Background: an optimization exercise with open tools, aiming at small area and a short achievable clock period. Do not read the settings as production practice.
Where RTL was checked, it was by simulation tests only, not by an equivalence proof against the original.
The series may have gaps, and a smaller design here may also do less where the tests do not look.
For runs 2, 3, 5, 8 and 9, only the layout was checked, not whether the RTL still works.

===== flow/design.v =====
module ALU (
    input [15:0] data1,
    input [15:0] data2,
    input [3:0] alu_op,  
    output reg [15:0] result
);
    always @(*) begin
        case (alu_op)
            4'b0000: result = data1 + data2;  
            4'b0001: result = data1 - data2;  
            4'b0010: result = data1 & data2;  
            4'b0011: result = data1 | data2;  
            4'b0100: result = data1 ^ data2;  
            4'b0101: result = ~data1;         
            4'b0110: result = data1 << data2[3:0];  
            4'b0111: result = data1 >> data2[3:0];  
            4'b1000: result = (data1 < data2) ? 16'b1 : 16'b0;  
            default: result = 16'b0;
        endcase
    end
endmodule
module Control_Unit (
    input [15:0] instr,
    output reg [3:0] alu_op,
    output reg mem_read,
    output reg mem_write,
    output reg reg_write,
    output reg [3:0] write_reg
);
    always @(*) begin
        case(instr[15:12])
            4'b0000: begin  
                alu_op = 4'b0000;
                mem_read = 1'b0;
                mem_write = 1'b0;
                reg_write = 1'b0;
                write_reg = 4'b0000;
            end
            4'b0001: begin  
                alu_op = 4'b0000;
                mem_read = 1'b0;
                mem_write = 1'b0;
                reg_write = 1'b1;
                write_reg = instr[11:8];
            end
            4'b0010: begin  
                alu_op = 4'b0001;
                mem_read = 1'b0;
                mem_write = 1'b0;
                reg_write = 1'b1;
                write_reg = instr[11:8];
            end
            4'b0011: begin  
                alu_op = 4'b0010;
                mem_read = 1'b0;
                mem_write = 1'b0;
                reg_write = 1'b1;
                write_reg = instr[11:8];
            end
            4'b0100: begin  
                alu_op = 4'b0011;
                mem_read = 1'b0;
                mem_write = 1'b0;
                reg_write = 1'b1;
                write_reg = instr[11:8];
            end
            4'b0101: begin  
                alu_op = 4'b0000;  
                mem_read = 1'b1;
                mem_write = 1'b0;
                reg_write = 1'b1;
                write_reg = instr[11:8];
            end
            4'b0110: begin  
                alu_op = 4'b0000;  
                mem_read = 1'b0;
                mem_write = 1'b1;
                reg_write = 1'b0;
                write_reg = 4'b0000;
            end
            default: begin
                alu_op = 4'b0000;
                mem_read = 1'b0;
                mem_write = 1'b0;
                reg_write = 1'b0;
                write_reg = 4'b0000;
            end
        endcase
    end
endmodule
module Register_File (
    input clk,
    input reset,
    input [3:0] read_reg1,
    input [3:0] read_reg2,
    input [3:0] write_reg,
    input [15:0] write_data,
    input reg_write,
    output [15:0] reg_data1,
    output [15:0] reg_data2
);
    reg [15:0] registers [0:15];
    integer i;
    always @(posedge clk or posedge reset) begin
        if(reset) begin
            for(i=0;i<16;i=i+1)
                registers[i]<=16'b0;
                end
        else if (reg_write) begin
            registers[write_reg] <= write_data;
        end
    end
    assign reg_data1 = registers[read_reg1];
    assign reg_data2 = registers[read_reg2];
endmodule
module Hazard_Detection_Unit (
    input [15:0] if_id_instr,
    input id_ex_mem_read,
    input [3:0] id_ex_write_reg,
    output reg hazard_detected
);
    always @(*) begin
        hazard_detected = (id_ex_mem_read &&
                           (id_ex_write_reg == if_id_instr[11:8] ||
                            id_ex_write_reg == if_id_instr[7:4]));
    end
endmodule
module CPU (
    input clk, 
    input reset, 
    output [15:0] pc, 
    input [15:0] instr, 
    output [15:0] alu_out, 
    output mem_read, 
    output mem_write, 
    input [15:0] mem_data
);
    reg [15:0] pc_reg;
    reg [15:0] if_id_instr;
    reg [15:0] id_ex_reg_data1, id_ex_reg_data2;
    reg [3:0] id_ex_alu_op;
    reg [15:0] id_ex_instr;
    reg id_ex_mem_read, id_ex_mem_write, id_ex_reg_write;
    reg [3:0] id_ex_write_reg;
    wire [15:0] alu_result;
    wire hazard_detected;
    wire [15:0] rf_reg_data1, rf_reg_data2;
    wire [3:0] alu_op;
    wire reg_write;
    wire [3:0] write_reg;
    wire [15:0] write_data;
    reg [15:0] ex_mem_alu_result;
    reg ex_mem_mem_read, ex_mem_mem_write, ex_mem_reg_write;
    reg [3:0] ex_mem_write_reg;
    always @(posedge clk or posedge reset) begin
        if (reset) begin
            pc_reg <= 0;
            if_id_instr <= 16'b0;
        end else if (!hazard_detected) begin
            pc_reg <= pc_reg + 1;
            if_id_instr <= instr;
        end
    end
    Control_Unit cu (
        .instr(if_id_instr), 
        .alu_op(alu_op), 
        .mem_read(mem_read), 
        .mem_write(mem_write), 
        .reg_write(reg_write), 
        .write_reg(write_reg)
    );
    Register_File rf (
        .clk(clk), 
        .reset(reset),
        .read_reg1(if_id_instr[11:8]), 
        .read_reg2(if_id_instr[7:4]), 
        .write_reg(ex_mem_write_reg), 
        .write_data(write_data), 
        .reg_write(ex_mem_reg_write), 
        .reg_data1(rf_reg_data1), 
        .reg_data2(rf_reg_data2)
    );
    ALU alu (
        .data1(id_ex_reg_data1), 
        .data2(id_ex_reg_data2), 
        .alu_op(id_ex_alu_op), 
        .result(alu_result)
    );
    Hazard_Detection_Unit hdu (
        .if_id_instr(if_id_instr),
        .id_ex_mem_read(id_ex_mem_read),
        .id_ex_write_reg(id_ex_write_reg),
        .hazard_detected(hazard_detected)
    );
    assign pc = pc_reg;
    assign alu_out = ex_mem_alu_result;
    always @(posedge clk or posedge reset) begin
        if (reset) begin
            id_ex_reg_data1 <= 16'b0;
            id_ex_reg_data2 <= 16'b0;
            id_ex_alu_op <= 4'b0;
            id_ex_instr <= 16'b0;
            id_ex_mem_read <= 1'b0;
            id_ex_mem_write <= 1'b0;
            id_ex_reg_write <= 1'b0;
            id_ex_write_reg <= 4'b0;
        end else if (!hazard_detected) begin
            id_ex_reg_data1 <= rf_reg_data1;
            id_ex_reg_data2 <= rf_reg_data2;
            id_ex_alu_op <= alu_op;
            id_ex_instr <= if_id_instr;
            id_ex_mem_read <= mem_read;
            id_ex_mem_write <= mem_write;
            id_ex_reg_write <= reg_write;
            id_ex_write_reg <= write_reg;
        end
    end
    always @(posedge clk or posedge reset) begin
        if (reset) begin
            ex_mem_alu_result <= 16'b0;
            ex_mem_mem_read <= 1'b0;
            ex_mem_mem_write <= 1'b0;
            ex_mem_reg_write <= 1'b0;
            ex_mem_write_reg <= 4'b0;
        end else begin
            ex_mem_alu_result <= alu_result;
            ex_mem_mem_read <= id_ex_mem_read;
            ex_mem_mem_write <= id_ex_mem_write;
            ex_mem_reg_write <= id_ex_reg_write;
            ex_mem_write_reg <= id_ex_write_reg;
        end
    end
    assign write_data = ex_mem_mem_read ? mem_data : ex_mem_alu_result;
endmodule

===== flow/constraint.sdc =====
create_clock -name core_clock -period 3.5 [get_ports {clk}]
set_input_delay 0.7000 -clock core_clock [delete_from_list [all_inputs] [get_ports {clk}]]
set_output_delay 0.7000 -clock core_clock [all_outputs]
set_load 0.01 [all_outputs]

===== flow/run.sh =====
#!/bin/bash
# synth_recipe.tcl (not shown) runs the flow's synth.tcl, then flattens the netlist and writes it again
# the make line also repeats each setting of config.mk as NAME=value (left out here)
make -C /OpenROAD-flow-scripts/flow DESIGN_CONFIG=/design/flow/config.mk WORK_HOME=/design/flow/orfs CLKGATE_MAP_FILE= SYNTH_SCRIPT=/design/flow/synth_recipe.tcl finish

===== flow/config.mk =====
export PLATFORM = sky130hd
export DESIGN_NAME = CPU
export DESIGN_NICKNAME = CPU
export VERILOG_FILES = /design/flow/design.v
export SDC_FILE = /design/flow/constraint.sdc
export NUM_CORES = 4
export LEC_CHECK = 0
export CAP_MARGIN = 20
export CORE_MARGIN = 2
export CORE_UTILIZATION = 40
export SETUP_SLACK_MARGIN = 1.5
export SLEW_MARGIN = 20

==> run_1/met1.png <==
Drawn at 1.5 px/um. Supply wires on this layer in grey. Cells faint in the background.
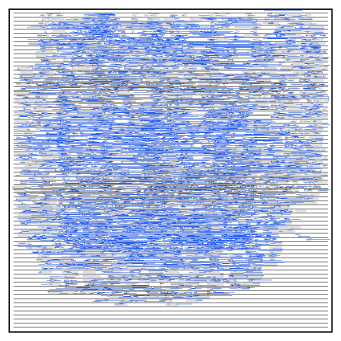
- nets with wire on the layer: 2135
- main direction: horizontal
- longest straight run: 71.3 um
- share of all routed wire: 39%
- wire length on this layer: 31.0 mm

==> run_1/met2.png <==
Drawn at 2 px/um.
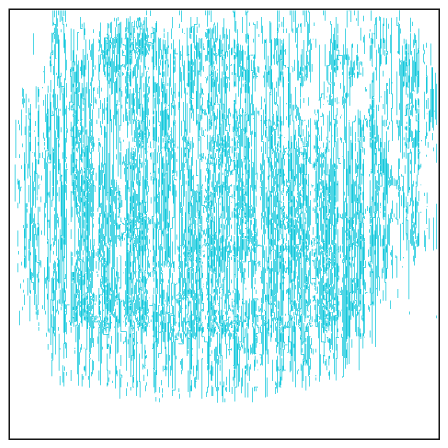
- share of all routed wire: 43%
- main direction: vertical

==> reports/results.ini, run 1 <==
[run_status]
status = complete, no violations

[setup_path]
regToRegEndpoint = ex_mem_alu_result[15]$_DFF_PP0_
r2r-start = id_ex_reg_data2[2]$_DFFE_PP0N_
cp.depth = 12
reg2reg_depth = 12
crit_fanout = 4
cp-end-kind = register
r2r_setup_slack_ps = 230
critPathLaunch = id_ex_reg_data2[2]$_DFFE_PP0N_
critical_path.endpoint = ex_mem_alu_result[15]$_DFF_PP0_
slowest_stage = or4b_4
critPathArrivalTime_ps = 3770
crit_family = simple AND/OR/NAND/NOR gates
crit_type = reg2reg

[yosys]
yosys.area_share.simple_pct = 14.7
synthesis.area_um2 = 17700
synthMostInstantiatedCell = dfrtp_1
ys_async_sr_fraction_pct = 100
synth_edf_count = 0
ys_top_cells_by_count = dfrtp_1 (346), nor2_1 (278), a21oi_1 (228)
syn_avg_cell_area_um2 = 9.11
synth_mux_area_share_pct = 3.82
synth-compound-area-share_pct = 24.1
synth.top_cell.area_share_pct = 49.0
synthCells = 1940
ys_ff_latch = 346
yosysUniqueCellTypes = 72
synth_ff_type = dfrtp_1

[clock_network]
clock_latency_ps = 570
clock-root-buffer = clkbuf_16
cts_tree = done
post_cts_buffers = 136
max-clock-path-buffers = 3
cts_resized = 352

[sta]
setup_viol = 0
period_needed_ps = 3270
relSlewSlack_pct = 36.0
maxSlewViolCount = 0
rsz0062_at_grt = yes
fmax_ghz = 0.306
worst_slew_pin_slew_ps = 959
fin_skew_ps = 15.9
finalHoldViolations = 0
period_share_pct = 93.4

[min_path]
hp-start = id_ex_reg_write$_DFFE_PP0N_
hp-class = reg2reg

[floorplanning]
die_h_um = 214
core_area_um2 = 43900

[grt]
grt_pass1_wl_um = 116000
grt.met3_usage_pct = 8.23
grt_max_degree = 91
top_usage_layer = met2
grt_pass1_vias = 17300
grt_antenna_before_repair = 3

[cells_and_area]
fin_cells = 2823
largest-register = rf.registers
final_util_pct = 55.5
largest_reg_flops = 256
fin_nets = 2257

[run]
max_cap_violations = 0

[route]
routed.top_layer = met4
first_pass_iters = 7
met1_length_um = 31000
wl_met2_um = 33700

[place]
dp_hpwl_um = 48700
gp_congestion = 0.997
numPortBuffers = 63

==> run_1/met3.png <==
Drawn at 2 px/um.
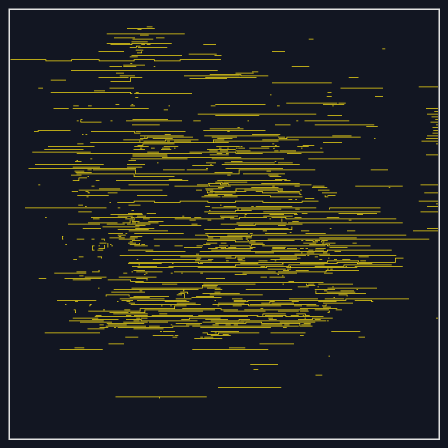
- wire length on this layer: 8780 um
- main direction: horizontal
- nets with wire on the layer: 373
- longest straight run: 93.8 um

[run 1: per-stage QoR]
stage          hold slack, ps  TNS [ps]  area [um2]
2_1_floorplan             351   -633340       17800
3_3_place_gp              361         0       19800
3_5_place_dp              369         0       19800
4_1_cts                   382         0       23700
5_1_grt                   390         0       24400
6_report                  384         0       24400
[run 1: logic make-up (layout without fill, tap and decap cells)]
family | Yosys count | after routing
AOI/OAI and AO/OA | 669 | 669
and+or+nand+nor | 602 | 602
DFF | 346 | 346
buffers and inverters | 179 | 469
muxes | 63 | 63
xor gates and xnor gates | 50 | 50
adders and majority gates | 31 | 31
other | 0 | 1
[run 1: final cells by class]
| type | instances | area [um2] |
|---|---|---|
| inverter | 28 | 115 |
| clock buffer | 51 | 1070 |
| clock inverter | 17 | 211 |
| tap | 592 | 741 |
| sequential | 346 | 8680 |
| multi-input combinational | 1415 | 9670 |
| fill | 3852 | 19600 |
| timing repair buffer | 373 | 3890 |
| antenna | 1 | 2.50 |
## Run 2: files that changed since run 1, shown whole
==> flow/design.v <==
module ALU (
    input  [15:0] data1,
    input  [15:0] data2,
    input  [1:0]  op,
    output [15:0] result
);
    wire [15:0] sum = data1 + (op[0] ? ~data2 : data2) + {15'b0, op[0]};
    assign result = op[1] ? (op[0] ? (data1 | data2) : (data1 & data2)) : sum;
endmodule
module Control_Unit (
    input  [3:0] opcode,
    output       mem_read,
    output       mem_write,
    output       reg_write,
    output [1:0] alu_op
);
    assign mem_read  = (opcode == 4'd5);
    assign mem_write = (opcode == 4'd6);
    assign reg_write = (opcode >= 4'd1) && (opcode <= 4'd5);
    assign alu_op    = (opcode == 4'd2) ? 2'd1 :
                       (opcode == 4'd3) ? 2'd2 :
                       (opcode == 4'd4) ? 2'd3 : 2'd0;
endmodule
module Register_File (
    input         clk,
    input         reset,
    input  [3:0]  read_reg1,
    input  [3:0]  read_reg2,
    input  [3:0]  write_reg,
    input  [15:0] write_data,
    input         reg_write,
    output reg [15:0] reg_data1,
    output reg [15:0] reg_data2
);
    reg [15:0] registers [0:15];
    reg [15:0] valid;
    integer i;
    always @(posedge clk) begin
        for (i = 0; i < 16; i = i + 1)
            if (reg_write && write_reg == i)
                registers[i] <= write_data;
    end
    always @(posedge clk or posedge reset) begin
        if (reset)
            valid <= 16'b0;
        else
            for (i = 0; i < 16; i = i + 1)
                if (reg_write && write_reg == i)
                    valid[i] <= 1'b1;
    end
    always @(*) begin
        reg_data1 = 16'b0;
        reg_data2 = 16'b0;
        for (i = 0; i < 16; i = i + 1) begin
            reg_data1 = reg_data1 | (registers[i] & {16{valid[i] && read_reg1 == i}});
            reg_data2 = reg_data2 | (registers[i] & {16{valid[i] && read_reg2 == i}});
        end
    end
endmodule
module Hazard_Detection_Unit (
    input        clk,
    input        reset,
    input        id_mem_read,
    input  [3:0] id_rd,
    input  [15:0] instr,
    output reg   stall
);
    always @(posedge clk or posedge reset) begin
        if (reset)
            stall <= 1'b0;
        else if (id_mem_read && (id_rd == instr[11:8] || id_rd == instr[7:4]))
            stall <= 1'b1;
    end
endmodule
module CPU (
    input clk,
    input reset,
    output [15:0] pc,
    input [15:0] instr,
    output [15:0] alu_out,
    output mem_read,
    output mem_write,
    input [15:0] mem_data
);
    wire stall;
    reg  stall_d;    
    reg [15:0] pc_reg;
    reg        id_mem_read, id_mem_write, id_reg_write;
    reg [1:0]  id_alu_op;
    reg [3:0]  id_ra, id_rb;
    reg [15:0] ex_data1, ex_data2;
    reg [1:0]  ex_alu_op;
    reg        ex_mem_read, ex_reg_write;
    reg [3:0]  ex_rd;
    reg [15:0] wb_result;
    reg        wb_mem_read, wb_reg_write;
    reg [3:0]  wb_rd;
    wire       dec_mem_read, dec_mem_write, dec_reg_write;
    wire [1:0] dec_alu_op;
    wire [15:0] rf_data1, rf_data2, alu_result;
    Control_Unit cu (
        .opcode(instr[15:12]),
        .mem_read(dec_mem_read),
        .mem_write(dec_mem_write),
        .reg_write(dec_reg_write),
        .alu_op(dec_alu_op)
    );
    Hazard_Detection_Unit hdu (
        .clk(clk),
        .reset(reset),
        .id_mem_read(id_mem_read),
        .id_rd(id_ra),
        .instr(instr),
        .stall(stall)
    );
    always @(posedge clk or posedge reset) begin
        if (reset) begin
            pc_reg       <= 16'b0;
            id_mem_read  <= 1'b0;
            id_mem_write <= 1'b0;
        end else begin
            pc_reg <= pc_reg + {15'b0, ~stall};
            if (!stall) begin
                id_mem_read  <= dec_mem_read;
                id_mem_write <= dec_mem_write;
            end
        end
    end
    always @(posedge clk or posedge reset) begin
        if (reset) begin
            id_reg_write <= 1'b0;
            id_alu_op    <= 2'b0;
            id_ra        <= 4'b0;
            id_rb        <= 4'b0;
        end else begin
            id_reg_write <= dec_reg_write;
            id_alu_op    <= dec_alu_op;
            id_ra        <= instr[11:8];
            id_rb        <= instr[7:4];
        end
    end
    Register_File rf (
        .clk(clk),
        .reset(reset),
        .read_reg1(id_ra),
        .read_reg2(id_rb),
        .write_reg(wb_rd),
        .write_data(wb_mem_read ? mem_data : wb_result),
        .reg_write(wb_reg_write),
        .reg_data1(rf_data1),
        .reg_data2(rf_data2)
    );
    always @(posedge clk or posedge reset) begin
        if (reset) begin
            ex_data1     <= 16'b0;
            ex_data2     <= 16'b0;
            ex_alu_op    <= 2'b0;
            ex_mem_read  <= 1'b0;
            ex_reg_write <= 1'b0;
            ex_rd        <= 4'b0;
        end else begin
            ex_data1     <= rf_data1;
            ex_data2     <= rf_data2;
            ex_alu_op    <= id_alu_op;
            ex_mem_read  <= id_mem_read;
            ex_reg_write <= id_reg_write;
            ex_rd        <= id_ra;
        end
    end
    ALU alu (
        .data1(ex_data1),
        .data2(ex_data2),
        .op(ex_alu_op),
        .result(alu_result)
    );
    always @(posedge clk or posedge reset) begin
        if (reset) begin
            stall_d      <= 1'b0;
            wb_result    <= 16'b0;
            wb_mem_read  <= 1'b0;
            wb_reg_write <= 1'b0;
            wb_rd        <= 4'b0;
        end else begin
            stall_d      <= stall;
            if (!stall_d)
                wb_result <= alu_result;
            wb_mem_read  <= ex_mem_read;
            wb_reg_write <= ex_reg_write;
            wb_rd        <= ex_rd;
        end
    end
    assign pc       = pc_reg;
    assign alu_out  = wb_result;
    assign mem_read = id_mem_read;
    assign mem_write = id_mem_write;
endmodule
==> run_2/met3.png <==
Drawn at 2 px/um.
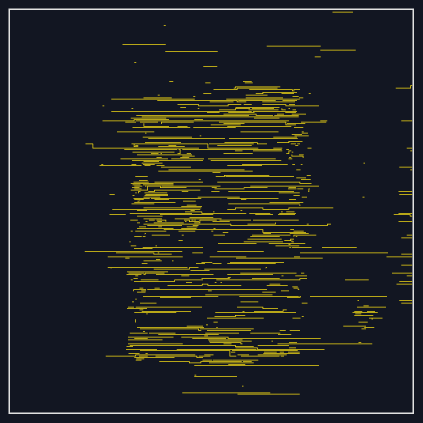
via count: 11300
global routing met3 resource utilization: 6.19%
Detailed Route WL: 51500 um

==> run_2/met1.png <==
Drawn at 2 px/um. Supply wires on this layer in grey. Cells faint in the background.
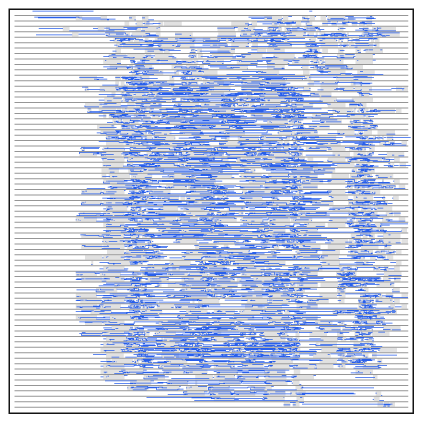
met1 usage: 33.0%

==> reports/results.ini, run 2 <==
[route]
routed.top_layer = met4  ; unchanged
met1_length_um = 19300  ; was 31000 um
wire_per_inst_um = 29.5  ; was 28.0 um
viasPerCell = 6.47  ; was 6.29
wl_met2_um = 22900  ; was 33700 um
first_pass_iters = 6  ; was 7
wl_met3_um = 6480  ; was 8780 um

[grt]
grt_max_degree = 53  ; was 91
track_usage_pct = 25.0  ; was 33.9%
overflow = 0  ; unchanged
top_usage_layer = met2  ; unchanged
grt_pass1_wl_um = 73900  ; was 116000 um
grt_antenna_before_repair = 1  ; was 3
grt_pass1_vias = 11000  ; was 17300

[clock_network]
cts_resized = 98  ; was 352
post_cts_buffers = 31  ; was 136
cts_tree = done  ; unchanged
max-clock-path-buffers = 3  ; unchanged
clock-root-buffer = clkbuf_16  ; unchanged
clkTransAtPathRegs_ps = 60  ; about the same
clock_latency_ps = 540  ; was 570 ps
cts_hold_buf = 0  ; unchanged

[yosys]
synthMostInstantiatedCell = edfxtp_1  ; was dfrtp_1
ys_ff_latch = 365  ; was 346
synthCells = 1072  ; was 1940
synth_top_family_by_area = compound AO/OA/AOI/OAI gates  ; unchanged
synth_mux_area_share_pct = 1.38  ; was 3.82%
syn_avg_cell_area_um2 = 14.5  ; was 9.11 um2
synth_edf_count = 256  ; was 0
ys_top_cells_by_count = edfxtp_1 (256), a221oi_1 (129), a22o_1 (129)  ; was dfrtp_1 (346), nor2_1 (278), a21oi_1 (228)
synth_ff_type = edfxtp_1  ; was dfrtp_1
synthAdderAreaFrac_pct = 2.28  ; was 2.08%
yosysUniqueCellTypes = 55  ; was 72
synth-compound-area-share_pct = 17.6  ; was 24.1%
yosysTopAreaCell = edfxtp_1  ; was dfrtp_1
synthesis.area_um2 = 15600  ; was 17700 um2
ys_async_sr_fraction_pct = 29.9  ; was 100%
ys_seq_area_share_pct = 66.9  ; was 49.0%
synth.top_cell.area_share_pct = 49.4  ; was 49.0%
synth_xor_area_share_pct = 2.81  ; was 2.48%
yosys.area_share.simple_pct = 6.86  ; was 14.7%

[setup_path]
crit_fanout = 8  ; was 4
crit_path_cell_trace = buf_6 > xor2_1 > ha_1 > a211o_1 > o22a_1 > o41ai_4 > buf_4 > nor3_2 > o2111a_1 > a211o_1  ; was nor4_4 > buf_4 > nand2_2 > o21ai_0 > xor2_1 > ha_1 > nand2_1 > o21ai_4 > a2111oi_4 > a211oi_2 > or4b_4 > nand4b_1
crit_buf_inv = 2  ; was 1
cp-end-kind = register  ; unchanged
crit_family = compound AO/OA/AOI/OAI gates  ; was simple AND/OR/NAND/NOR gates
worstSetupStartpointType = register  ; unchanged
slowest_stage = dfrtp_4  ; was or4b_4
critPathArrivalTime_ps = 2990  ; was 3770 ps
required_ps = 3920  ; was 4000 ps
r2r_setup_slack_ps = 930  ; was 230 ps
critPathMaxStageDelay_ps = 540  ; was 470 ps
crit_type = reg2reg  ; unchanged

[sta]
period_share_pct = 73.5  ; was 93.4%
hold_ws_ps = 346  ; was 384 ps
worst_slew_pin_slew_ps = 824  ; was 959 ps
rsz0062_at_grt = yes  ; unchanged
maxSlewViolCount = 0  ; unchanged
relSlewSlack_pct = 44.9  ; was 36.0%
finalHoldViolations = 0  ; unchanged
fin_skew_ps = 22.5  ; was 15.9 ps
fmax_ghz = 0.389  ; was 0.306 GHz
setup_viol = 0  ; unchanged

[run]
max_cap_violations = 0  ; unchanged

[cells_and_area]
fin_nets = 1255  ; was 2257
largest_reg_flops = 256  ; unchanged
final_cell_area_um2 = 19100  ; was 24400 um2
diodes = 0  ; was 1
largest-register = rf.registers  ; unchanged
layout_common_cells = edfxtp_1 (256), a22o_1 (129), a221oi_1 (117)  ; was dfrtp_1 (335), nor2_1 (227), a21oi_1 (205)
final_util_pct = 49.4  ; was 55.5%
final_common_cell = edfxtp_1  ; was dfrtp_1
drive_above_1_share_pct = 23.2  ; was 28.6%
fillCellCount = 3298  ; was 3852

[place]
dp_worst_setup_slack_ps = 617  ; was 126 ps
gp_congestion = 0.934  ; was 0.997
dp_hpwl_um = 30600  ; was 48700 um
numPortBuffers = 63  ; unchanged
place_area_um2 = 17100  ; was 19800 um2

[floorplanning]
core_area_um2 = 38600  ; was 43900 um2
die_h_um = 201  ; was 214 um

[run_status]
status = complete, no violations  ; unchanged

[min_path]
hp-class = reg2reg  ; unchanged

==> run_2/final_worst_path.png <==
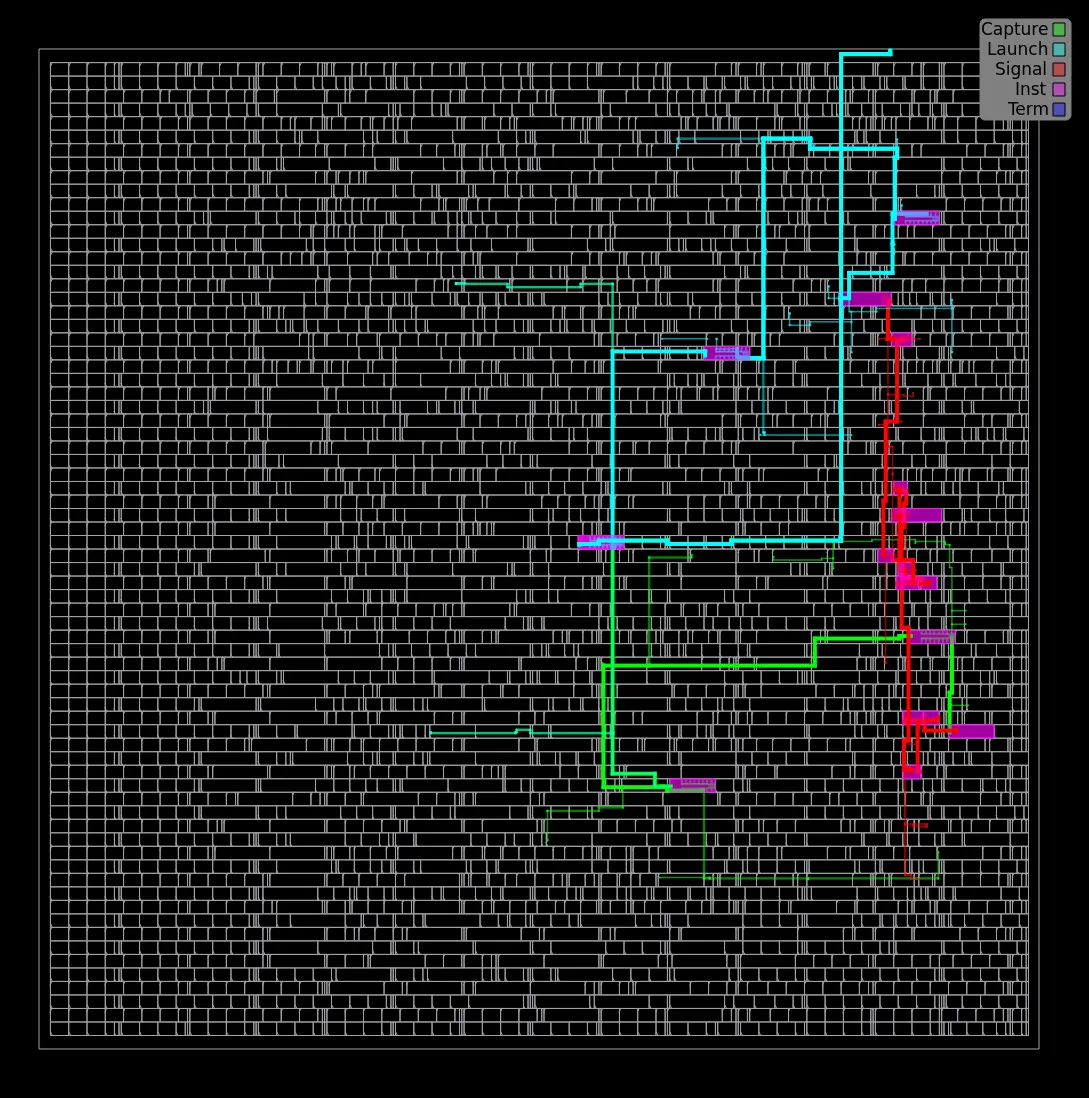
setup_tns: 0 ps
min cycle time layout: 2570 ps
final worst slack: 928 ps
Non-Filler Instances: 1749

==> run_2/met2.png <==
Drawn at 2 px/um.
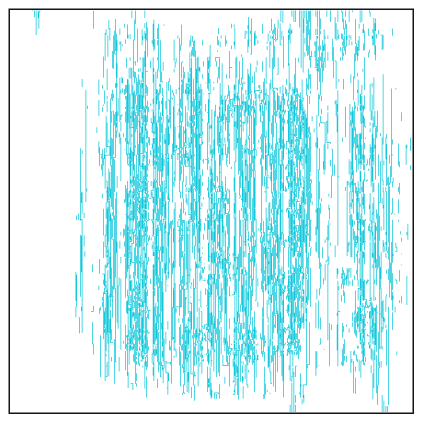
GR Util met2: 38.4%

-- run 2: final cells by class --
type	count	area (um2)	area share, %
Clock inverter	18	138	0.722
Tap cell	518	648	3.40
Timing Repair Buffer	166	1470	7.71
Clock buffer	51	1100	5.75
Multi-Input combinational cell	622	5240	27.5
Inverter	9	37.5	0.197
Sequential cell	365	10400	54.7
-- run 2: cell families after synthesis --
| group | Yosys count |
|---|---|
| mux | 19 |
| buf+inv | 86 |
| compound gates | 329 |
| xor+xnor | 50 |
| fa+ha+maj | 30 |
| flops | 365 |
| simple gates | 193 |
-- run 2: path summary, 6_finish.rpt --
check	endpoint	start	cells past startpoint
hold reg to reg	wb_rd[2]$_DFF_PP0_	ex_rd[2]$_DFF_PP0_	0
max in group asynchronous	ex_alu_op[0]$_DFF_PP0_	reset	3
hold / removal	wb_rd[2]$_DFF_PP0_	ex_rd[2]$_DFF_PP0_	0
setup / recovery	wb_result[15]$_DFFE_PP0N_	ex_alu_op[0]$_DFF_PP0_	10
setup reg to reg	wb_result[15]$_DFFE_PP0N_	ex_alu_op[0]$_DFF_PP0_	10
min in group asynchronous	wb_result[5]$_DFFE_PP0N_	reset	2
## Run 3: what changed since run 2
--- a/flow/config.mk
+++ b/flow/config.mk
@@ -8,5 +8,6 @@
 export CAP_MARGIN = 20
 export CORE_MARGIN = 2
-export CORE_UTILIZATION = 40
-export SETUP_SLACK_MARGIN = 1.5
+export CORE_UTILIZATION = 60
+export PLACE_DENSITY = 0.7
+export SETUP_SLACK_MARGIN = 1.7
 export SLEW_MARGIN = 20
==> run_3/final_worst_path.png <==
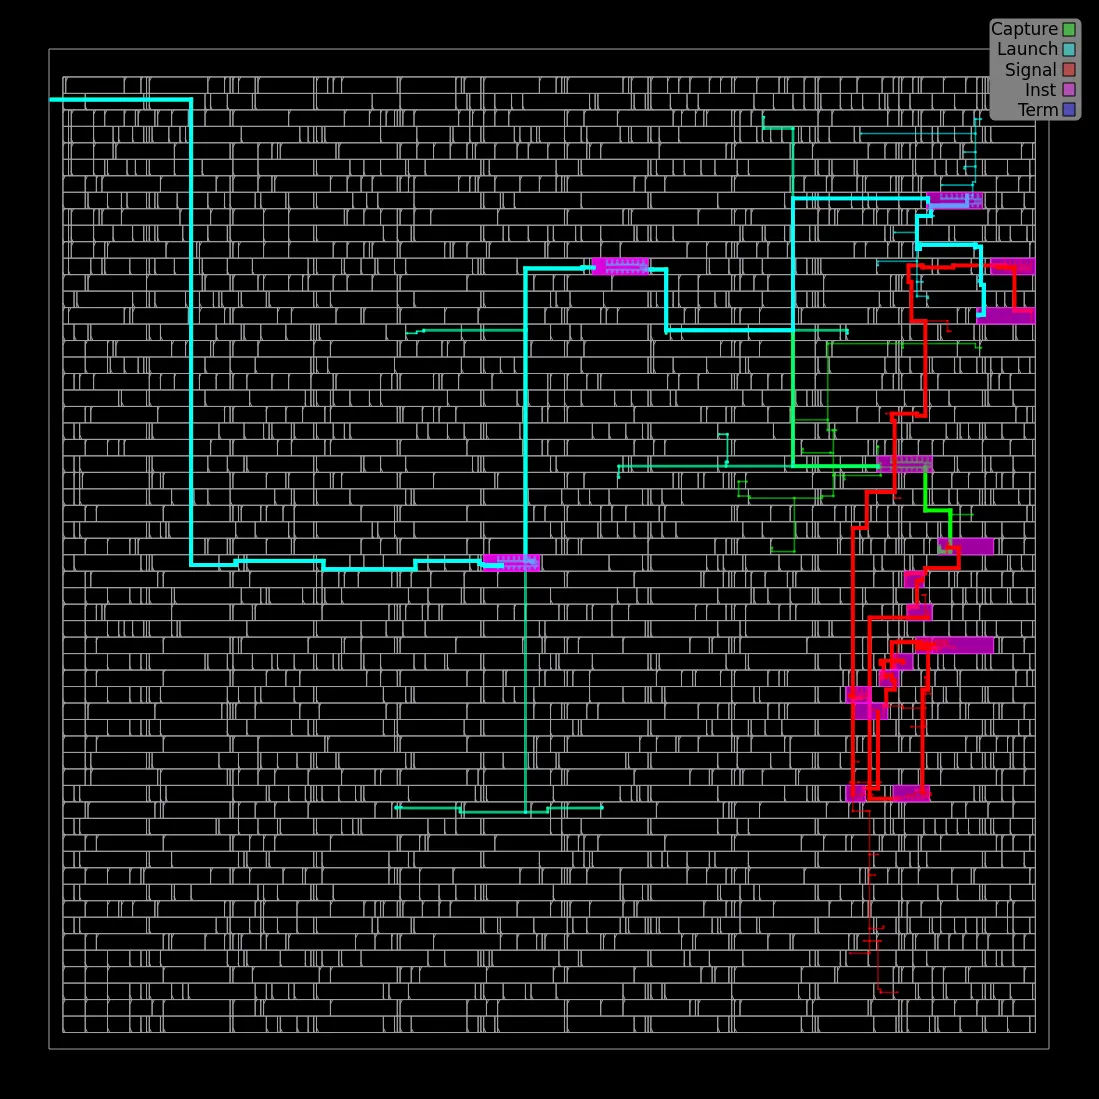
min cycle time layout: 2580 ps
Non-Filler Instances: 1698
Util after Layout: 83.0%

==> run_3/met4.png <==
Drawn at 3 px/um. Supply wires on this layer in grey.
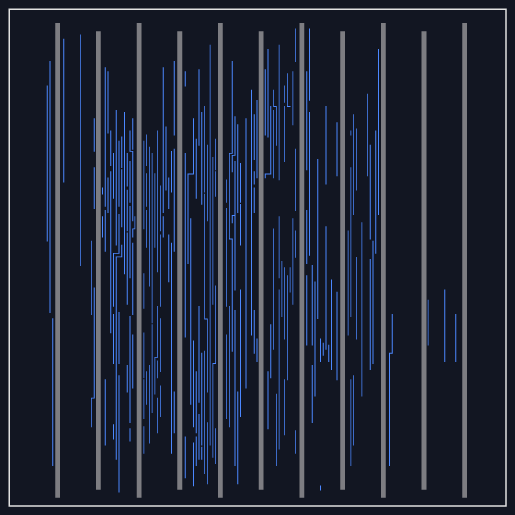
- nets with wire on the layer: 140
- longest straight run: 133 um

==> reports/results.ini, run 3 <==
[route]
met1_length_um = 19200  ; was 19300 um
wire_per_inst_um = 35.1  ; was 29.5 um
wl_met2_um = 25500  ; was 22900 um
drt-total-wl_um = 59600  ; was 51500 um
viasPerCell = 7.66  ; was 6.47
postRouteAntennaNets = 0  ; unchanged
num_vias = 13000  ; was 11300
first_pass_iters = 8  ; was 6
drc_errors = 0  ; unchanged
routed.top_layer = met5  ; was met4
wl_met3_um = 9730  ; was 6480 um

[setup_path]
critPathMaxStageDelay_ps = 420  ; was 540 ps
critPathArrivalTime_ps = 2990  ; about the same
cp.depth = 11  ; was 10
crit_type = reg2reg  ; unchanged
required_ps = 3910  ; was 3920 ps
r2r_setup_slack_ps = 920  ; was 930 ps
crit_path_cell_trace = buf_12 > buf_6 > xor2_1 > ha_2 > a211o_1 > o22a_1 > o41ai_4 > buf_4 > nor3_4 > o2111a_1 > a211o_1  ; was buf_6 > xor2_1 > ha_1 > a211o_1 > o22a_1 > o41ai_4 > buf_4 > nor3_2 > o2111a_1 > a211o_1
crit_buf_inv = 3  ; was 2
reg2reg_depth = 11  ; was 10
cp-end-kind = register  ; unchanged
crit_fanout = 14  ; was 8
critPathLaunch = ex_alu_op[0]$_DFF_PP0_  ; unchanged
slowest_stage = dfrtp_2  ; was dfrtp_4
r2r-start = ex_alu_op[0]$_DFF_PP0_  ; unchanged
crit_family = compound AO/OA/AOI/OAI gates  ; unchanged
regToRegEndpoint = wb_result[15]$_DFFE_PP0N_  ; unchanged
critical_path.endpoint = wb_result[15]$_DFFE_PP0N_  ; unchanged
worstSetupStartpointType = register  ; unchanged

[yosys]
yosys_warnings = 4  ; unchanged
ys_top_cells_by_area = edfxtp_1 (49%), dfrtp_1 (18%), a221oi_1 (7.3%), a22o_1 (7.3%), xor2_1 (2.0%)  ; unchanged
synthMostInstantiatedCell = edfxtp_1  ; unchanged
synth-compound-area-share_pct = 17.6  ; unchanged
synthCells = 1072  ; unchanged
synthAdderAreaFrac_pct = 2.28  ; unchanged
ys_async_sr_fraction_pct = 29.9  ; unchanged
syn_avg_cell_area_um2 = 14.5  ; unchanged
synth_ff_type = edfxtp_1  ; unchanged
synthesis.area_um2 = 15600  ; unchanged
synth_xor_area_share_pct = 2.81  ; unchanged
yosysTopAreaCell = edfxtp_1  ; unchanged
ys_ff_latch = 365  ; unchanged
synth.top_cell.area_share_pct = 49.4  ; unchanged
synth_edf_count = 256  ; unchanged
synth_top_family_by_area = compound AO/OA/AOI/OAI gates  ; unchanged
yosys.area_share.simple_pct = 6.86  ; unchanged
ys_seq_area_share_pct = 66.9  ; unchanged
synth_mux_area_share_pct = 1.38  ; unchanged
ys_top_cells_by_count = edfxtp_1 (256), a221oi_1 (129), a22o_1 (129)  ; unchanged
yosysUniqueCellTypes = 55  ; unchanged

[clock_network]
clock_latency_ps = 540  ; about the same
cts_hold_buf = 0  ; unchanged
clkTransAtPathRegs_ps = 70  ; was 60 ps
max-clock-path-buffers = 3  ; unchanged
cts_tree = done  ; unchanged
clock-root-buffer = clkbuf_16  ; unchanged
cts_sinks = 365  ; unchanged

[min_path]
hp-start = ex_rd[0]$_DFF_PP0_  ; was ex_rd[2]$_DFF_PP0_
hp-class = reg2reg  ; unchanged
hold_path_end = wb_rd[0]$_DFF_PP0_  ; was wb_rd[2]$_DFF_PP0_
holdPathStages = 0  ; unchanged

[cells_and_area]
final_common_cell = edfxtp_1  ; unchanged
layout_common_cells = edfxtp_1 (256), buf_4 (172), a22o_1 (129)  ; was edfxtp_1 (256), a22o_1 (129), a221oi_1 (117)
largest_reg_flops = 256  ; unchanged
fin_nets = 1391  ; was 1255
largest-register = rf.registers  ; unchanged
drive_above_1_share_pct = 42.8  ; was 23.2%

[sta]
maxSlewViolCount = 0  ; unchanged
period_share_pct = 73.7  ; was 73.5%
tns_ps = 0  ; unchanged
worst_slew_pin_slew_ps = 742  ; was 824 ps
hold_ws_ps = 340  ; was 346 ps
setup_viol = 0  ; unchanged
rsz0062_at_grt = yes  ; unchanged
relSlewSlack_pct = 50.3  ; was 44.9%
fmax_ghz = 0.388  ; was 0.389 GHz
fin_skew_ps = 28.4  ; was 22.5 ps
finalHoldViolations = 0  ; unchanged

[floorplanning]
core_area_um2 = 25300  ; was 38600 um2
io_pins = 68  ; unchanged
initial_utilization_pct = 61.5  ; was 40.4%
die_h_um = 165  ; was 201 um
rows = 58  ; was 72
die_x_um = 165  ; was 201 um

[grt]
met2_usage_pct = 59.8  ; was 38.4%
track_usage_pct = 39.9  ; was 25.0%
grt_use_met1_pct = 50.6  ; was 33.0%
top_usage_layer = met2  ; unchanged
grt_pass1_wl_um = 76200  ; was 73900 um
grt_pass1_vias = 11900  ; was 11000
grt_max_degree = 57  ; was 53
grt_antenna_before_repair = 2  ; was 1
grt.met3_usage_pct = 13.7  ; was 6.19%
overflow = 0  ; unchanged

[run]
max_cap_violations = 0  ; unchanged

[place]
numPortBuffers = 63  ; unchanged
gp_congestion = 0.902  ; was 0.934
dp_hpwl_um = 29700  ; was 30600 um

[run_status]
status = complete, no violations  ; unchanged

==> run_3/met3.png <==
Drawn at 3 px/um.
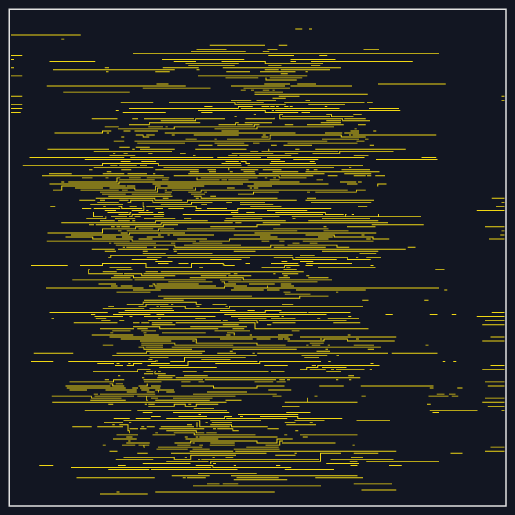
- wire length on this layer: 9730 um
- nets with wire on the layer: 425

==> run_3/met2.png <==
Drawn at 3 px/um.
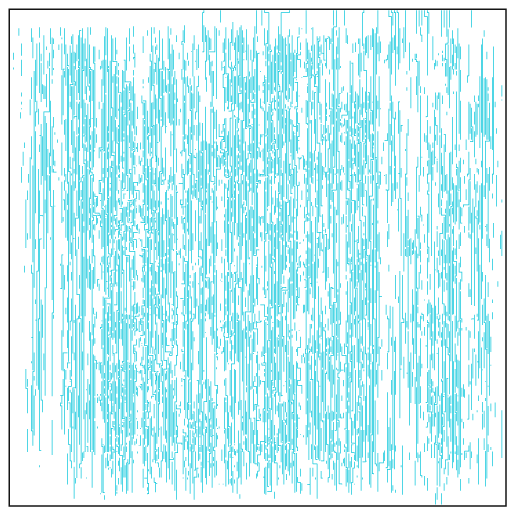
- wire length on this layer: 25.5 mm
- nets with wire on the layer: 1286
- share of all routed wire: 43%

[run 3: cell counts after synthesis]
No cell type changed its count.
[run 3: layout make-up]
cell class | count | area, um2
Antenna cell | 1 | 2.50
Sequential cell | 365 | 10400
Inverter | 9 | 37.5
Clock inverter | 20 | 180
Fill cell | 1202 | 4290
Multi-Input combinational cell | 625 | 6080
Timing Repair Buffer | 300 | 2850
Clock buffer | 48 | 1040
Tap cell | 330 | 413
[run 3: metrics by stage]
step	area (um2)	util [%]	setup slack, ps
floorplan	15700	-	870
global placement	16800	66.3	621
detailed placement	16800	66.3	587
CTS	19900	78.7	921
global route	21000	83.0	842
finish	21000	83.0	920
[run 3: what timing repair did]
action / in CTS / in global routing
pin swaps: 79 / 89
hold endpoints to repair: 0 / 0
setup endpoints to repair: 190 / 125
cloned: 4 / 5
setup buffers: 128 / 56
gates resized for setup: 352 / 117
## Run 4: what changed since run 3
--- a/flow/design.v
+++ b/flow/design.v
@@ -1,10 +1,58 @@
-module ALU (
+module ALU_PG (
     input  [15:0] data1,
     input  [15:0] data2,
+    input         sub,
+    output [15:0] p,
+    output [15:0] g
+);
+    wire [15:0] b = data2 ^ {16{sub}};
+    assign p = data1 ^ b;
+    assign g = {data1[15:1] & b[15:1], (data1[0] & b[0]) | ((data1[0] ^ b[0]) & sub)};
+endmodule
+module ALU (
+    input  [15:0] p,
+    input  [15:0] g,
     input  [1:0]  op,
     output [15:0] result
 );
-    wire [15:0] sum = data1 + (op[0] ? ~data2 : data2) + {15'b0, op[0]};
-    assign result = op[1] ? (op[0] ? (data1 | data2) : (data1 & data2)) : sum;
+    wire [15:0] g1, p1, g2, p2, g3, p3, c;
+    genvar i;
+    generate
+        for (i = 0; i < 16; i = i + 1) begin : l1
+            if (i >= 1) begin
+                assign g1[i] = g[i] | (p[i] & g[i-1]);
+                assign p1[i] = p[i] & p[i-1];
+            end else begin
+                assign g1[i] = g[i];
+                assign p1[i] = p[i];
+            end
+        end
+        for (i = 0; i < 16; i = i + 1) begin : l2
+            if (i >= 2) begin
+                assign g2[i] = g1[i] | (p1[i] & g1[i-2]);
+                assign p2[i] = p1[i] & p1[i-2];
+            end else begin
+                assign g2[i] = g1[i];
+                assign p2[i] = p1[i];
+            end
+        end
+        for (i = 0; i < 16; i = i + 1) begin : l3
+            if (i >= 4) begin
+                assign g3[i] = g2[i] | (p2[i] & g2[i-4]);
+                assign p3[i] = p2[i] & p2[i-4];
+            end else begin
+                assign g3[i] = g2[i];
+                assign p3[i] = p2[i];
+            end
+        end
+        for (i = 0; i < 16; i = i + 1) begin : l4
+            if (i >= 8)
+                assign c[i] = g3[i] | (p3[i] & g3[i-8]);
+            else
+                assign c[i] = g3[i];
+        end
+    endgenerate
+    wire [15:0] sum = p ^ {c[14:0], op[0]};
+    assign result = op[1] ? (op[0] ? (p | g) : g) : sum;
 endmodule
 module Control_Unit (
@@ -89,5 +137,5 @@
     reg [1:0]  id_alu_op;
     reg [3:0]  id_ra, id_rb;
-    reg [15:0] ex_data1, ex_data2;
+    reg [15:0] ex_p, ex_g;
     reg [1:0]  ex_alu_op;
     reg        ex_mem_read, ex_reg_write;
@@ -98,5 +146,5 @@
     wire       dec_mem_read, dec_mem_write, dec_reg_write;
     wire [1:0] dec_alu_op;
-    wire [15:0] rf_data1, rf_data2, alu_result;
+    wire [15:0] rf_data1, rf_data2, alu_result, id_p, id_g;
     Control_Unit cu (
         .opcode(instr[15:12]),
@@ -151,8 +199,15 @@
         .reg_data2(rf_data2)
     );
-    always @(posedge clk or posedge reset) begin
-        if (reset) begin
-            ex_data1     <= 16'b0;
-            ex_data2     <= 16'b0;
+    ALU_PG alu_pg (
+        .data1(rf_data1),
+        .data2(rf_data2),
+        .sub(id_alu_op == 2'd1),
+        .p(id_p),
+        .g(id_g)
+    );
+    always @(posedge clk or posedge reset) begin
+        if (reset) begin
+            ex_p         <= 16'b0;
+            ex_g         <= 16'b0;
             ex_alu_op    <= 2'b0;
             ex_mem_read  <= 1'b0;
@@ -160,6 +215,6 @@
             ex_rd        <= 4'b0;
         end else begin
-            ex_data1     <= rf_data1;
-            ex_data2     <= rf_data2;
+            ex_p         <= id_p;
+            ex_g         <= id_g;
             ex_alu_op    <= id_alu_op;
             ex_mem_read  <= id_mem_read;
@@ -169,6 +224,6 @@
     end
     ALU alu (
-        .data1(ex_data1),
-        .data2(ex_data2),
+        .p(ex_p),
+        .g(ex_g),
         .op(ex_alu_op),
         .result(alu_result)
--- a/flow/config.mk
+++ b/flow/config.mk
@@ -8,6 +8,6 @@
 export CAP_MARGIN = 20
 export CORE_MARGIN = 2
-export CORE_UTILIZATION = 60
-export PLACE_DENSITY = 0.7
-export SETUP_SLACK_MARGIN = 1.7
+export CORE_UTILIZATION = 55
+export CTS_BUF_LIST = sky130_fd_sc_hd__clkbuf_8
+export SETUP_SLACK_MARGIN = 1.2
 export SLEW_MARGIN = 20
==> run_4/final_worst_path.png <==
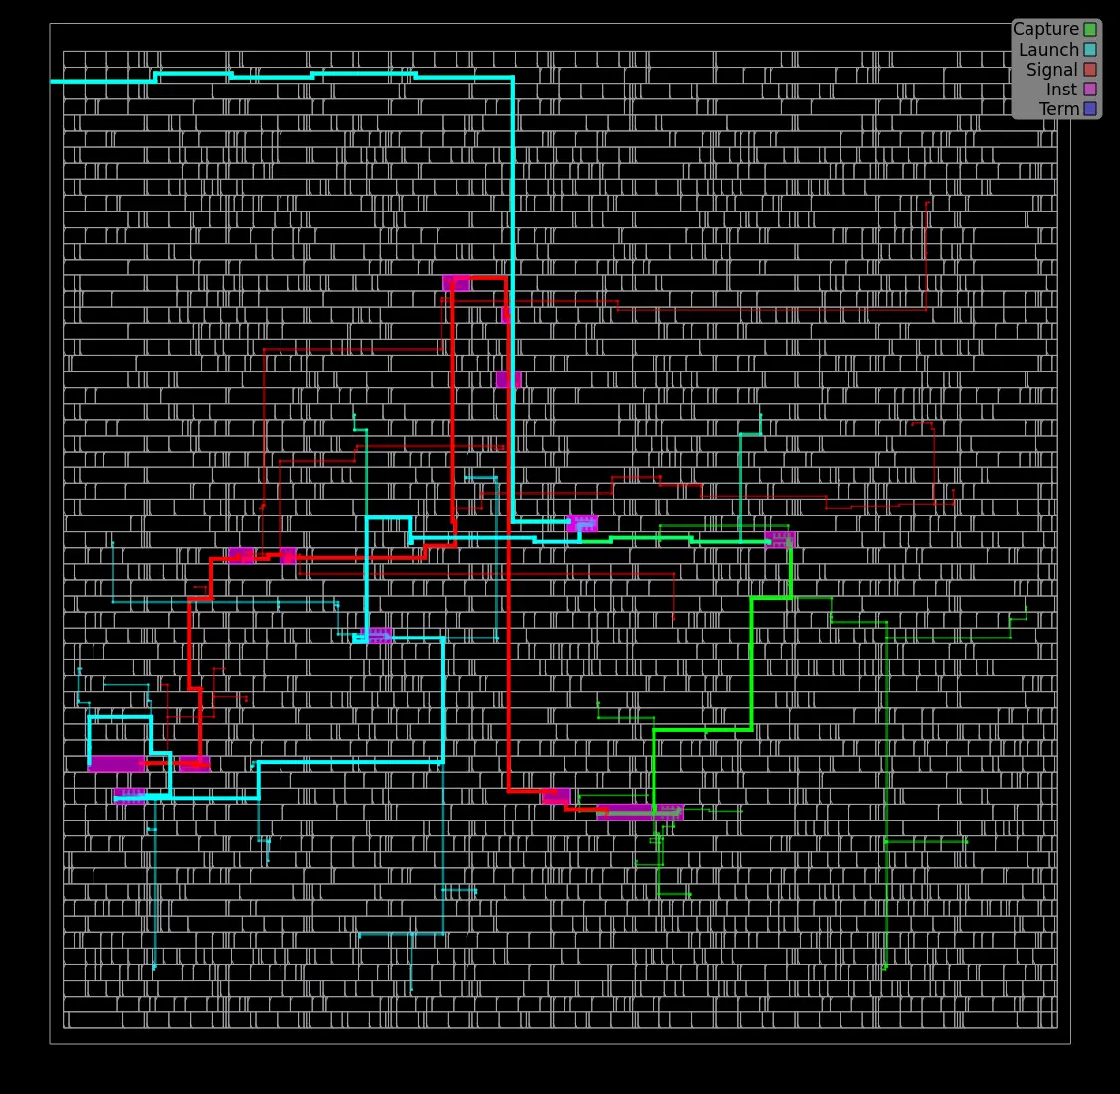
final worst slack: 1140 ps
min cycle time layout: 2360 ps
Util after Layout: 68.5%

==> run_4/met2.png <==
Drawn at 3 px/um.
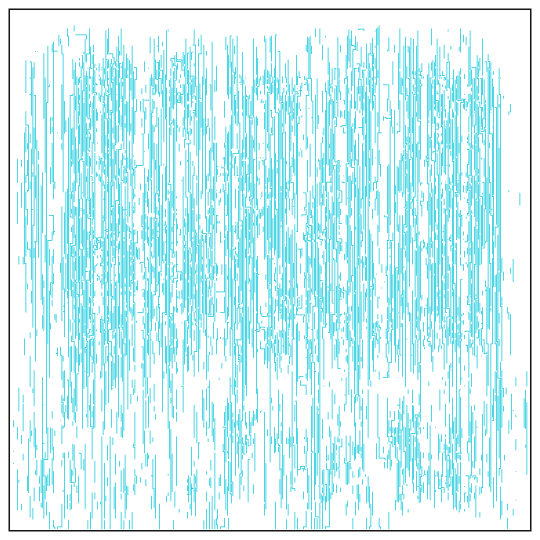
- main direction: vertical
- wire length on this layer: 24.4 mm
- longest straight run: 110 um

==> reports/results.ini, run 4 <==
[run_status]
status = complete, no violations  ; unchanged

[yosys]
synthCells = 1216  ; was 1072
synth_edf_count = 256  ; unchanged
ys_async_sr_fraction_pct = 29.9  ; unchanged
ys_top_cells_by_count = a22oi_1 (260), edfxtp_1 (256), nand2_1 (156)  ; was edfxtp_1 (256), a221oi_1 (129), a22o_1 (129)
ys_seq_area_share_pct = 66.0  ; was 66.9%
synthMostInstantiatedCell = a22oi_1  ; was edfxtp_1
synth.top_cell.area_share_pct = 48.7  ; was 49.4%
yosysTopAreaCell = edfxtp_1  ; unchanged
synth_ff_type = edfxtp_1  ; unchanged
synthesis.area_um2 = 15800  ; was 15600 um2
yosys_warnings = 4  ; unchanged

[clock_network]
clkTransAtPathRegs_ps = 60  ; was 70 ps
clock_latency_ps = 620  ; was 540 ps
cts_tree = done  ; unchanged
max-clock-path-buffers = 3  ; unchanged
cts_sinks = 365  ; unchanged

[route]
viasPerCell = 6.89  ; was 7.66
first_pass_iters = 9  ; was 8
drc_errors = 0  ; unchanged
wl_met3_um = 8050  ; was 9730 um
postRouteAntennaNets = 0  ; unchanged
met1_length_um = 19900  ; was 19200 um
wl_met2_um = 24400  ; was 25500 um
routed.top_layer = met5  ; unchanged

[grt]
grt_pass1_wl_um = 76500  ; was 76200 um
top_usage_layer = met2  ; unchanged
grt.met3_usage_pct = 9.17  ; was 13.7%
met2_usage_pct = 52.8  ; was 59.8%

[cells_and_area]
final_common_cell = edfxtp_1  ; unchanged
layout_common_cells = edfxtp_1 (256), a22oi_1 (245), nand2_1 (155)  ; was edfxtp_1 (256), buf_4 (172), a22o_1 (129)
largest_reg_flops = 256  ; unchanged
fillCellCount = 2057  ; was 1202

[min_path]
holdPathStages = 0  ; unchanged
hp-class = reg2reg  ; unchanged

[setup_path]
r2r_setup_slack_ps = 1140  ; was 920 ps
crit_family = simple AND/OR/NAND/NOR gates  ; was compound AO/OA/AOI/OAI gates
crit_type = reg2reg  ; unchanged
cp.depth = 7  ; was 11
slowest_stage = or4_4  ; was dfrtp_2
critical_path.endpoint = ex_p[1]$_DFF_PP0_  ; was wb_result[15]$_DFFE_PP0N_
crit_fanout = 6  ; was 14
crit_buf_inv = 1  ; was 3
critPathMaxStageDelay_ps = 570  ; was 420 ps
critPathArrivalTime_ps = 2820  ; was 2990 ps
critPathLaunch = id_ra[1]$_DFF_PP0_  ; was ex_alu_op[0]$_DFF_PP0_
required_ps = 3970  ; was 3910 ps
crit_path_cell_trace = nor2b_4 > and3_4 > buf_4 > a22oi_2 > nand2_1 > or4_4 > ha_1  ; was buf_12 > buf_6 > xor2_1 > ha_2 > a211o_1 > o22a_1 > o41ai_4 > buf_4 > nor3_4 > o2111a_1 > a211o_1
worstSetupStartpointType = register  ; unchanged

[sta]
worst_slew_pin_slew_ps = 931  ; was 742 ps
period_share_pct = 67.3  ; was 73.7%
finalHoldViolations = 0  ; unchanged
relSlewSlack_pct = 37.8  ; was 50.3%
rsz0062_at_grt = yes  ; unchanged
tns_ps = 0  ; unchanged
fin_skew_ps = 37.9  ; was 28.4 ps

[place]
numPortBuffers = 63  ; unchanged
dp_hpwl_um = 30900  ; was 29700 um
place_area_um2 = 17000  ; was 16800 um2
gp_congestion = 0.906  ; was 0.902

[floorplanning]
rows = 61  ; was 58
die_h_um = 173  ; was 165 um
io_pins = 68  ; unchanged
core_area_um2 = 28000  ; was 25300 um2

[run]
max_cap_violations = 0  ; unchanged

==> run_4/met3.png <==
Drawn at 3 px/um.
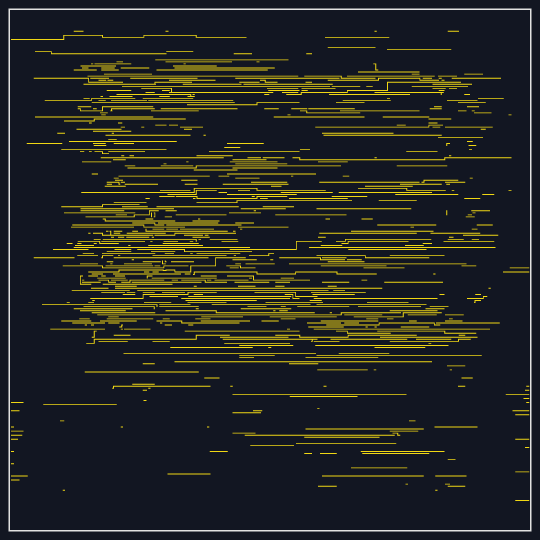
- share of all routed wire: 14%
- longest straight run: 88.8 um

==> run_4/met1.png <==
Drawn at 2 px/um. Supply wires on this layer in grey. Cells faint in the background.
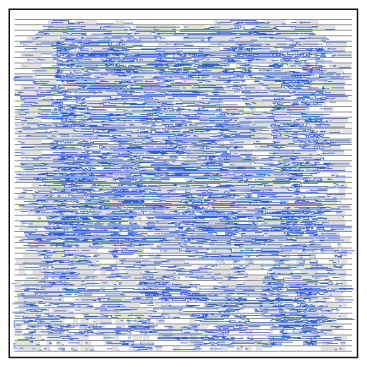
met1 usage: 46.4%
via count: 12400

==> run 4: what timing repair did <==
item                                    CTS  global route
cloned                                    0             6
resized for setup                        96            62
endpoints found under the setup margin   34            34
pin swaps                                13            33
buffers inserted                         18            29
==> run 4: area by class of cell <==
cell class / instances / area, um2 / area share (%)
tap: 378 / 473 / 2.47
clock inverter: 37 / 179 / 0.933
clock buffer: 67 / 922 / 4.81
inverter: 13 / 52.6 / 0.274
antenna: 5 / 12.5 / 0.0652
sequential: 365 / 10400 / 54.3
multi-input combinational: 763 / 5530 / 28.8
timing repair buffer: 168 / 1590 / 8.30
==> run 4: cells by family after synthesis <==
kind of cell / after synthesis / share of synthesized area [%]
compound gates: 344 / 15.9
mux: 15 / 1.05
simple gates: 336 / 10.4
fa+ha+maj: 18 / 1.43
xor+xnor: 44 / 2.44
buf+inv: 94 / 2.77
flops: 365 / 66.0
==> run 4: metrics by stage <==
stage                     hold slack (ps)  instances
after floorplan                       331       1216
after global placement                332       1634
after detailed placement              336       1634
after CTS                             344       1756
after global routing                  362       1791
final                                 342       1796
## Run 5: what changed since run 4
--- a/flow/design.v
+++ b/flow/design.v
@@ -73,9 +73,12 @@
     input         clk,
     input         reset,
-    input  [3:0]  read_reg1,
-    input  [3:0]  read_reg2,
-    input  [3:0]  write_reg,
+    input  [3:0]  next_reg1,     
+    input  [3:0]  next_reg2,
+    input  [15:0] read_sel1,     
+    input  [15:0] read_sel2,
+    input  [15:0] write_en,      
     input  [15:0] write_data,
-    input         reg_write,
+    output reg [15:0] next_sel1,
+    output reg [15:0] next_sel2,
     output reg [15:0] reg_data1,
     output reg [15:0] reg_data2
@@ -83,8 +86,9 @@
     reg [15:0] registers [0:15];
     reg [15:0] valid;
+    wire [15:0] we = write_en;
     integer i;
     always @(posedge clk) begin
         for (i = 0; i < 16; i = i + 1)
-            if (reg_write && write_reg == i)
+            if (we[i])
                 registers[i] <= write_data;
     end
@@ -93,7 +97,11 @@
             valid <= 16'b0;
         else
-            for (i = 0; i < 16; i = i + 1)
-                if (reg_write && write_reg == i)
-                    valid[i] <= 1'b1;
+            valid <= valid | we;
+    end
+    always @(*) begin
+        for (i = 0; i < 16; i = i + 1) begin
+            next_sel1[i] = (valid[i] || we[i]) && next_reg1 == i;
+            next_sel2[i] = (valid[i] || we[i]) && next_reg2 == i;
+        end
     end
     always @(*) begin
@@ -101,6 +109,6 @@
         reg_data2 = 16'b0;
         for (i = 0; i < 16; i = i + 1) begin
-            reg_data1 = reg_data1 | (registers[i] & {16{valid[i] && read_reg1 == i}});
-            reg_data2 = reg_data2 | (registers[i] & {16{valid[i] && read_reg2 == i}});
+            reg_data1 = reg_data1 | (registers[i] & {16{read_sel1[i]}});
+            reg_data2 = reg_data2 | (registers[i] & {16{read_sel2[i]}});
         end
     end
@@ -136,5 +144,6 @@
     reg        id_mem_read, id_mem_write, id_reg_write;
     reg [1:0]  id_alu_op;
-    reg [3:0]  id_ra, id_rb;
+    reg [3:0]  id_ra;
+    reg [15:0] id_sel1, id_sel2;   
     reg [15:0] ex_p, ex_g;
     reg [1:0]  ex_alu_op;
@@ -142,8 +151,9 @@
     reg [3:0]  ex_rd;
     reg [15:0] wb_result;
-    reg        wb_mem_read, wb_reg_write;
-    reg [3:0]  wb_rd;
+    reg        wb_mem_read;
+    reg [15:0] wb_we;        
     wire       dec_mem_read, dec_mem_write, dec_reg_write;
     wire [1:0] dec_alu_op;
+    wire [15:0] next_sel1, next_sel2;
     wire [15:0] rf_data1, rf_data2, alu_result, id_p, id_g;
     Control_Unit cu (
@@ -180,10 +190,12 @@
             id_alu_op    <= 2'b0;
             id_ra        <= 4'b0;
-            id_rb        <= 4'b0;
+            id_sel1      <= 16'b0;
+            id_sel2      <= 16'b0;
         end else begin
             id_reg_write <= dec_reg_write;
             id_alu_op    <= dec_alu_op;
             id_ra        <= instr[11:8];
-            id_rb        <= instr[7:4];
+            id_sel1      <= next_sel1;
+            id_sel2      <= next_sel2;
         end
     end
@@ -191,9 +203,12 @@
         .clk(clk),
         .reset(reset),
-        .read_reg1(id_ra),
-        .read_reg2(id_rb),
-        .write_reg(wb_rd),
+        .next_reg1(instr[11:8]),
+        .next_reg2(instr[7:4]),
+        .read_sel1(id_sel1),
+        .read_sel2(id_sel2),
+        .write_en(wb_we),
         .write_data(wb_mem_read ? mem_data : wb_result),
-        .reg_write(wb_reg_write),
+        .next_sel1(next_sel1),
+        .next_sel2(next_sel2),
         .reg_data1(rf_data1),
         .reg_data2(rf_data2)
@@ -234,6 +249,5 @@
             wb_result    <= 16'b0;
             wb_mem_read  <= 1'b0;
-            wb_reg_write <= 1'b0;
-            wb_rd        <= 4'b0;
+            wb_we        <= 16'b0;
         end else begin
             stall_d      <= stall;
@@ -241,6 +255,5 @@
                 wb_result <= alu_result;
             wb_mem_read  <= ex_mem_read;
-            wb_reg_write <= ex_reg_write;
-            wb_rd        <= ex_rd;
+            wb_we        <= {15'b0, ex_reg_write} << ex_rd;
         end
     end
==> flow/flow/run.sh (new file) <==
#!/bin/bash
# Layout flow: the standard ORFS flow (standard.sh), with the standard
# synthesis unchanged. Only two layout settings differ from the standard
# flow: the resizer may swap a cell for one of another footprint, and the
# port buffers start as buf_2 instead of a delay cell. Each step's full
# output goes to a log file of its own here.
set -euo pipefail
bash standard.sh synth > synth.log 2>&1
bash standard.sh MATCH_CELL_FOOTPRINT=0 \
  "BUFFER_PORTS_ARGS=-buffer_cell sky130_fd_sc_hd__buf_2" finish > layout.log 2>&1
==> flow/standard.sh (new file) <==
#!/bin/bash
# synth_recipe.tcl (not shown) runs the flow's synth.tcl, then flattens the netlist and writes it again
# the make line also repeats each setting of config.mk as NAME=value (left out here)
make -C /OpenROAD-flow-scripts/flow DESIGN_CONFIG=/design/flow/config.mk WORK_HOME=/design/flow/orfs CLKGATE_MAP_FILE= SYNTH_SCRIPT=/design/flow/synth_recipe.tcl "${@:-finish}"
--- a/flow/config.mk
+++ b/flow/config.mk
@@ -9,5 +9,7 @@
 export CORE_MARGIN = 2
 export CORE_UTILIZATION = 55
-export CTS_BUF_LIST = sky130_fd_sc_hd__clkbuf_8
-export SETUP_SLACK_MARGIN = 1.2
+export CTS_BUF_LIST = sky130_fd_sc_hd__clkbuf_16
+export CTS_CLUSTER_DIAMETER = 100
+export CTS_CLUSTER_SIZE = 30
+export SETUP_SLACK_MARGIN = 1.5
 export SLEW_MARGIN = 20
removed: flow/run.sh
==> run_5/met1.png <==
Drawn at 2 px/um. Supply wires on this layer in grey. Cells faint in the background.
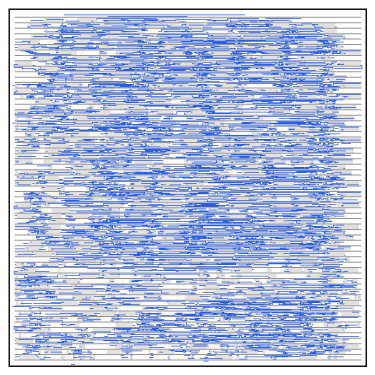
- wire length on this layer: 20.9 mm
- nets with wire on the layer: 1198
- main direction: horizontal
- longest straight run: 90.6 um

==> run_5/met3.png <==
Drawn at 3 px/um.
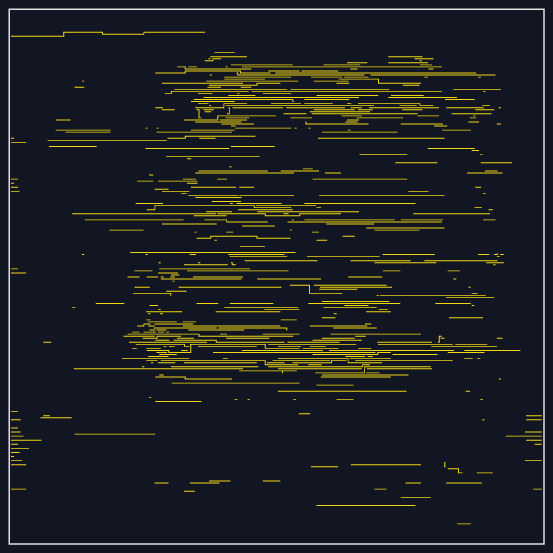
- share of all routed wire: 11%
- wire length on this layer: 5540 um

==> reports/results.ini, run 5 <==
[min_path]
hp-class = in2reg  ; was reg2reg
hp-start = instr[10]  ; was ex_rd[1]$_DFF_PP0_
holdPathStages = 1  ; was 0
hold_path_end = id_ra[2]$_DFF_PP0_  ; was wb_rd[1]$_DFF_PP0_

[setup_path]
crit_type = reg2reg  ; unchanged
regToRegEndpoint = ex_p[4]$_DFF_PP0_  ; was ex_p[1]$_DFF_PP0_
r2r-start = id_sel2[1]$_DFF_PP0_  ; was id_ra[1]$_DFF_PP0_
worstSetupStartpointType = register  ; unchanged
critPathLaunch = id_sel2[1]$_DFF_PP0_  ; was id_ra[1]$_DFF_PP0_
critPathArrivalTime_ps = 2510  ; was 2820 ps
cp-end-kind = register  ; unchanged
critical_path.endpoint = ex_p[4]$_DFF_PP0_  ; was ex_p[1]$_DFF_PP0_
crit_fanout = 6  ; unchanged
reg2reg_depth = 6  ; was 7
r2r_setup_slack_ps = 1440  ; was 1140 ps

[grt]
grt_pass1_wl_um = 73900  ; was 76500 um
top_usage_layer = met2  ; unchanged
grt.met3_usage_pct = 6.88  ; was 9.17%
grt_use_met1_pct = 46.8  ; was 46.4%
grt_antenna_before_repair = 0  ; was 2
grt_pass1_vias = 11300  ; was 11700
track_usage_pct = 33.0  ; was 35.1%
grt_max_degree = 149  ; was 67

[cells_and_area]
largest-register = rf.registers  ; unchanged
final_cell_area_um2 = 18900  ; was 19200 um2
final_common_cell = edfxtp_1  ; unchanged
largest_reg_flops = 256  ; unchanged
fillCellCount = 2226  ; was 2057
synthToLayoutAreaGrowth_pct = 13.6  ; was 21.6%
multi_input_area_um2 = 5090  ; was 5530 um2
layout_common_cells = edfxtp_1 (256), a22o_1 (127), dfrtp_1 (114)  ; was edfxtp_1 (256), a22oi_1 (245), nand2_1 (155)
fin_nets = 1294  ; was 1421
fin_cells = 1643  ; was 1796
final_util_pct = 63.5  ; was 68.5%
drive_above_1_share_pct = 22.8  ; was 24.1%

[sta]
maxSlewViolCount = 0  ; unchanged
fin_skew_ps = 22.2  ; was 37.9 ps
tns_ps = 0  ; unchanged
relSlewSlack_pct = 17.0  ; was 37.8%
hold_ws_ps = 333  ; was 342 ps
rsz0062_at_grt = yes  ; unchanged
period_needed_ps = 2060  ; was 2360 ps
worst_slew_pin_slew_ps = 1250  ; was 931 ps
setup_viol = 0  ; unchanged
period_share_pct = 58.9  ; was 67.3%
fmax_ghz = 0.485  ; was 0.424 GHz
finalHoldViolations = 0  ; unchanged

[floorplanning]
initial_utilization_pct = 55.9  ; was 56.3%
rows = 63  ; was 61
core_area_um2 = 29700  ; was 28000 um2
io_pins = 68  ; unchanged
die_h_um = 178  ; was 173 um
die_x_um = 178  ; was 173 um

[route]
postRouteAntennaNets = 0  ; unchanged
routed.top_layer = met4  ; was met5
wl_met3_um = 5540  ; was 8050 um
viasPerCell = 7.14  ; was 6.89
drc_errors = 0  ; unchanged
wl_met2_um = 23500  ; was 24400 um
met1_length_um = 20900  ; was 19900 um
wire_per_inst_um = 32.0  ; was 31.3 um

[yosys]
ys_seq_area_share_pct = 68.6  ; was 66.0%
synth.top_cell.area_share_pct = 46.3  ; was 48.7%
synthesis.area_um2 = 16600  ; was 15800 um2
syn_avg_cell_area_um2 = 14.5  ; was 13.0 um2
synth_edf_count = 256  ; unchanged
synthCells = 1148  ; was 1216
synth_ff_type = edfxtp_1  ; unchanged
yosys_warnings = 4  ; unchanged
ys_async_sr_fraction_pct = 36.6  ; was 29.9%
ys_ff_latch = 404  ; was 365
ys_top_cells_by_area = edfxtp_1 (46%), dfrtp_1 (22%), a22o_1 (6.7%), a221oi_1 (6.6%), xnor2_1 (1.8%)  ; was edfxtp_1 (49%), dfrtp_1 (17%), a22oi_1 (12%), nand2_1 (3.7%), xnor2_1 (1.7%)
synthMostInstantiatedCell = edfxtp_1  ; was a22oi_1

[clock_network]
cts_sinks = 404  ; was 365
max-clock-path-buffers = 3  ; unchanged
clock-root-buffer = clkbuf_16  ; was clkbuf_8
cts_hold_buf = 0  ; unchanged
cts_buffers = 17  ; was 58
clock_latency_ps = 550  ; was 620 ps
cts_tree = done  ; unchanged
clkTransAtPathRegs_ps = 120  ; was 60 ps

[place]
dp_hpwl_um = 29300  ; was 30900 um
gp_congestion = 0.893  ; was 0.906
place_area_um2 = 17300  ; was 17000 um2
numPortBuffers = 63  ; unchanged
dp_worst_setup_slack_ps = 1140  ; was 675 ps

[run_status]
status = complete, no violations  ; unchanged

[run]
max_cap_violations = 0  ; unchanged

==> run_5/met2.png <==
Drawn at 3 px/um.
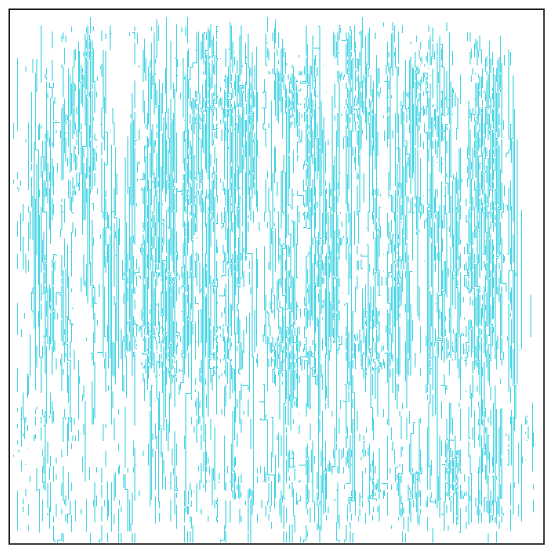
GR Util met2: 48.9%
via count: 11700
Detailed Route WL: 52600 um

==> run_5/met4.png <==
Drawn at 3 px/um. Supply wires on this layer in grey.
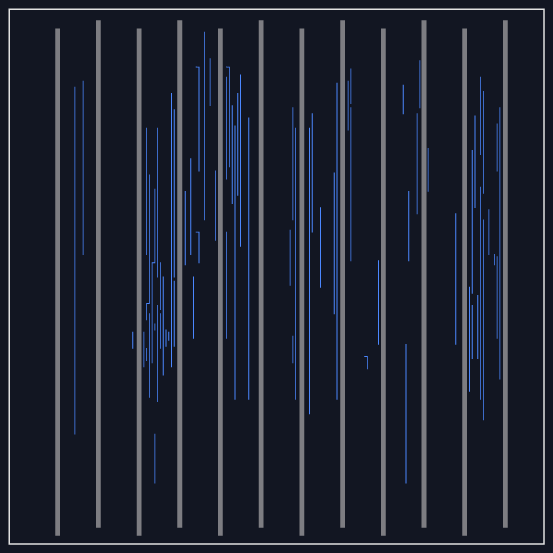

## run 5: cell count changes in the layout (fill, tap and decap cells not counted), sizes merged, moves of 50 or more
cell | before | now
nand2 | 156 | 35
a22o | 4 | 127
a221oi | 3 | 128
clkbuf | 67 | 17
a22oi | 260 | 8
clkdlybuf4s50 | 61 | 0
## run 5: timing repair
action | in CTS | in global routing
endpoints found under the setup margin | 37 | 24
gates resized for setup | 56 | 57
buffers inserted | 52 | 13
pin swaps | 16 | 43
## run 5: cells by family after synthesis
logic type / count (synthesis) / synth area share (%)
flip-flops: 404 / 68.6
AO/OA/AOI/OAI: 343 / 17.3
AND/OR/NAND/NOR: 213 / 6.70
multiplexers: 16 / 1.07
buffers and inverters: 107 / 2.45
adder cells (fa/ha/maj): 18 / 1.36
XOR/XNOR: 47 / 2.48
## run 5: final cells by class
type	count	share of cell area, %
Inverter	28	0.577
Timing Repair Buffer	154	6.35
Sequential cell	404	60.9
Tap cell	390	2.59
Clock inverter	13	0.371
Clock buffer	17	2.25
Multi-Input combinational cell	637	27.0
## run 5: worst max-delay path, cell delays in order, from the launching register on
cell and delay [ps]:
dfrtp_4 580, buf_8 190, a22o_1 220, a221oi_2 180, nand4_1 300, xnor2_1 230
ha_1 280
## Run 6: what changed since run 5
--- a/flow/design.v
+++ b/flow/design.v
@@ -141,4 +141,5 @@
     wire stall;
     reg  stall_d;    
+    reg  [1:0] started;
     reg [15:0] pc_reg;
     reg        id_mem_read, id_mem_write, id_reg_write;
@@ -157,4 +158,5 @@
     wire [15:0] next_sel1, next_sel2;
     wire [15:0] rf_data1, rf_data2, alu_result, id_p, id_g;
+    reg  [15:0] ex_we;
     Control_Unit cu (
         .opcode(instr[15:12]),
@@ -177,4 +179,5 @@
             id_mem_read  <= 1'b0;
             id_mem_write <= 1'b0;
+            id_reg_write <= 1'b0;
         end else begin
             pc_reg <= pc_reg + {15'b0, ~stall};
@@ -183,20 +186,12 @@
                 id_mem_write <= dec_mem_write;
             end
-        end
-    end
-    always @(posedge clk or posedge reset) begin
-        if (reset) begin
-            id_reg_write <= 1'b0;
-            id_alu_op    <= 2'b0;
-            id_ra        <= 4'b0;
-            id_sel1      <= 16'b0;
-            id_sel2      <= 16'b0;
-        end else begin
             id_reg_write <= dec_reg_write;
-            id_alu_op    <= dec_alu_op;
-            id_ra        <= instr[11:8];
-            id_sel1      <= next_sel1;
-            id_sel2      <= next_sel2;
-        end
+        end
+    end
+    always @(posedge clk) begin
+        id_alu_op <= dec_alu_op;
+        id_ra     <= instr[11:8];
+        id_sel1   <= next_sel1;
+        id_sel2   <= next_sel2;
     end
     Register_File rf (
@@ -222,19 +217,15 @@
     );
     always @(posedge clk or posedge reset) begin
-        if (reset) begin
-            ex_p         <= 16'b0;
-            ex_g         <= 16'b0;
-            ex_alu_op    <= 2'b0;
-            ex_mem_read  <= 1'b0;
+        if (reset)
             ex_reg_write <= 1'b0;
-            ex_rd        <= 4'b0;
-        end else begin
-            ex_p         <= id_p;
-            ex_g         <= id_g;
-            ex_alu_op    <= id_alu_op;
-            ex_mem_read  <= id_mem_read;
+        else
             ex_reg_write <= id_reg_write;
-            ex_rd        <= id_ra;
-        end
+    end
+    always @(posedge clk) begin
+        ex_p        <= id_p;
+        ex_g        <= id_g;
+        ex_alu_op   <= id_alu_op;
+        ex_mem_read <= id_mem_read;
+        ex_rd       <= id_ra;
     end
     ALU alu (
@@ -244,18 +235,26 @@
         .result(alu_result)
     );
+    integer i;
+    always @(*)
+        for (i = 0; i < 16; i = i + 1)
+            ex_we[i] = ex_reg_write && ex_rd == i;
     always @(posedge clk or posedge reset) begin
         if (reset) begin
+            started      <= 2'b0;
             stall_d      <= 1'b0;
             wb_result    <= 16'b0;
-            wb_mem_read  <= 1'b0;
             wb_we        <= 16'b0;
         end else begin
+            started      <= {started[0], 1'b1};
             stall_d      <= stall;
-            if (!stall_d)
+            if (!started[1])
+                wb_result <= 16'b0;
+            else if (!stall_d)
                 wb_result <= alu_result;
-            wb_mem_read  <= ex_mem_read;
-            wb_we        <= {15'b0, ex_reg_write} << ex_rd;
-        end
-    end
+            wb_we        <= ex_we;
+        end
+    end
+    always @(posedge clk)
+        wb_mem_read <= ex_mem_read;
     assign pc       = pc_reg;
     assign alu_out  = wb_result;
--- a/flow/config.mk
+++ b/flow/config.mk
@@ -10,6 +10,6 @@
 export CORE_UTILIZATION = 55
 export CTS_BUF_LIST = sky130_fd_sc_hd__clkbuf_16
-export CTS_CLUSTER_DIAMETER = 100
-export CTS_CLUSTER_SIZE = 30
-export SETUP_SLACK_MARGIN = 1.5
+export CTS_CLUSTER_DIAMETER = 80
+export CTS_CLUSTER_SIZE = 24
+export SETUP_SLACK_MARGIN = 1.6
 export SLEW_MARGIN = 20
==> run_6/met1.png <==
Drawn at 2 px/um. Supply wires on this layer in grey. Cells faint in the background.
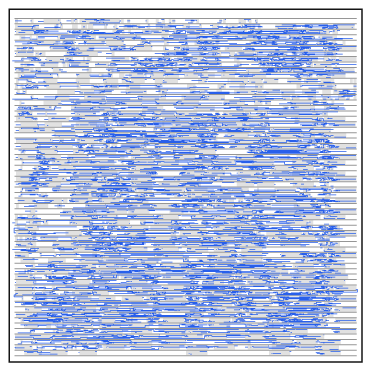
via count: 11200
met1 usage: 46.6%
Detailed Route WL: 51000 um

==> run_6/final_worst_path.png <==
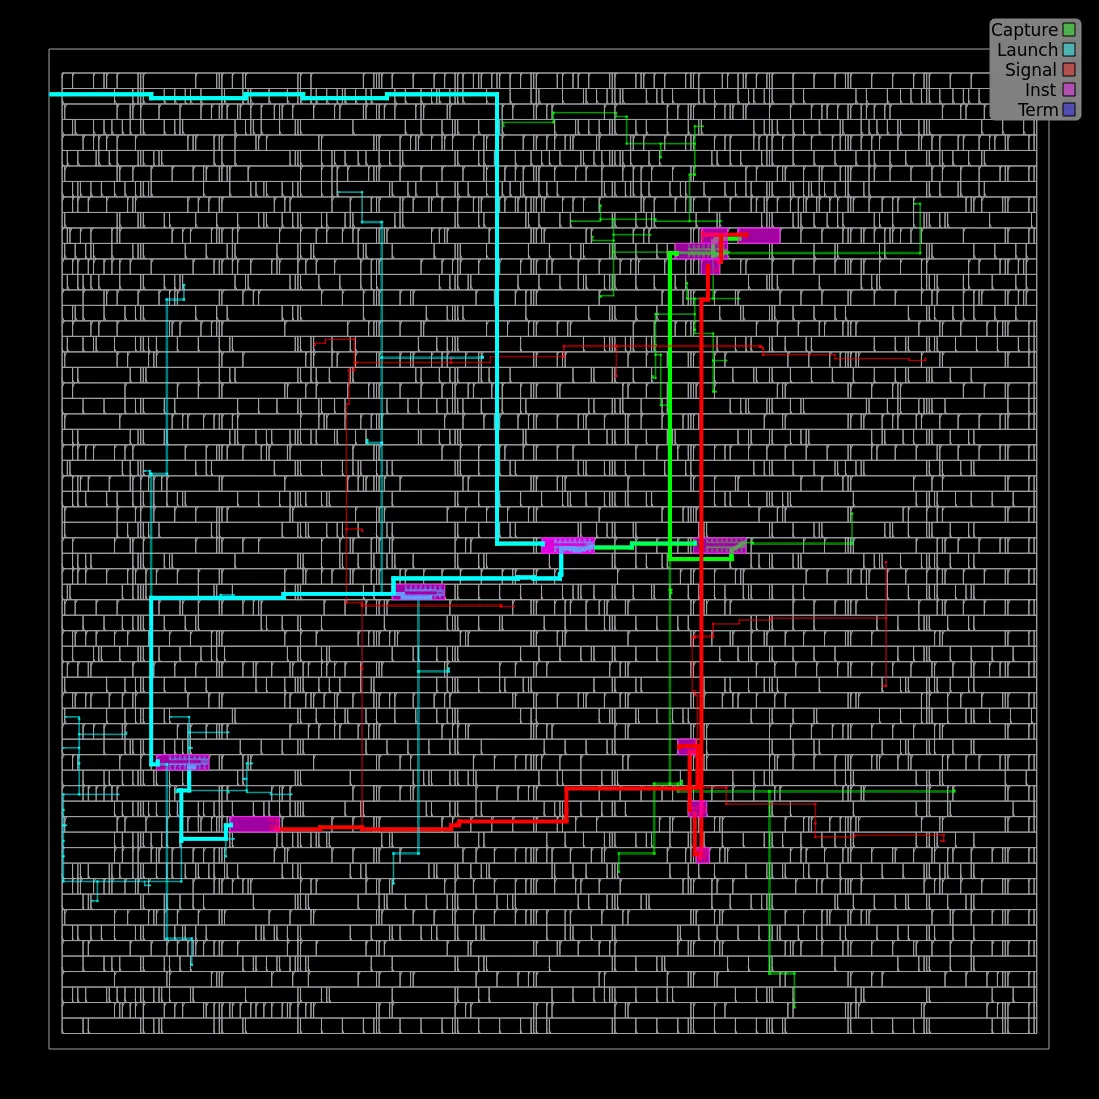
Non-Filler Instances: 1611
min cycle time layout: 1890 ps

==> reports/results.ini, run 6 <==
[place]
numPortBuffers = 63  ; unchanged
dp_cells = 1536  ; was 1548
place_area_um2 = 16900  ; was 17300 um2

[sta]
fmax_ghz = 0.530  ; was 0.485 GHz
finalHoldViolations = 0  ; unchanged
relSlewSlack_pct = 26.0  ; was 17.0%

[run_status]
status = complete, no violations  ; unchanged

[cells_and_area]
signal_buffers = 126  ; was 154
multiInputCombCellCount = 634  ; was 637
final_common_cell = edfxtp_1  ; unchanged
seq_share_pct = 61.9  ; was 60.9%
drive_above_1_share_pct = 18.7  ; was 22.8%
synthToLayoutAreaGrowth_pct = 11.2  ; was 13.6%
multi_input_area_um2 = 4800  ; was 5090 um2
multi_input_area_share_pct = 26.7  ; was 27.0%

[setup_path]
cp-end-kind = register  ; unchanged
r2r-start = id_sel2[13]$_DFF_P_  ; was id_sel2[1]$_DFF_PP0_
crit_path_cell_trace = a22o_1 > a221oi_1 > nand4_1 > xnor2_1 > ha_1  ; was buf_8 > a22o_1 > a221oi_2 > nand4_1 > xnor2_1 > ha_1
reg2reg_depth = 5  ; was 6
r2r_setup_slack_ps = 1610  ; was 1440 ps

[floorplanning]
die_h_um = 176  ; was 178 um

[clock_network]
cts_resized = 51  ; was 56
clock-root-buffer = clkbuf_16  ; unchanged
cts_tree = done  ; unchanged
clock_latency_ps = 550  ; about the same

[grt]
grt_pass1_vias = 10900  ; was 11300
overflow = 0  ; unchanged
grt_antenna_before_repair = 0  ; unchanged
grt_pass1_wl_um = 73500  ; was 73900 um

[yosys]
yosysUniqueCellTypes = 59  ; was 60
ys_top_cells_by_area = edfxtp_1 (47%), dfrtp_1 (11%), dfxtp_1 (9.6%), a221oi_1 (7.0%), a22o_1 (6.9%)  ; was edfxtp_1 (46%), dfrtp_1 (22%), a22o_1 (6.7%), a221oi_1 (6.6%), xnor2_1 (1.8%)
synth.top_cell.area_share_pct = 47.5  ; was 46.3%
synthMostInstantiatedCell = edfxtp_1  ; unchanged
ys_async_sr_fraction_pct = 17.7  ; was 36.6%

[route]
postRouteAntennaNets = 0  ; unchanged

==> run_6/met4.png <==
Drawn at 3 px/um. Supply wires on this layer in grey.
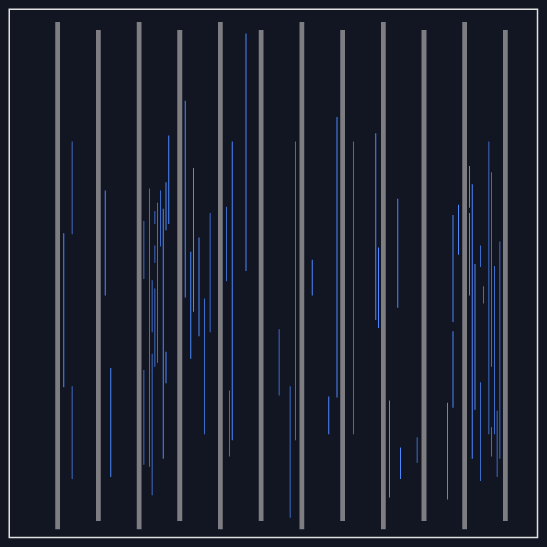
- main direction: vertical
- wire length on this layer: 2330 um

==> run_6/met2.png <==
Drawn at 3 px/um.
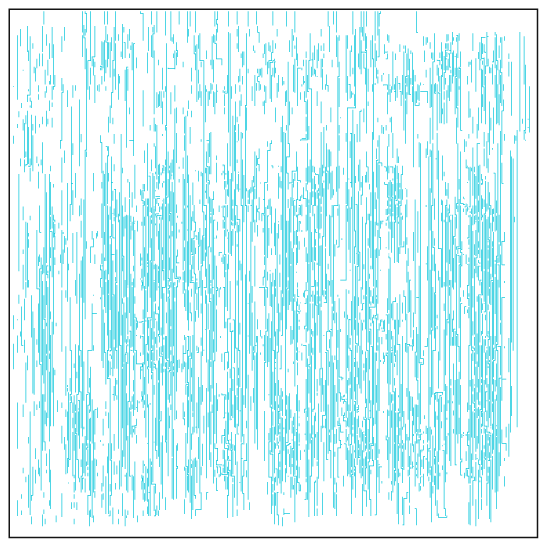
- wire length on this layer: 23.1 mm
- share of all routed wire: 45%
- main direction: vertical
- nets with wire on the layer: 1103
- longest straight run: 105 um

run 6: worst max path at each step:
stage | end | cells after the start | startpoint
floorplan | wb_result[10]$_DFFE_PP0P_ | 8 | ex_g[0]$_DFF_P_
global placement | ex_p[4]$_DFF_P_ | 5 | id_sel2[12]$_DFF_P_
detailed placement | ex_p[4]$_DFF_P_ | 5 | id_sel2[12]$_DFF_P_
CTS | ex_p[4]$_DFF_P_ | 5 | id_sel2[0]$_DFF_P_
global route | wb_result[10]$_DFFE_PP0P_ | 8 | ex_g[0]$_DFF_P_
finish | ex_p[13]$_DFF_P_ | 5 | id_sel2[13]$_DFF_P_
run 6: routing by layer:
metal	part of all wire (%)	global-route usage (%)
met5	0	0
met3	12	6.93
met1	39	46.6
met4	4.6	13.6
met2	45	51.1
run 6: logic make-up after synthesis:
family,count (synthesis),synth area share (%)
AO/OA/AOI/OAI,347,17.7
XOR/XNOR,47,2.54
adder cells (fa/ha/maj),18,1.39
buffers and inverters,105,2.50
flip-flops,406,68.3
multiplexers,17,1.17
other,1,0.0232
AND/OR/NAND/NOR,204,6.38
## Run 7: what changed since run 6
==> flow/flow/run.sh (replaced) <==
#!/bin/bash
set -euo pipefail
bash standard.sh synth > synth.log 2>&1
bash standard.sh MATCH_CELL_FOOTPRINT=0 \
  "BUFFER_PORTS_ARGS=-buffer_cell sky130_fd_sc_hd__buf_2" \
  "CTS_ARGS=-sink_clustering_enable -repair_clock_nets -buf_list sky130_fd_sc_hd__clkbuf_16 -sink_clustering_size 24 -sink_clustering_max_diameter 80 -dont_use_dummy_load" \
  finish > layout.log 2>&1
--- a/flow/config.mk
+++ b/flow/config.mk
@@ -8,5 +8,5 @@
 export CAP_MARGIN = 20
 export CORE_MARGIN = 2
-export CORE_UTILIZATION = 55
+export CORE_UTILIZATION = 65
 export CTS_BUF_LIST = sky130_fd_sc_hd__clkbuf_16
 export CTS_CLUSTER_DIAMETER = 80
==> run_7/met2.png <==
Drawn at 3 px/um.
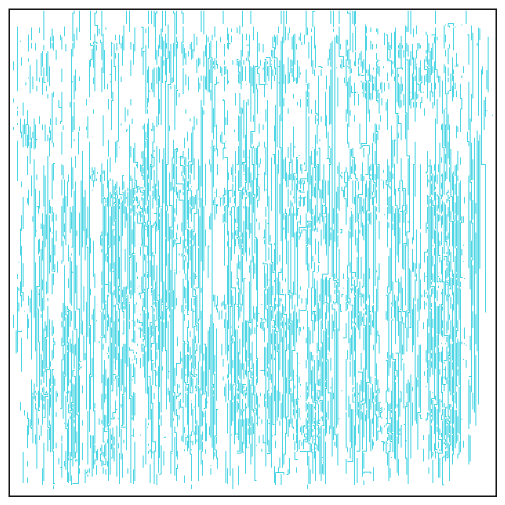
- longest straight run: 95.9 um
- wire length on this layer: 21.2 mm
- share of all routed wire: 44%
- nets with wire on the layer: 1099
- main direction: vertical

==> run_7/met4.png <==
Drawn at 3 px/um. Supply wires on this layer in grey.
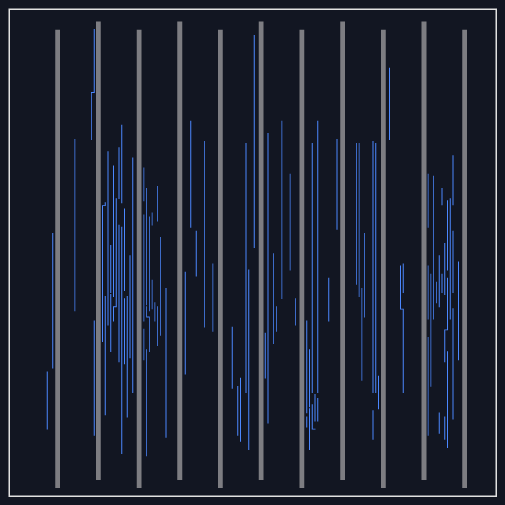
via count: 11400
Detailed Route WL: 48500 um

==> reports/results.ini, run 7 <==
[yosys]
ys_seq_area_share_pct = 68.3  ; unchanged
yosys.area_share.simple_pct = 6.38  ; unchanged
synth_ff_type = edfxtp_1  ; unchanged
yosysUniqueCellTypes = 59  ; unchanged
ys_ff_latch = 406  ; unchanged
synthCells = 1145  ; unchanged
yosys_warnings = 4  ; unchanged
synth_top_family_by_area = compound AO/OA/AOI/OAI gates  ; unchanged
synthesis.area_um2 = 16200  ; unchanged
synth-compound-area-share_pct = 17.7  ; unchanged
synthAdderAreaFrac_pct = 1.39  ; unchanged

[sta]
finalHoldViolations = 0  ; unchanged
hold_ws_ps = 323  ; was 345 ps
fmax_ghz = 0.518  ; was 0.530 GHz
fin_skew_ps = 54.4  ; was 24.8 ps
period_needed_ps = 1930  ; was 1890 ps
period_share_pct = 55.2  ; was 53.9%
tns_ps = 0  ; unchanged

[route]
wl_met3_um = 7010  ; was 5890 um
wl_met2_um = 21200  ; was 23100 um
drc_errors = 0  ; unchanged
viasPerCell = 7.55  ; was 6.98
routed.top_layer = met4  ; unchanged
wire_per_inst_um = 32.1  ; was 31.7 um

[cells_and_area]
final_common_cell = edfxtp_1  ; unchanged
nonClkBufAreaFrac_pct = 4.18  ; was 4.82%
multiInputCombCellCount = 634  ; unchanged
multi_input_area_share_pct = 27.2  ; was 26.7%
drive_above_1_share_pct = 18.3  ; was 18.7%
clockBufferCount = 21  ; unchanged
seq_cells = 406  ; unchanged
multi_input_area_um2 = 4830  ; was 4800 um2
synthToLayoutAreaGrowth_pct = 9.62  ; was 11.2%
largest-register = rf.registers  ; unchanged
layout_common_cells = edfxtp_1 (256), a22o_1 (127), a221oi_1 (120)  ; was edfxtp_1 (256), a22o_1 (127), a221oi_1 (122)
final_cell_area_um2 = 17700  ; was 18000 um2
dominant_cells = sequential cells  ; unchanged
num-nonclk-inverters = 23  ; unchanged

[floorplanning]
initial_utilization_pct = 66.4  ; was 56.1%
rows = 57  ; was 62
io_pins = 68  ; unchanged
die_x_um = 162  ; was 176 um

[setup_path]
regToRegEndpoint = ex_p[13]$_DFF_P_  ; unchanged
cp-end-kind = register  ; unchanged
crit_path_cell_trace = buf_4 > a221oi_1 > nand4_1 > xnor2_1 > ha_1  ; was a22o_1 > a221oi_1 > nand4_1 > xnor2_1 > ha_1
r2r-start = id_sel2[14]$_DFF_P_  ; was id_sel2[13]$_DFF_P_
crit_type = reg2reg  ; unchanged
crit_family = flip-flops  ; unchanged
critPathArrivalTime_ps = 2320  ; about the same
reg2reg_depth = 5  ; unchanged
slowest_stage = dfxtp_4  ; unchanged
crit_buf_inv = 1  ; was 0
r2r_setup_slack_ps = 1570  ; was 1610 ps
worstSetupStartpointType = register  ; unchanged
critPathMaxStageDelay_ps = 420  ; was 470 ps

[grt]
track_usage_pct = 36.8  ; was 33.2%
grt_pass1_wl_um = 69500  ; was 73500 um
grt_max_degree = 73  ; unchanged
overflow = 0  ; unchanged
grt_pass1_vias = 11000  ; was 10900
top_usage_layer = met2  ; unchanged
grt.met3_usage_pct = 9.55  ; was 6.93%
grt_antenna_before_repair = 0  ; unchanged

[clock_network]
cts_tree = done  ; unchanged
clkTransAtPathRegs_ps = 90  ; was 100 ps
max-clock-path-buffers = 3  ; unchanged
clock_latency_ps = 550  ; about the same
cts_resized = 55  ; was 51
clock-root-buffer = clkbuf_16  ; unchanged
cts_buffers = 21  ; unchanged

[min_path]
holdPathStages = 1  ; was 0
hp-class = in2reg  ; was reg2reg
hold_path_end = id_ra[3]$_DFF_P_  ; was wb_mem_read$_DFF_P_

[run]
max_cap_violations = 0  ; unchanged

[run_status]
status = complete, no violations  ; unchanged

[place]
dp_hpwl_um = 27700  ; was 30300 um

==> run_7/met1.png <==
Drawn at 2 px/um. Supply wires on this layer in grey. Cells faint in the background.
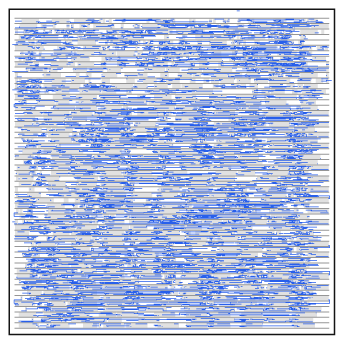
met1 usage: 50.4%

==> run_7/met3.png <==
Drawn at 3 px/um.
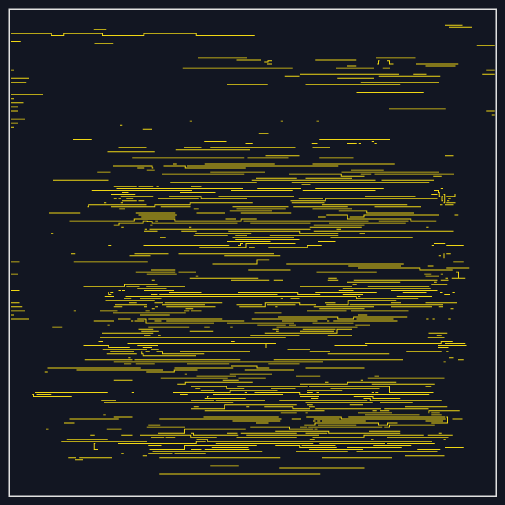
- share of all routed wire: 14%
- main direction: horizontal
- nets with wire on the layer: 217
- longest straight run: 76.8 um
- wire length on this layer: 7010 um

run 7: through the flow:
step           cells  setup slack (ps)  util [%]
4_1_cts         1491              1540      71.4
2_1_floorplan   1145              1760         -
5_1_grt         1514              1480      72.8
3_3_place_gp    1462              1280      68.4
3_5_place_dp    1462              1270      68.4
6_report        1514              1570      72.8
run 7: worst register-to-register path, cell delays in order, from the launching register on:
cell and delay (ps):
dfxtp_4 420, buf_4 210, a221oi_1 330, nand4_1 300, xnor2_1 210, ha_1 300
run 7: worst max-delay path by stage:
stage | cells past startpoint | slack [ps] | from | endpoint
2_1_floorplan | 8 | 1760 | ex_g[0]$_DFF_P_ | wb_result[10]$_DFFE_PP0P_
3_3_place_gp | 5 | 1280 | id_sel2[10]$_DFF_P_ | ex_p[4]$_DFF_P_
3_5_place_dp | 5 | 1270 | id_sel2[10]$_DFF_P_ | ex_p[4]$_DFF_P_
4_1_cts | 6 | 1540 | id_sel2[15]$_DFF_P_ | ex_p[6]$_DFF_P_
5_1_grt | 8 | 1480 | ex_g[0]$_DFF_P_ | wb_result[10]$_DFFE_PP0P_
6_report | 5 | 1570 | id_sel2[14]$_DFF_P_ | ex_p[13]$_DFF_P_
## Run 8: what changed since run 7
--- a/flow/design.v
+++ b/flow/design.v
@@ -7,6 +7,6 @@
 );
     wire [15:0] b = data2 ^ {16{sub}};
-    assign p = data1 ^ b;
-    assign g = {data1[15:1] & b[15:1], (data1[0] & b[0]) | ((data1[0] ^ b[0]) & sub)};
+    assign p = (data1 ^ data2) ^ {16{sub}};
+    assign g = {data1[15:1] & b[15:1], (data1[0] & b[0]) | (p[0] & sub)};
 endmodule
 module ALU (
--- a/flow/config.mk
+++ b/flow/config.mk
@@ -8,5 +8,5 @@
 export CAP_MARGIN = 20
 export CORE_MARGIN = 2
-export CORE_UTILIZATION = 65
+export CORE_UTILIZATION = 60
 export CTS_BUF_LIST = sky130_fd_sc_hd__clkbuf_16
 export CTS_CLUSTER_DIAMETER = 80
==> run_8/met3.png <==
Drawn at 3 px/um.
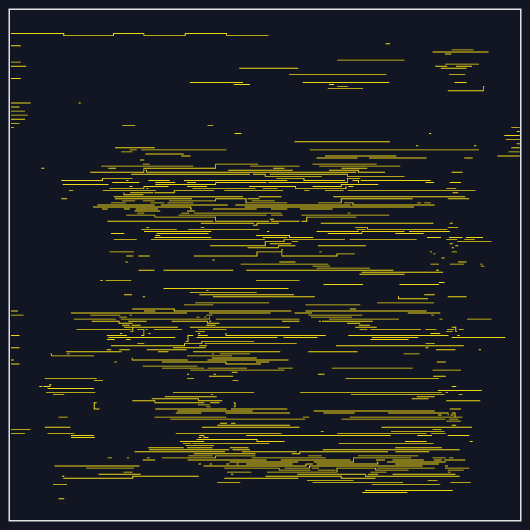
- main direction: horizontal
- longest straight run: 69.7 um
- wire length on this layer: 6560 um
- share of all routed wire: 13%
- nets with wire on the layer: 210

==> run_8/met2.png <==
Drawn at 3 px/um.
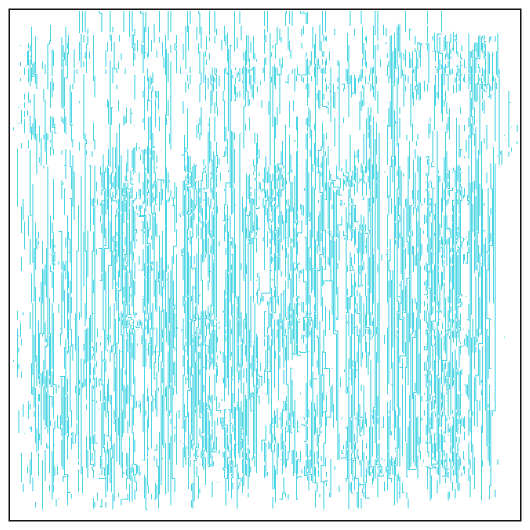
Detailed Route WL: 49900 um
GR Util met2: 52.7%
via count: 11500

==> reports/results.ini, run 8 <==
[sta]
fmax_ghz = 0.522  ; was 0.518 GHz
setup_viol = 0  ; unchanged
tns_ps = 0  ; unchanged
worst_slew_pin_slew_ps = 1210  ; was 1200 ps
period_share_pct = 54.7  ; was 55.2%
hold_ws_ps = 303  ; was 323 ps
relSlewSlack_pct = 19.2  ; was 19.7%
maxSlewViolCount = 0  ; unchanged
period_needed_ps = 1920  ; was 1930 ps
rsz0062_at_grt = yes  ; unchanged
fin_skew_ps = 47.1  ; was 54.4 ps
finalHoldViolations = 0  ; unchanged

[clock_network]
max-clock-path-buffers = 3  ; unchanged
cts_buffers = 21  ; unchanged
clkTransAtPathRegs_ps = 90  ; about the same
clock-root-buffer = clkbuf_16  ; unchanged
clock_latency_ps = 550  ; about the same
cts_tree = done  ; unchanged
cts_sinks = 406  ; unchanged

[yosys]
synth_mux_area_share_pct = 1.21  ; was 1.17%
synth_edf_count = 256  ; unchanged
synthesis.area_um2 = 16500  ; was 16200 um2
ys_top_cells_by_count = edfxtp_1 (256), a22o_1 (94), a221oi_1 (82)  ; was edfxtp_1 (256), a221oi_1 (129), a22o_1 (127)
synthMostInstantiatedCell = edfxtp_1  ; unchanged
synth.top_cell.area_share_pct = 46.5  ; was 47.5%
synth_ff_type = edfxtp_1  ; unchanged
synthAdderAreaFrac_pct = 0.227  ; was 1.39%
yosysTopAreaCell = edfxtp_1  ; unchanged
synth_top_family_by_area = compound AO/OA/AOI/OAI gates  ; unchanged
ys_top_cells_by_area = edfxtp_1 (46%), dfrtp_1 (11%), dfxtp_1 (9.4%), a22o_1 (5.0%), a221oi_1 (4.3%)  ; was edfxtp_1 (47%), dfrtp_1 (11%), dfxtp_1 (9.6%), a221oi_1 (7.0%), a22o_1 (6.9%)
yosysUniqueCellTypes = 54  ; was 59
yosys_warnings = 4  ; unchanged
ys_async_sr_fraction_pct = 17.7  ; unchanged
syn_avg_cell_area_um2 = 13.7  ; was 14.1 um2
ys_ff_latch = 406  ; unchanged
yosys.area_share.simple_pct = 7.55  ; was 6.38%
ys_seq_area_share_pct = 66.8  ; was 68.3%
synthCells = 1209  ; was 1145
synth-compound-area-share_pct = 17.4  ; was 17.7%

[cells_and_area]
multi_input_area_um2 = 5030  ; was 4830 um2
layout_common_cells = edfxtp_1 (256), a22o_1 (94), a221oi_1 (78)  ; was edfxtp_1 (256), a22o_1 (127), a221oi_1 (120)
fillCellCount = 1978  ; was 1613
largest_reg_flops = 256  ; unchanged
fin_nets = 1286  ; was 1244
final_common_cell = edfxtp_1  ; unchanged
fin_cells = 1588  ; was 1514
drive_above_1_share_pct = 18.0  ; was 18.3%
synthToLayoutAreaGrowth_pct = 7.80  ; was 9.62%
final_cell_area_um2 = 17800  ; was 17700 um2
diodes = 0  ; unchanged
seq_area_um2 = 11100  ; was 11200 um2
largest-register = rf.registers  ; unchanged

[setup_path]
crit_buf_inv = 1  ; unchanged
required_ps = 3920  ; was 3890 ps
regToRegEndpoint = ex_p[12]$_DFF_P_  ; was ex_p[13]$_DFF_P_
reg2reg_depth = 6  ; was 5
cp.depth = 6  ; was 5
cp-end-kind = register  ; unchanged
r2r_setup_slack_ps = 1580  ; was 1570 ps
critPathMaxStageDelay_ps = 370  ; was 420 ps
critPathLaunch = id_sel2[4]$_DFF_P_  ; was id_sel2[14]$_DFF_P_
worstSetupStartpointType = register  ; unchanged
crit_fanout = 16  ; was 7
critical_path.endpoint = ex_p[12]$_DFF_P_  ; was ex_p[13]$_DFF_P_
crit_family = compound AO/OA/AOI/OAI gates  ; was flip-flops
crit_type = reg2reg  ; unchanged
r2r-start = id_sel2[4]$_DFF_P_  ; was id_sel2[14]$_DFF_P_
critPathArrivalTime_ps = 2340  ; was 2320 ps
crit_path_cell_trace = buf_4 > a22o_1 > a221oi_1 > nand4_1 > xnor2_2 > xor2_1  ; was buf_4 > a221oi_1 > nand4_1 > xnor2_1 > ha_1
slowest_stage = nand4_1  ; was dfxtp_4

[floorplanning]
die_x_um = 170  ; was 162 um
io_pins = 68  ; unchanged
rows = 60  ; was 57
core_area_um2 = 27000  ; was 24400 um2
die_h_um = 170  ; was 162 um

[route]
wire_per_inst_um = 31.4  ; was 32.1 um
viasPerCell = 7.26  ; was 7.55
met1_length_um = 18700  ; was 17300 um
wl_met2_um = 22100  ; was 21200 um
wl_met3_um = 6560  ; was 7010 um
drc_errors = 0  ; unchanged
routed.top_layer = met4  ; unchanged
first_pass_iters = 6  ; unchanged

[grt]
grt.met3_usage_pct = 8.07  ; was 9.55%
grt_pass1_wl_um = 70900  ; was 69500 um
grt_antenna_before_repair = 0  ; unchanged
top_usage_layer = met2  ; unchanged
grt_pass1_vias = 10900  ; was 11000
overflow = 0  ; unchanged
grt_max_degree = 43  ; was 73
track_usage_pct = 34.5  ; was 36.8%

[place]
place_area_um2 = 17000  ; was 16700 um2
dp_cells = 1558  ; was 1462
gp_congestion = 0.906  ; was 0.901
dp_hpwl_um = 29100  ; was 27700 um

[min_path]
hp-class = in2async  ; was in2reg

[run_status]
status = complete, no violations  ; unchanged

==> run_8/met4.png <==
Drawn at 3 px/um. Supply wires on this layer in grey.
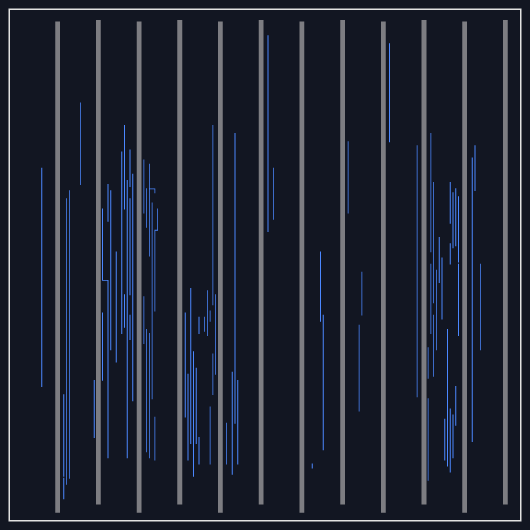
- nets with wire on the layer: 53
- wire length on this layer: 2570 um
- share of all routed wire: 5.1%
- longest straight run: 96.6 um

==> run_8/met1.png <==
Drawn at 2 px/um. Supply wires on this layer in grey. Cells faint in the background.
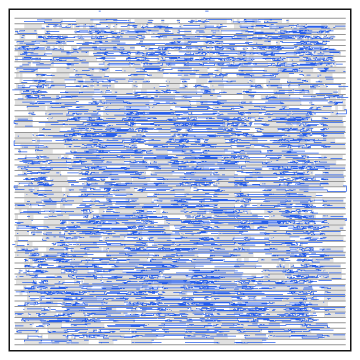
met1 usage: 48.4%

[run 8: changes by cell type after synthesis, moves of 14 or more]
cell      delta
a221oi_1    -47
a221oi_2    +16
a22o_1      -33
a22oi_1     +59
buf_6       +18
clkbuf_1    -25
ha_1        -15
nand3_1     +29
nand4_1     -14
nor2_1      +33
xor2_1      +15
[run 8: stage by stage]
step / utilization, % / setup WS (ps)
2_1_floorplan: - / 1870
3_3_place_gp: 63.0 / 1310
3_5_place_dp: 63.0 / 1310
4_1_cts: 65.4 / 1580
5_1_grt: 66.0 / 1520
6_report: 66.0 / 1580
[run 8: layout make-up]
type	count	share of cell area [%]
flip-flops and latches	406	62.4
multi-input cells	693	28.2
repair buffers	103	3.52
clock buffers	21	2.95
well taps	341	2.39
inverters	24	0.547
[run 8: repair_timing]
item,4_1_cts,5_1_grt
hold buffers,0,0
pin swaps,5,11
endpoints found under the setup margin,34,23
setup buffers,2,7
resized for setup,44,23
## Run 9: what changed since run 8
--- a/flow/design.v
+++ b/flow/design.v
@@ -140,9 +140,10 @@
 );
     wire stall;
-    reg  stall_d;    
-    reg  [1:0] started;
+    reg        started;
+    reg        wb_load, wb_hold;
     reg [15:0] pc_reg;
     reg        id_mem_read, id_mem_write, id_reg_write;
     reg [1:0]  id_alu_op;
+    reg        id_sub;
     reg [3:0]  id_ra;
     reg [15:0] id_sel1, id_sel2;   
@@ -191,4 +192,5 @@
     always @(posedge clk) begin
         id_alu_op <= dec_alu_op;
+        id_sub    <= dec_alu_op == 2'd1;
         id_ra     <= instr[11:8];
         id_sel1   <= next_sel1;
@@ -212,5 +214,5 @@
         .data1(rf_data1),
         .data2(rf_data2),
-        .sub(id_alu_op == 2'd1),
+        .sub(id_sub),
         .p(id_p),
         .g(id_g)
@@ -241,15 +243,14 @@
     always @(posedge clk or posedge reset) begin
         if (reset) begin
-            started      <= 2'b0;
-            stall_d      <= 1'b0;
+            started      <= 1'b0;
+            wb_load      <= 1'b0;
+            wb_hold      <= 1'b0;
             wb_result    <= 16'b0;
             wb_we        <= 16'b0;
         end else begin
-            started      <= {started[0], 1'b1};
-            stall_d      <= stall;
-            if (!started[1])
-                wb_result <= 16'b0;
-            else if (!stall_d)
-                wb_result <= alu_result;
+            started      <= 1'b1;
+            wb_load      <= started & ~stall;
+            wb_hold      <= started & stall;
+            wb_result    <= (alu_result & {16{wb_load}}) | (wb_result & {16{wb_hold}});
             wb_we        <= ex_we;
         end
==> run_9/met4.png <==
Drawn at 3 px/um. Supply wires on this layer in grey.
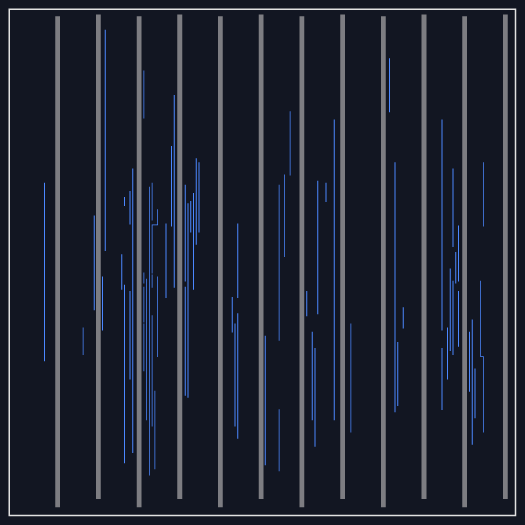
Detailed Route WL: 48500 um
via count: 11200

==> run_9/met2.png <==
Drawn at 3 px/um.
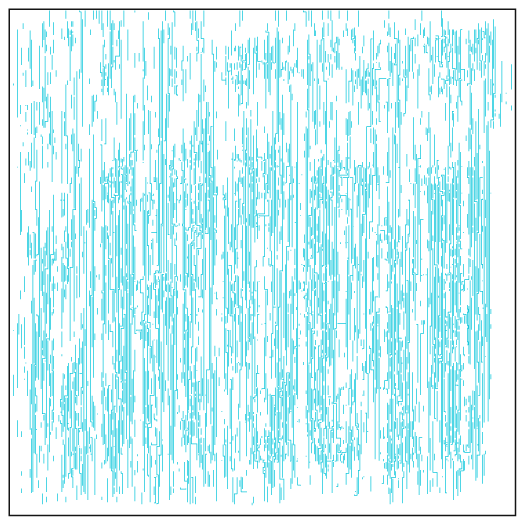
- nets with wire on the layer: 1086
- longest straight run: 100 um
- wire length on this layer: 21.7 mm
- main direction: vertical

==> reports/results.ini, run 9 <==
[run_status]
status = complete, no violations  ; unchanged

[yosys]
synthCells = 1172  ; was 1209
synth_xor_area_share_pct = 3.46  ; was 3.23%
synthMostInstantiatedCell = edfxtp_1  ; unchanged
synth.top_cell.area_share_pct = 47.5  ; was 46.5%
syn_avg_cell_area_um2 = 13.8  ; was 13.7 um2
synth-compound-area-share_pct = 16.8  ; was 17.4%
synth_ff_type = edfxtp_1  ; unchanged
yosysTopAreaCell = edfxtp_1  ; unchanged
synth_top_family_by_area = compound AO/OA/AOI/OAI gates  ; unchanged
synth_edf_count = 256  ; unchanged
ys_seq_area_share_pct = 68.4  ; was 66.8%
synth_mux_area_share_pct = 1.18  ; was 1.21%

[floorplanning]
core_area_um2 = 26700  ; was 27000 um2
die_x_um = 168  ; was 170 um
initial_utilization_pct = 60.6  ; was 61.2%

[grt]
met2_usage_pct = 52.8  ; was 52.7%
grt_use_met1_pct = 48.7  ; was 48.4%
grt_max_degree = 44  ; was 43
grt.met3_usage_pct = 6.89  ; was 8.07%

[sta]
tns_ps = 0  ; unchanged
rsz0062_at_grt = yes  ; unchanged
period_share_pct = 56.9  ; was 54.7%
fin_skew_ps = 20.2  ; was 47.1 ps
finalHoldViolations = 0  ; unchanged

[setup_path]
crit_path_cell_trace = ha_4 > o211ai_1 > a21oi_2 > buf_4 > or2_1 > nor3b_1 > a221o_1 > a22o_1  ; was buf_4 > a22o_1 > a221oi_1 > nand4_1 > xnor2_2 > xor2_1
crit_buf_inv = 1  ; unchanged
worstSetupStartpointType = register  ; unchanged
slowest_stage = dfxtp_4  ; was nand4_1
crit_type = reg2reg  ; unchanged
critPathArrivalTime_ps = 2410  ; was 2340 ps

[clock_network]
max-clock-path-buffers = 3  ; unchanged
cts_tree = done  ; unchanged

[route]
viasPerCell = 7.24  ; was 7.26
wire_per_inst_um = 31.3  ; was 31.4 um
wl_met3_um = 6220  ; was 6560 um
postRouteAntennaNets = 0  ; unchanged

[cells_and_area]
layout_common_cells = edfxtp_1 (256), a22o_1 (101), a221oi_1 (91)  ; was edfxtp_1 (256), a22o_1 (94), a221oi_1 (78)
nonClkBufAreaFrac_pct = 3.28  ; was 3.52%
clockNetworkAreaShare_pct = 2.98  ; was 2.95%
multi_input_area_um2 = 4840  ; was 5030 um2
largest-register = rf.registers  ; unchanged
seq_share_pct = 63.3  ; was 62.4%
multi_input_area_share_pct = 27.5  ; was 28.2%

[place]
place_area_um2 = 16800  ; was 17000 um2
gp_congestion = 0.912  ; was 0.906

[run]
max_cap_violations = 0  ; unchanged

[min_path]
hp-class = in2async  ; unchanged

==> run_9/met3.png <==
Drawn at 3 px/um.
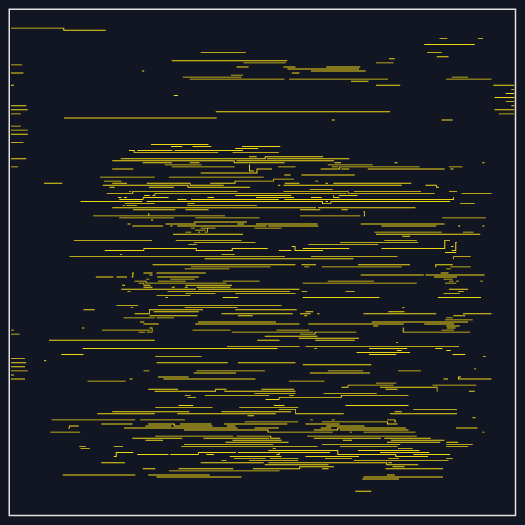
- nets with wire on the layer: 180
- main direction: horizontal
- longest straight run: 71.5 um
- share of all routed wire: 13%

==> run_9/final_worst_path.png <==
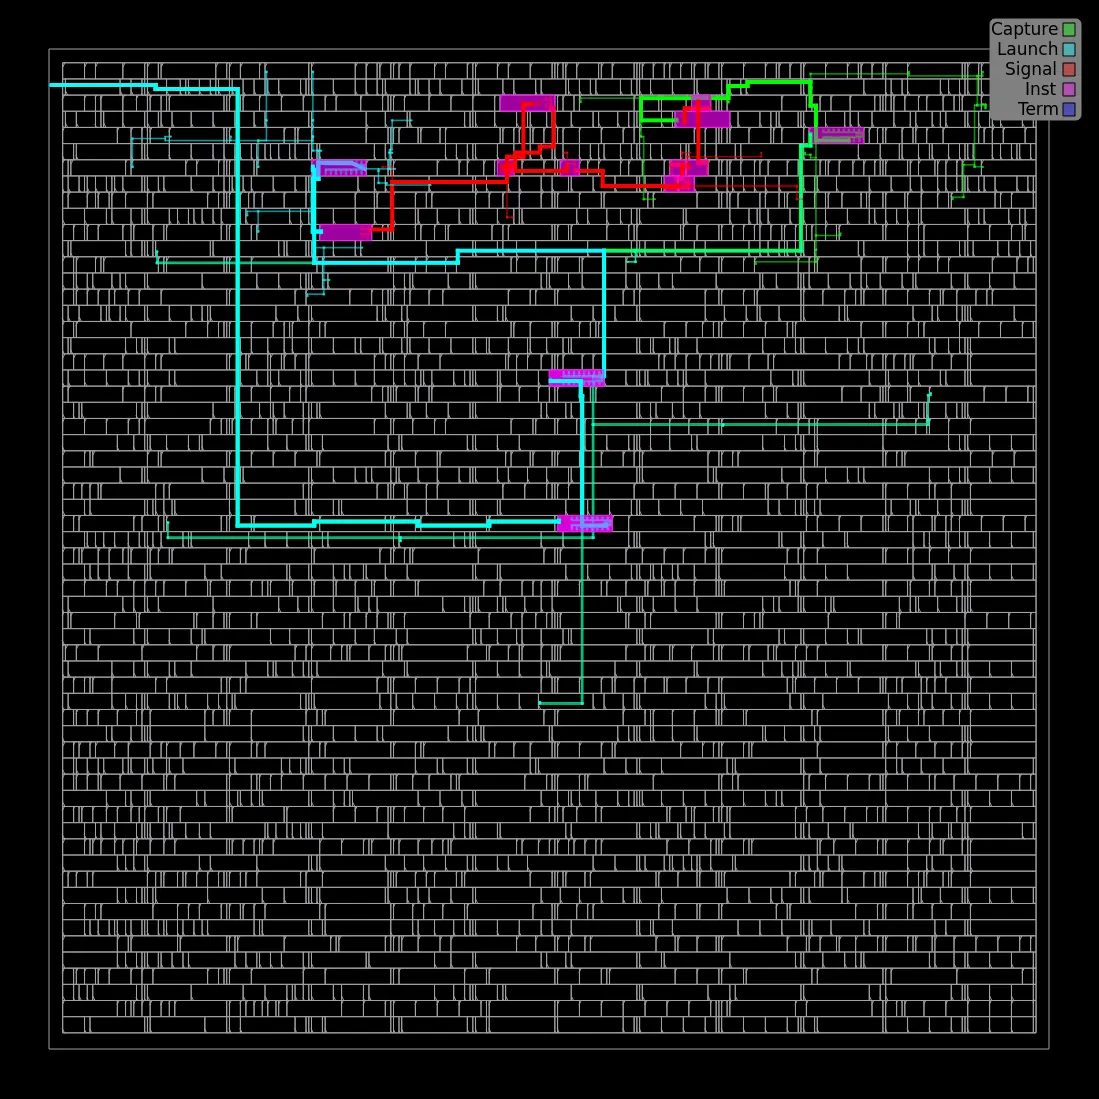
Util after Layout: 65.9%
final worst slack: 1510 ps
Non-Filler Instances: 1550
min cycle time layout: 1990 ps

==> run 9: changes by cell type after synthesis, sizes merged, moves of 5 or more <==
cell / before / now
a221o: 0 / 7
o221ai: 0 / 7
a31oi: 8 / 2
nor2b: 5 / 18
xnor2: 32 / 47
o21ai: 22 / 12
nor2: 80 / 59
xor2: 29 / 17
clkbuf: 52 / 80
buf: 34 / 1
nand2: 39 / 28
a22o: 96 / 101
==> run 9: final timing paths <==
kind                            slack (ps)                     end  cells past startpoint                  from
worst max-delay path                  1510  wb_result[6]$_DFF_PP0_                      8       ex_g[0]$_DFF_P_
worst min-delay path                   330  id_reg_write$_DFF_PP0_                      2                 reset
worst max register to register        1510  wb_result[6]$_DFF_PP0_                      8       ex_g[0]$_DFF_P_
worst min register to register         330    ex_alu_op[0]$_DFF_P_                      0  id_alu_op[0]$_DFF_P_
max in group asynchronous             2370   rf.valid[1]$_DFF_PP0_                      3                 reset
min in group core_clock                330        id_ra[3]$_DFF_P_                      1             instr[11]
==> run 9: repair_timing <==
action / CTS / global route
endpoints found under the setup margin: 40 / 34
setup buffers: 9 / 6
pin swaps: 11 / 16
gates resized for setup: 31 / 35
hold buffers: 0 / 0
endpoints found under the hold margin: 0 / 0

==> layout pictures side by side <==
The metal 4 layer.
shot_01.png
Drawn at 2 px/um. Supply wires on this layer in grey.
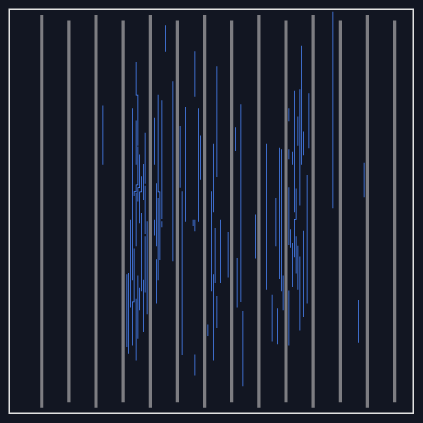
shot_02.png
Drawn at 3 px/um. Supply wires on this layer in grey.
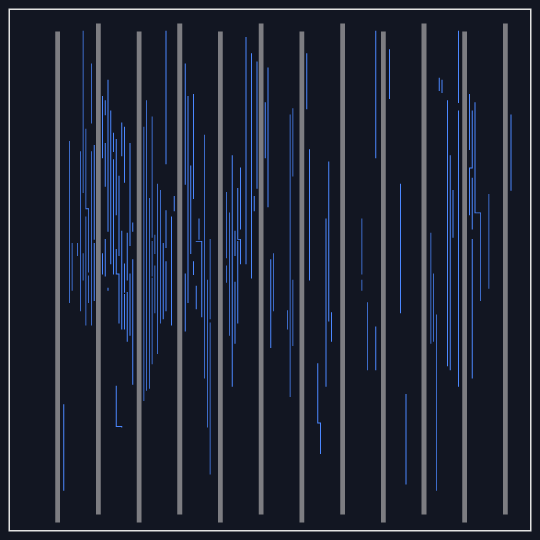
shot_03.png
Drawn at 2 px/um. Supply wires on this layer in grey.
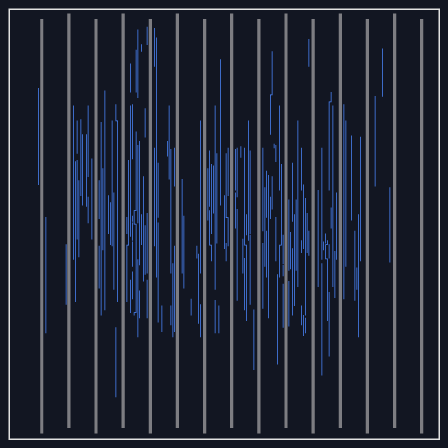
- smallest die: shot_02.png
For run 4, see shot_02.png.
For run 1, see shot_03.png.
For run 2, see shot_01.png.

Key to shot_03.png:
- share of all routed wire: 6.9%
- wire length on this layer: 5430 um


## Gallery

Critical path on the layout.
image #1
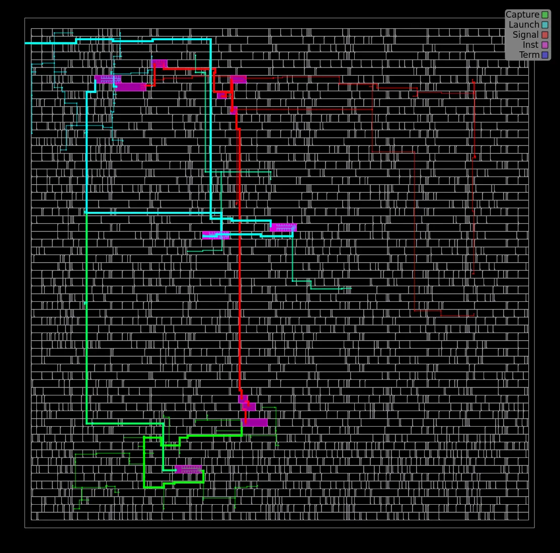
image #2
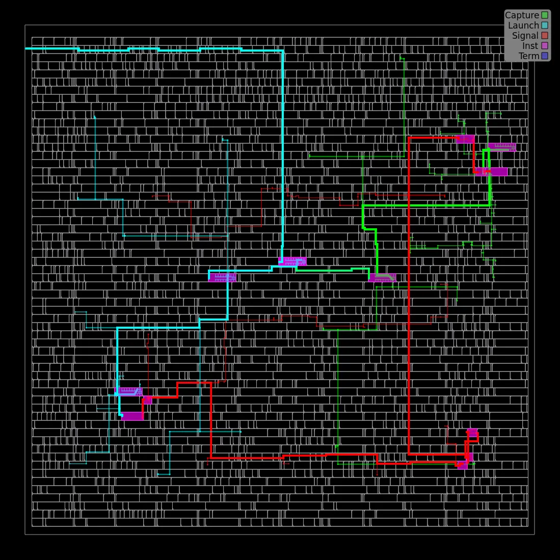
| picture | from |
|---|---|
| image #2 | run 8 |
| image #1 | run 5 |

-- what the ideal ports hide --
How much do the figures lean on ideal ports? The routed layouts below were timed once more, with nothing changed but the port constraints. Step 1 sets driving cells, clkbuf_16 on the clock port and buf_2 on the other inputs (assumed; they add their load-dependent delay and slew). Step 2 times the ports against the registers' clock, not the clock port: input delays grow and output delays shrink by t, the midpoint of the rising clock arrivals with the driver on. a / b / c = no drivers / after step 1 / after step 2; a / b = the first two.
run | shift t [ns] | setup WS [ns] | hold WS [ns] | latest minus earliest clock arrival (ns)
run 1 | 0.621 | 0.230 / 0.230 / 0.230 | 0.384 / 0.384 / 0.384 | 0.016 / 0.016
run 2 | 0.578 | 0.928 / 0.928 / 0.928 | 0.346 / 0.346 / 0.346 | 0.024 / 0.024
run 3 | 0.583 | 0.920 / 0.920 / 0.920 | 0.340 / 0.340 / 0.340 | 0.029 / 0.030
run 4 | 0.651 | 1.143 / 1.143 / 1.143 | 0.342 / 0.342 / 0.342 | 0.042 / 0.041
run 5 | 0.587 | 1.437 / 1.437 / 1.437 | 0.333 / 0.300 / 0.354 | 0.023 / 0.023
run 6 | 0.586 | 1.612 / 1.612 / 1.612 | 0.345 / 0.321 / 0.345 | 0.030 / 0.030
run 7 | 0.574 | 1.568 / 1.568 / 1.568 | 0.323 / 0.294 / 0.342 | 0.057 / 0.056
run 8 | 0.575 | 1.584 / 1.584 / 1.584 | 0.303 / 0.275 / 0.333 | 0.049 / 0.049
run 9 | 0.579 | 1.508 / 1.508 / 1.508 | 0.330 / 0.295 / 0.334 | 0.023 / 0.023
After both steps setup and hold are still met in every run listed.
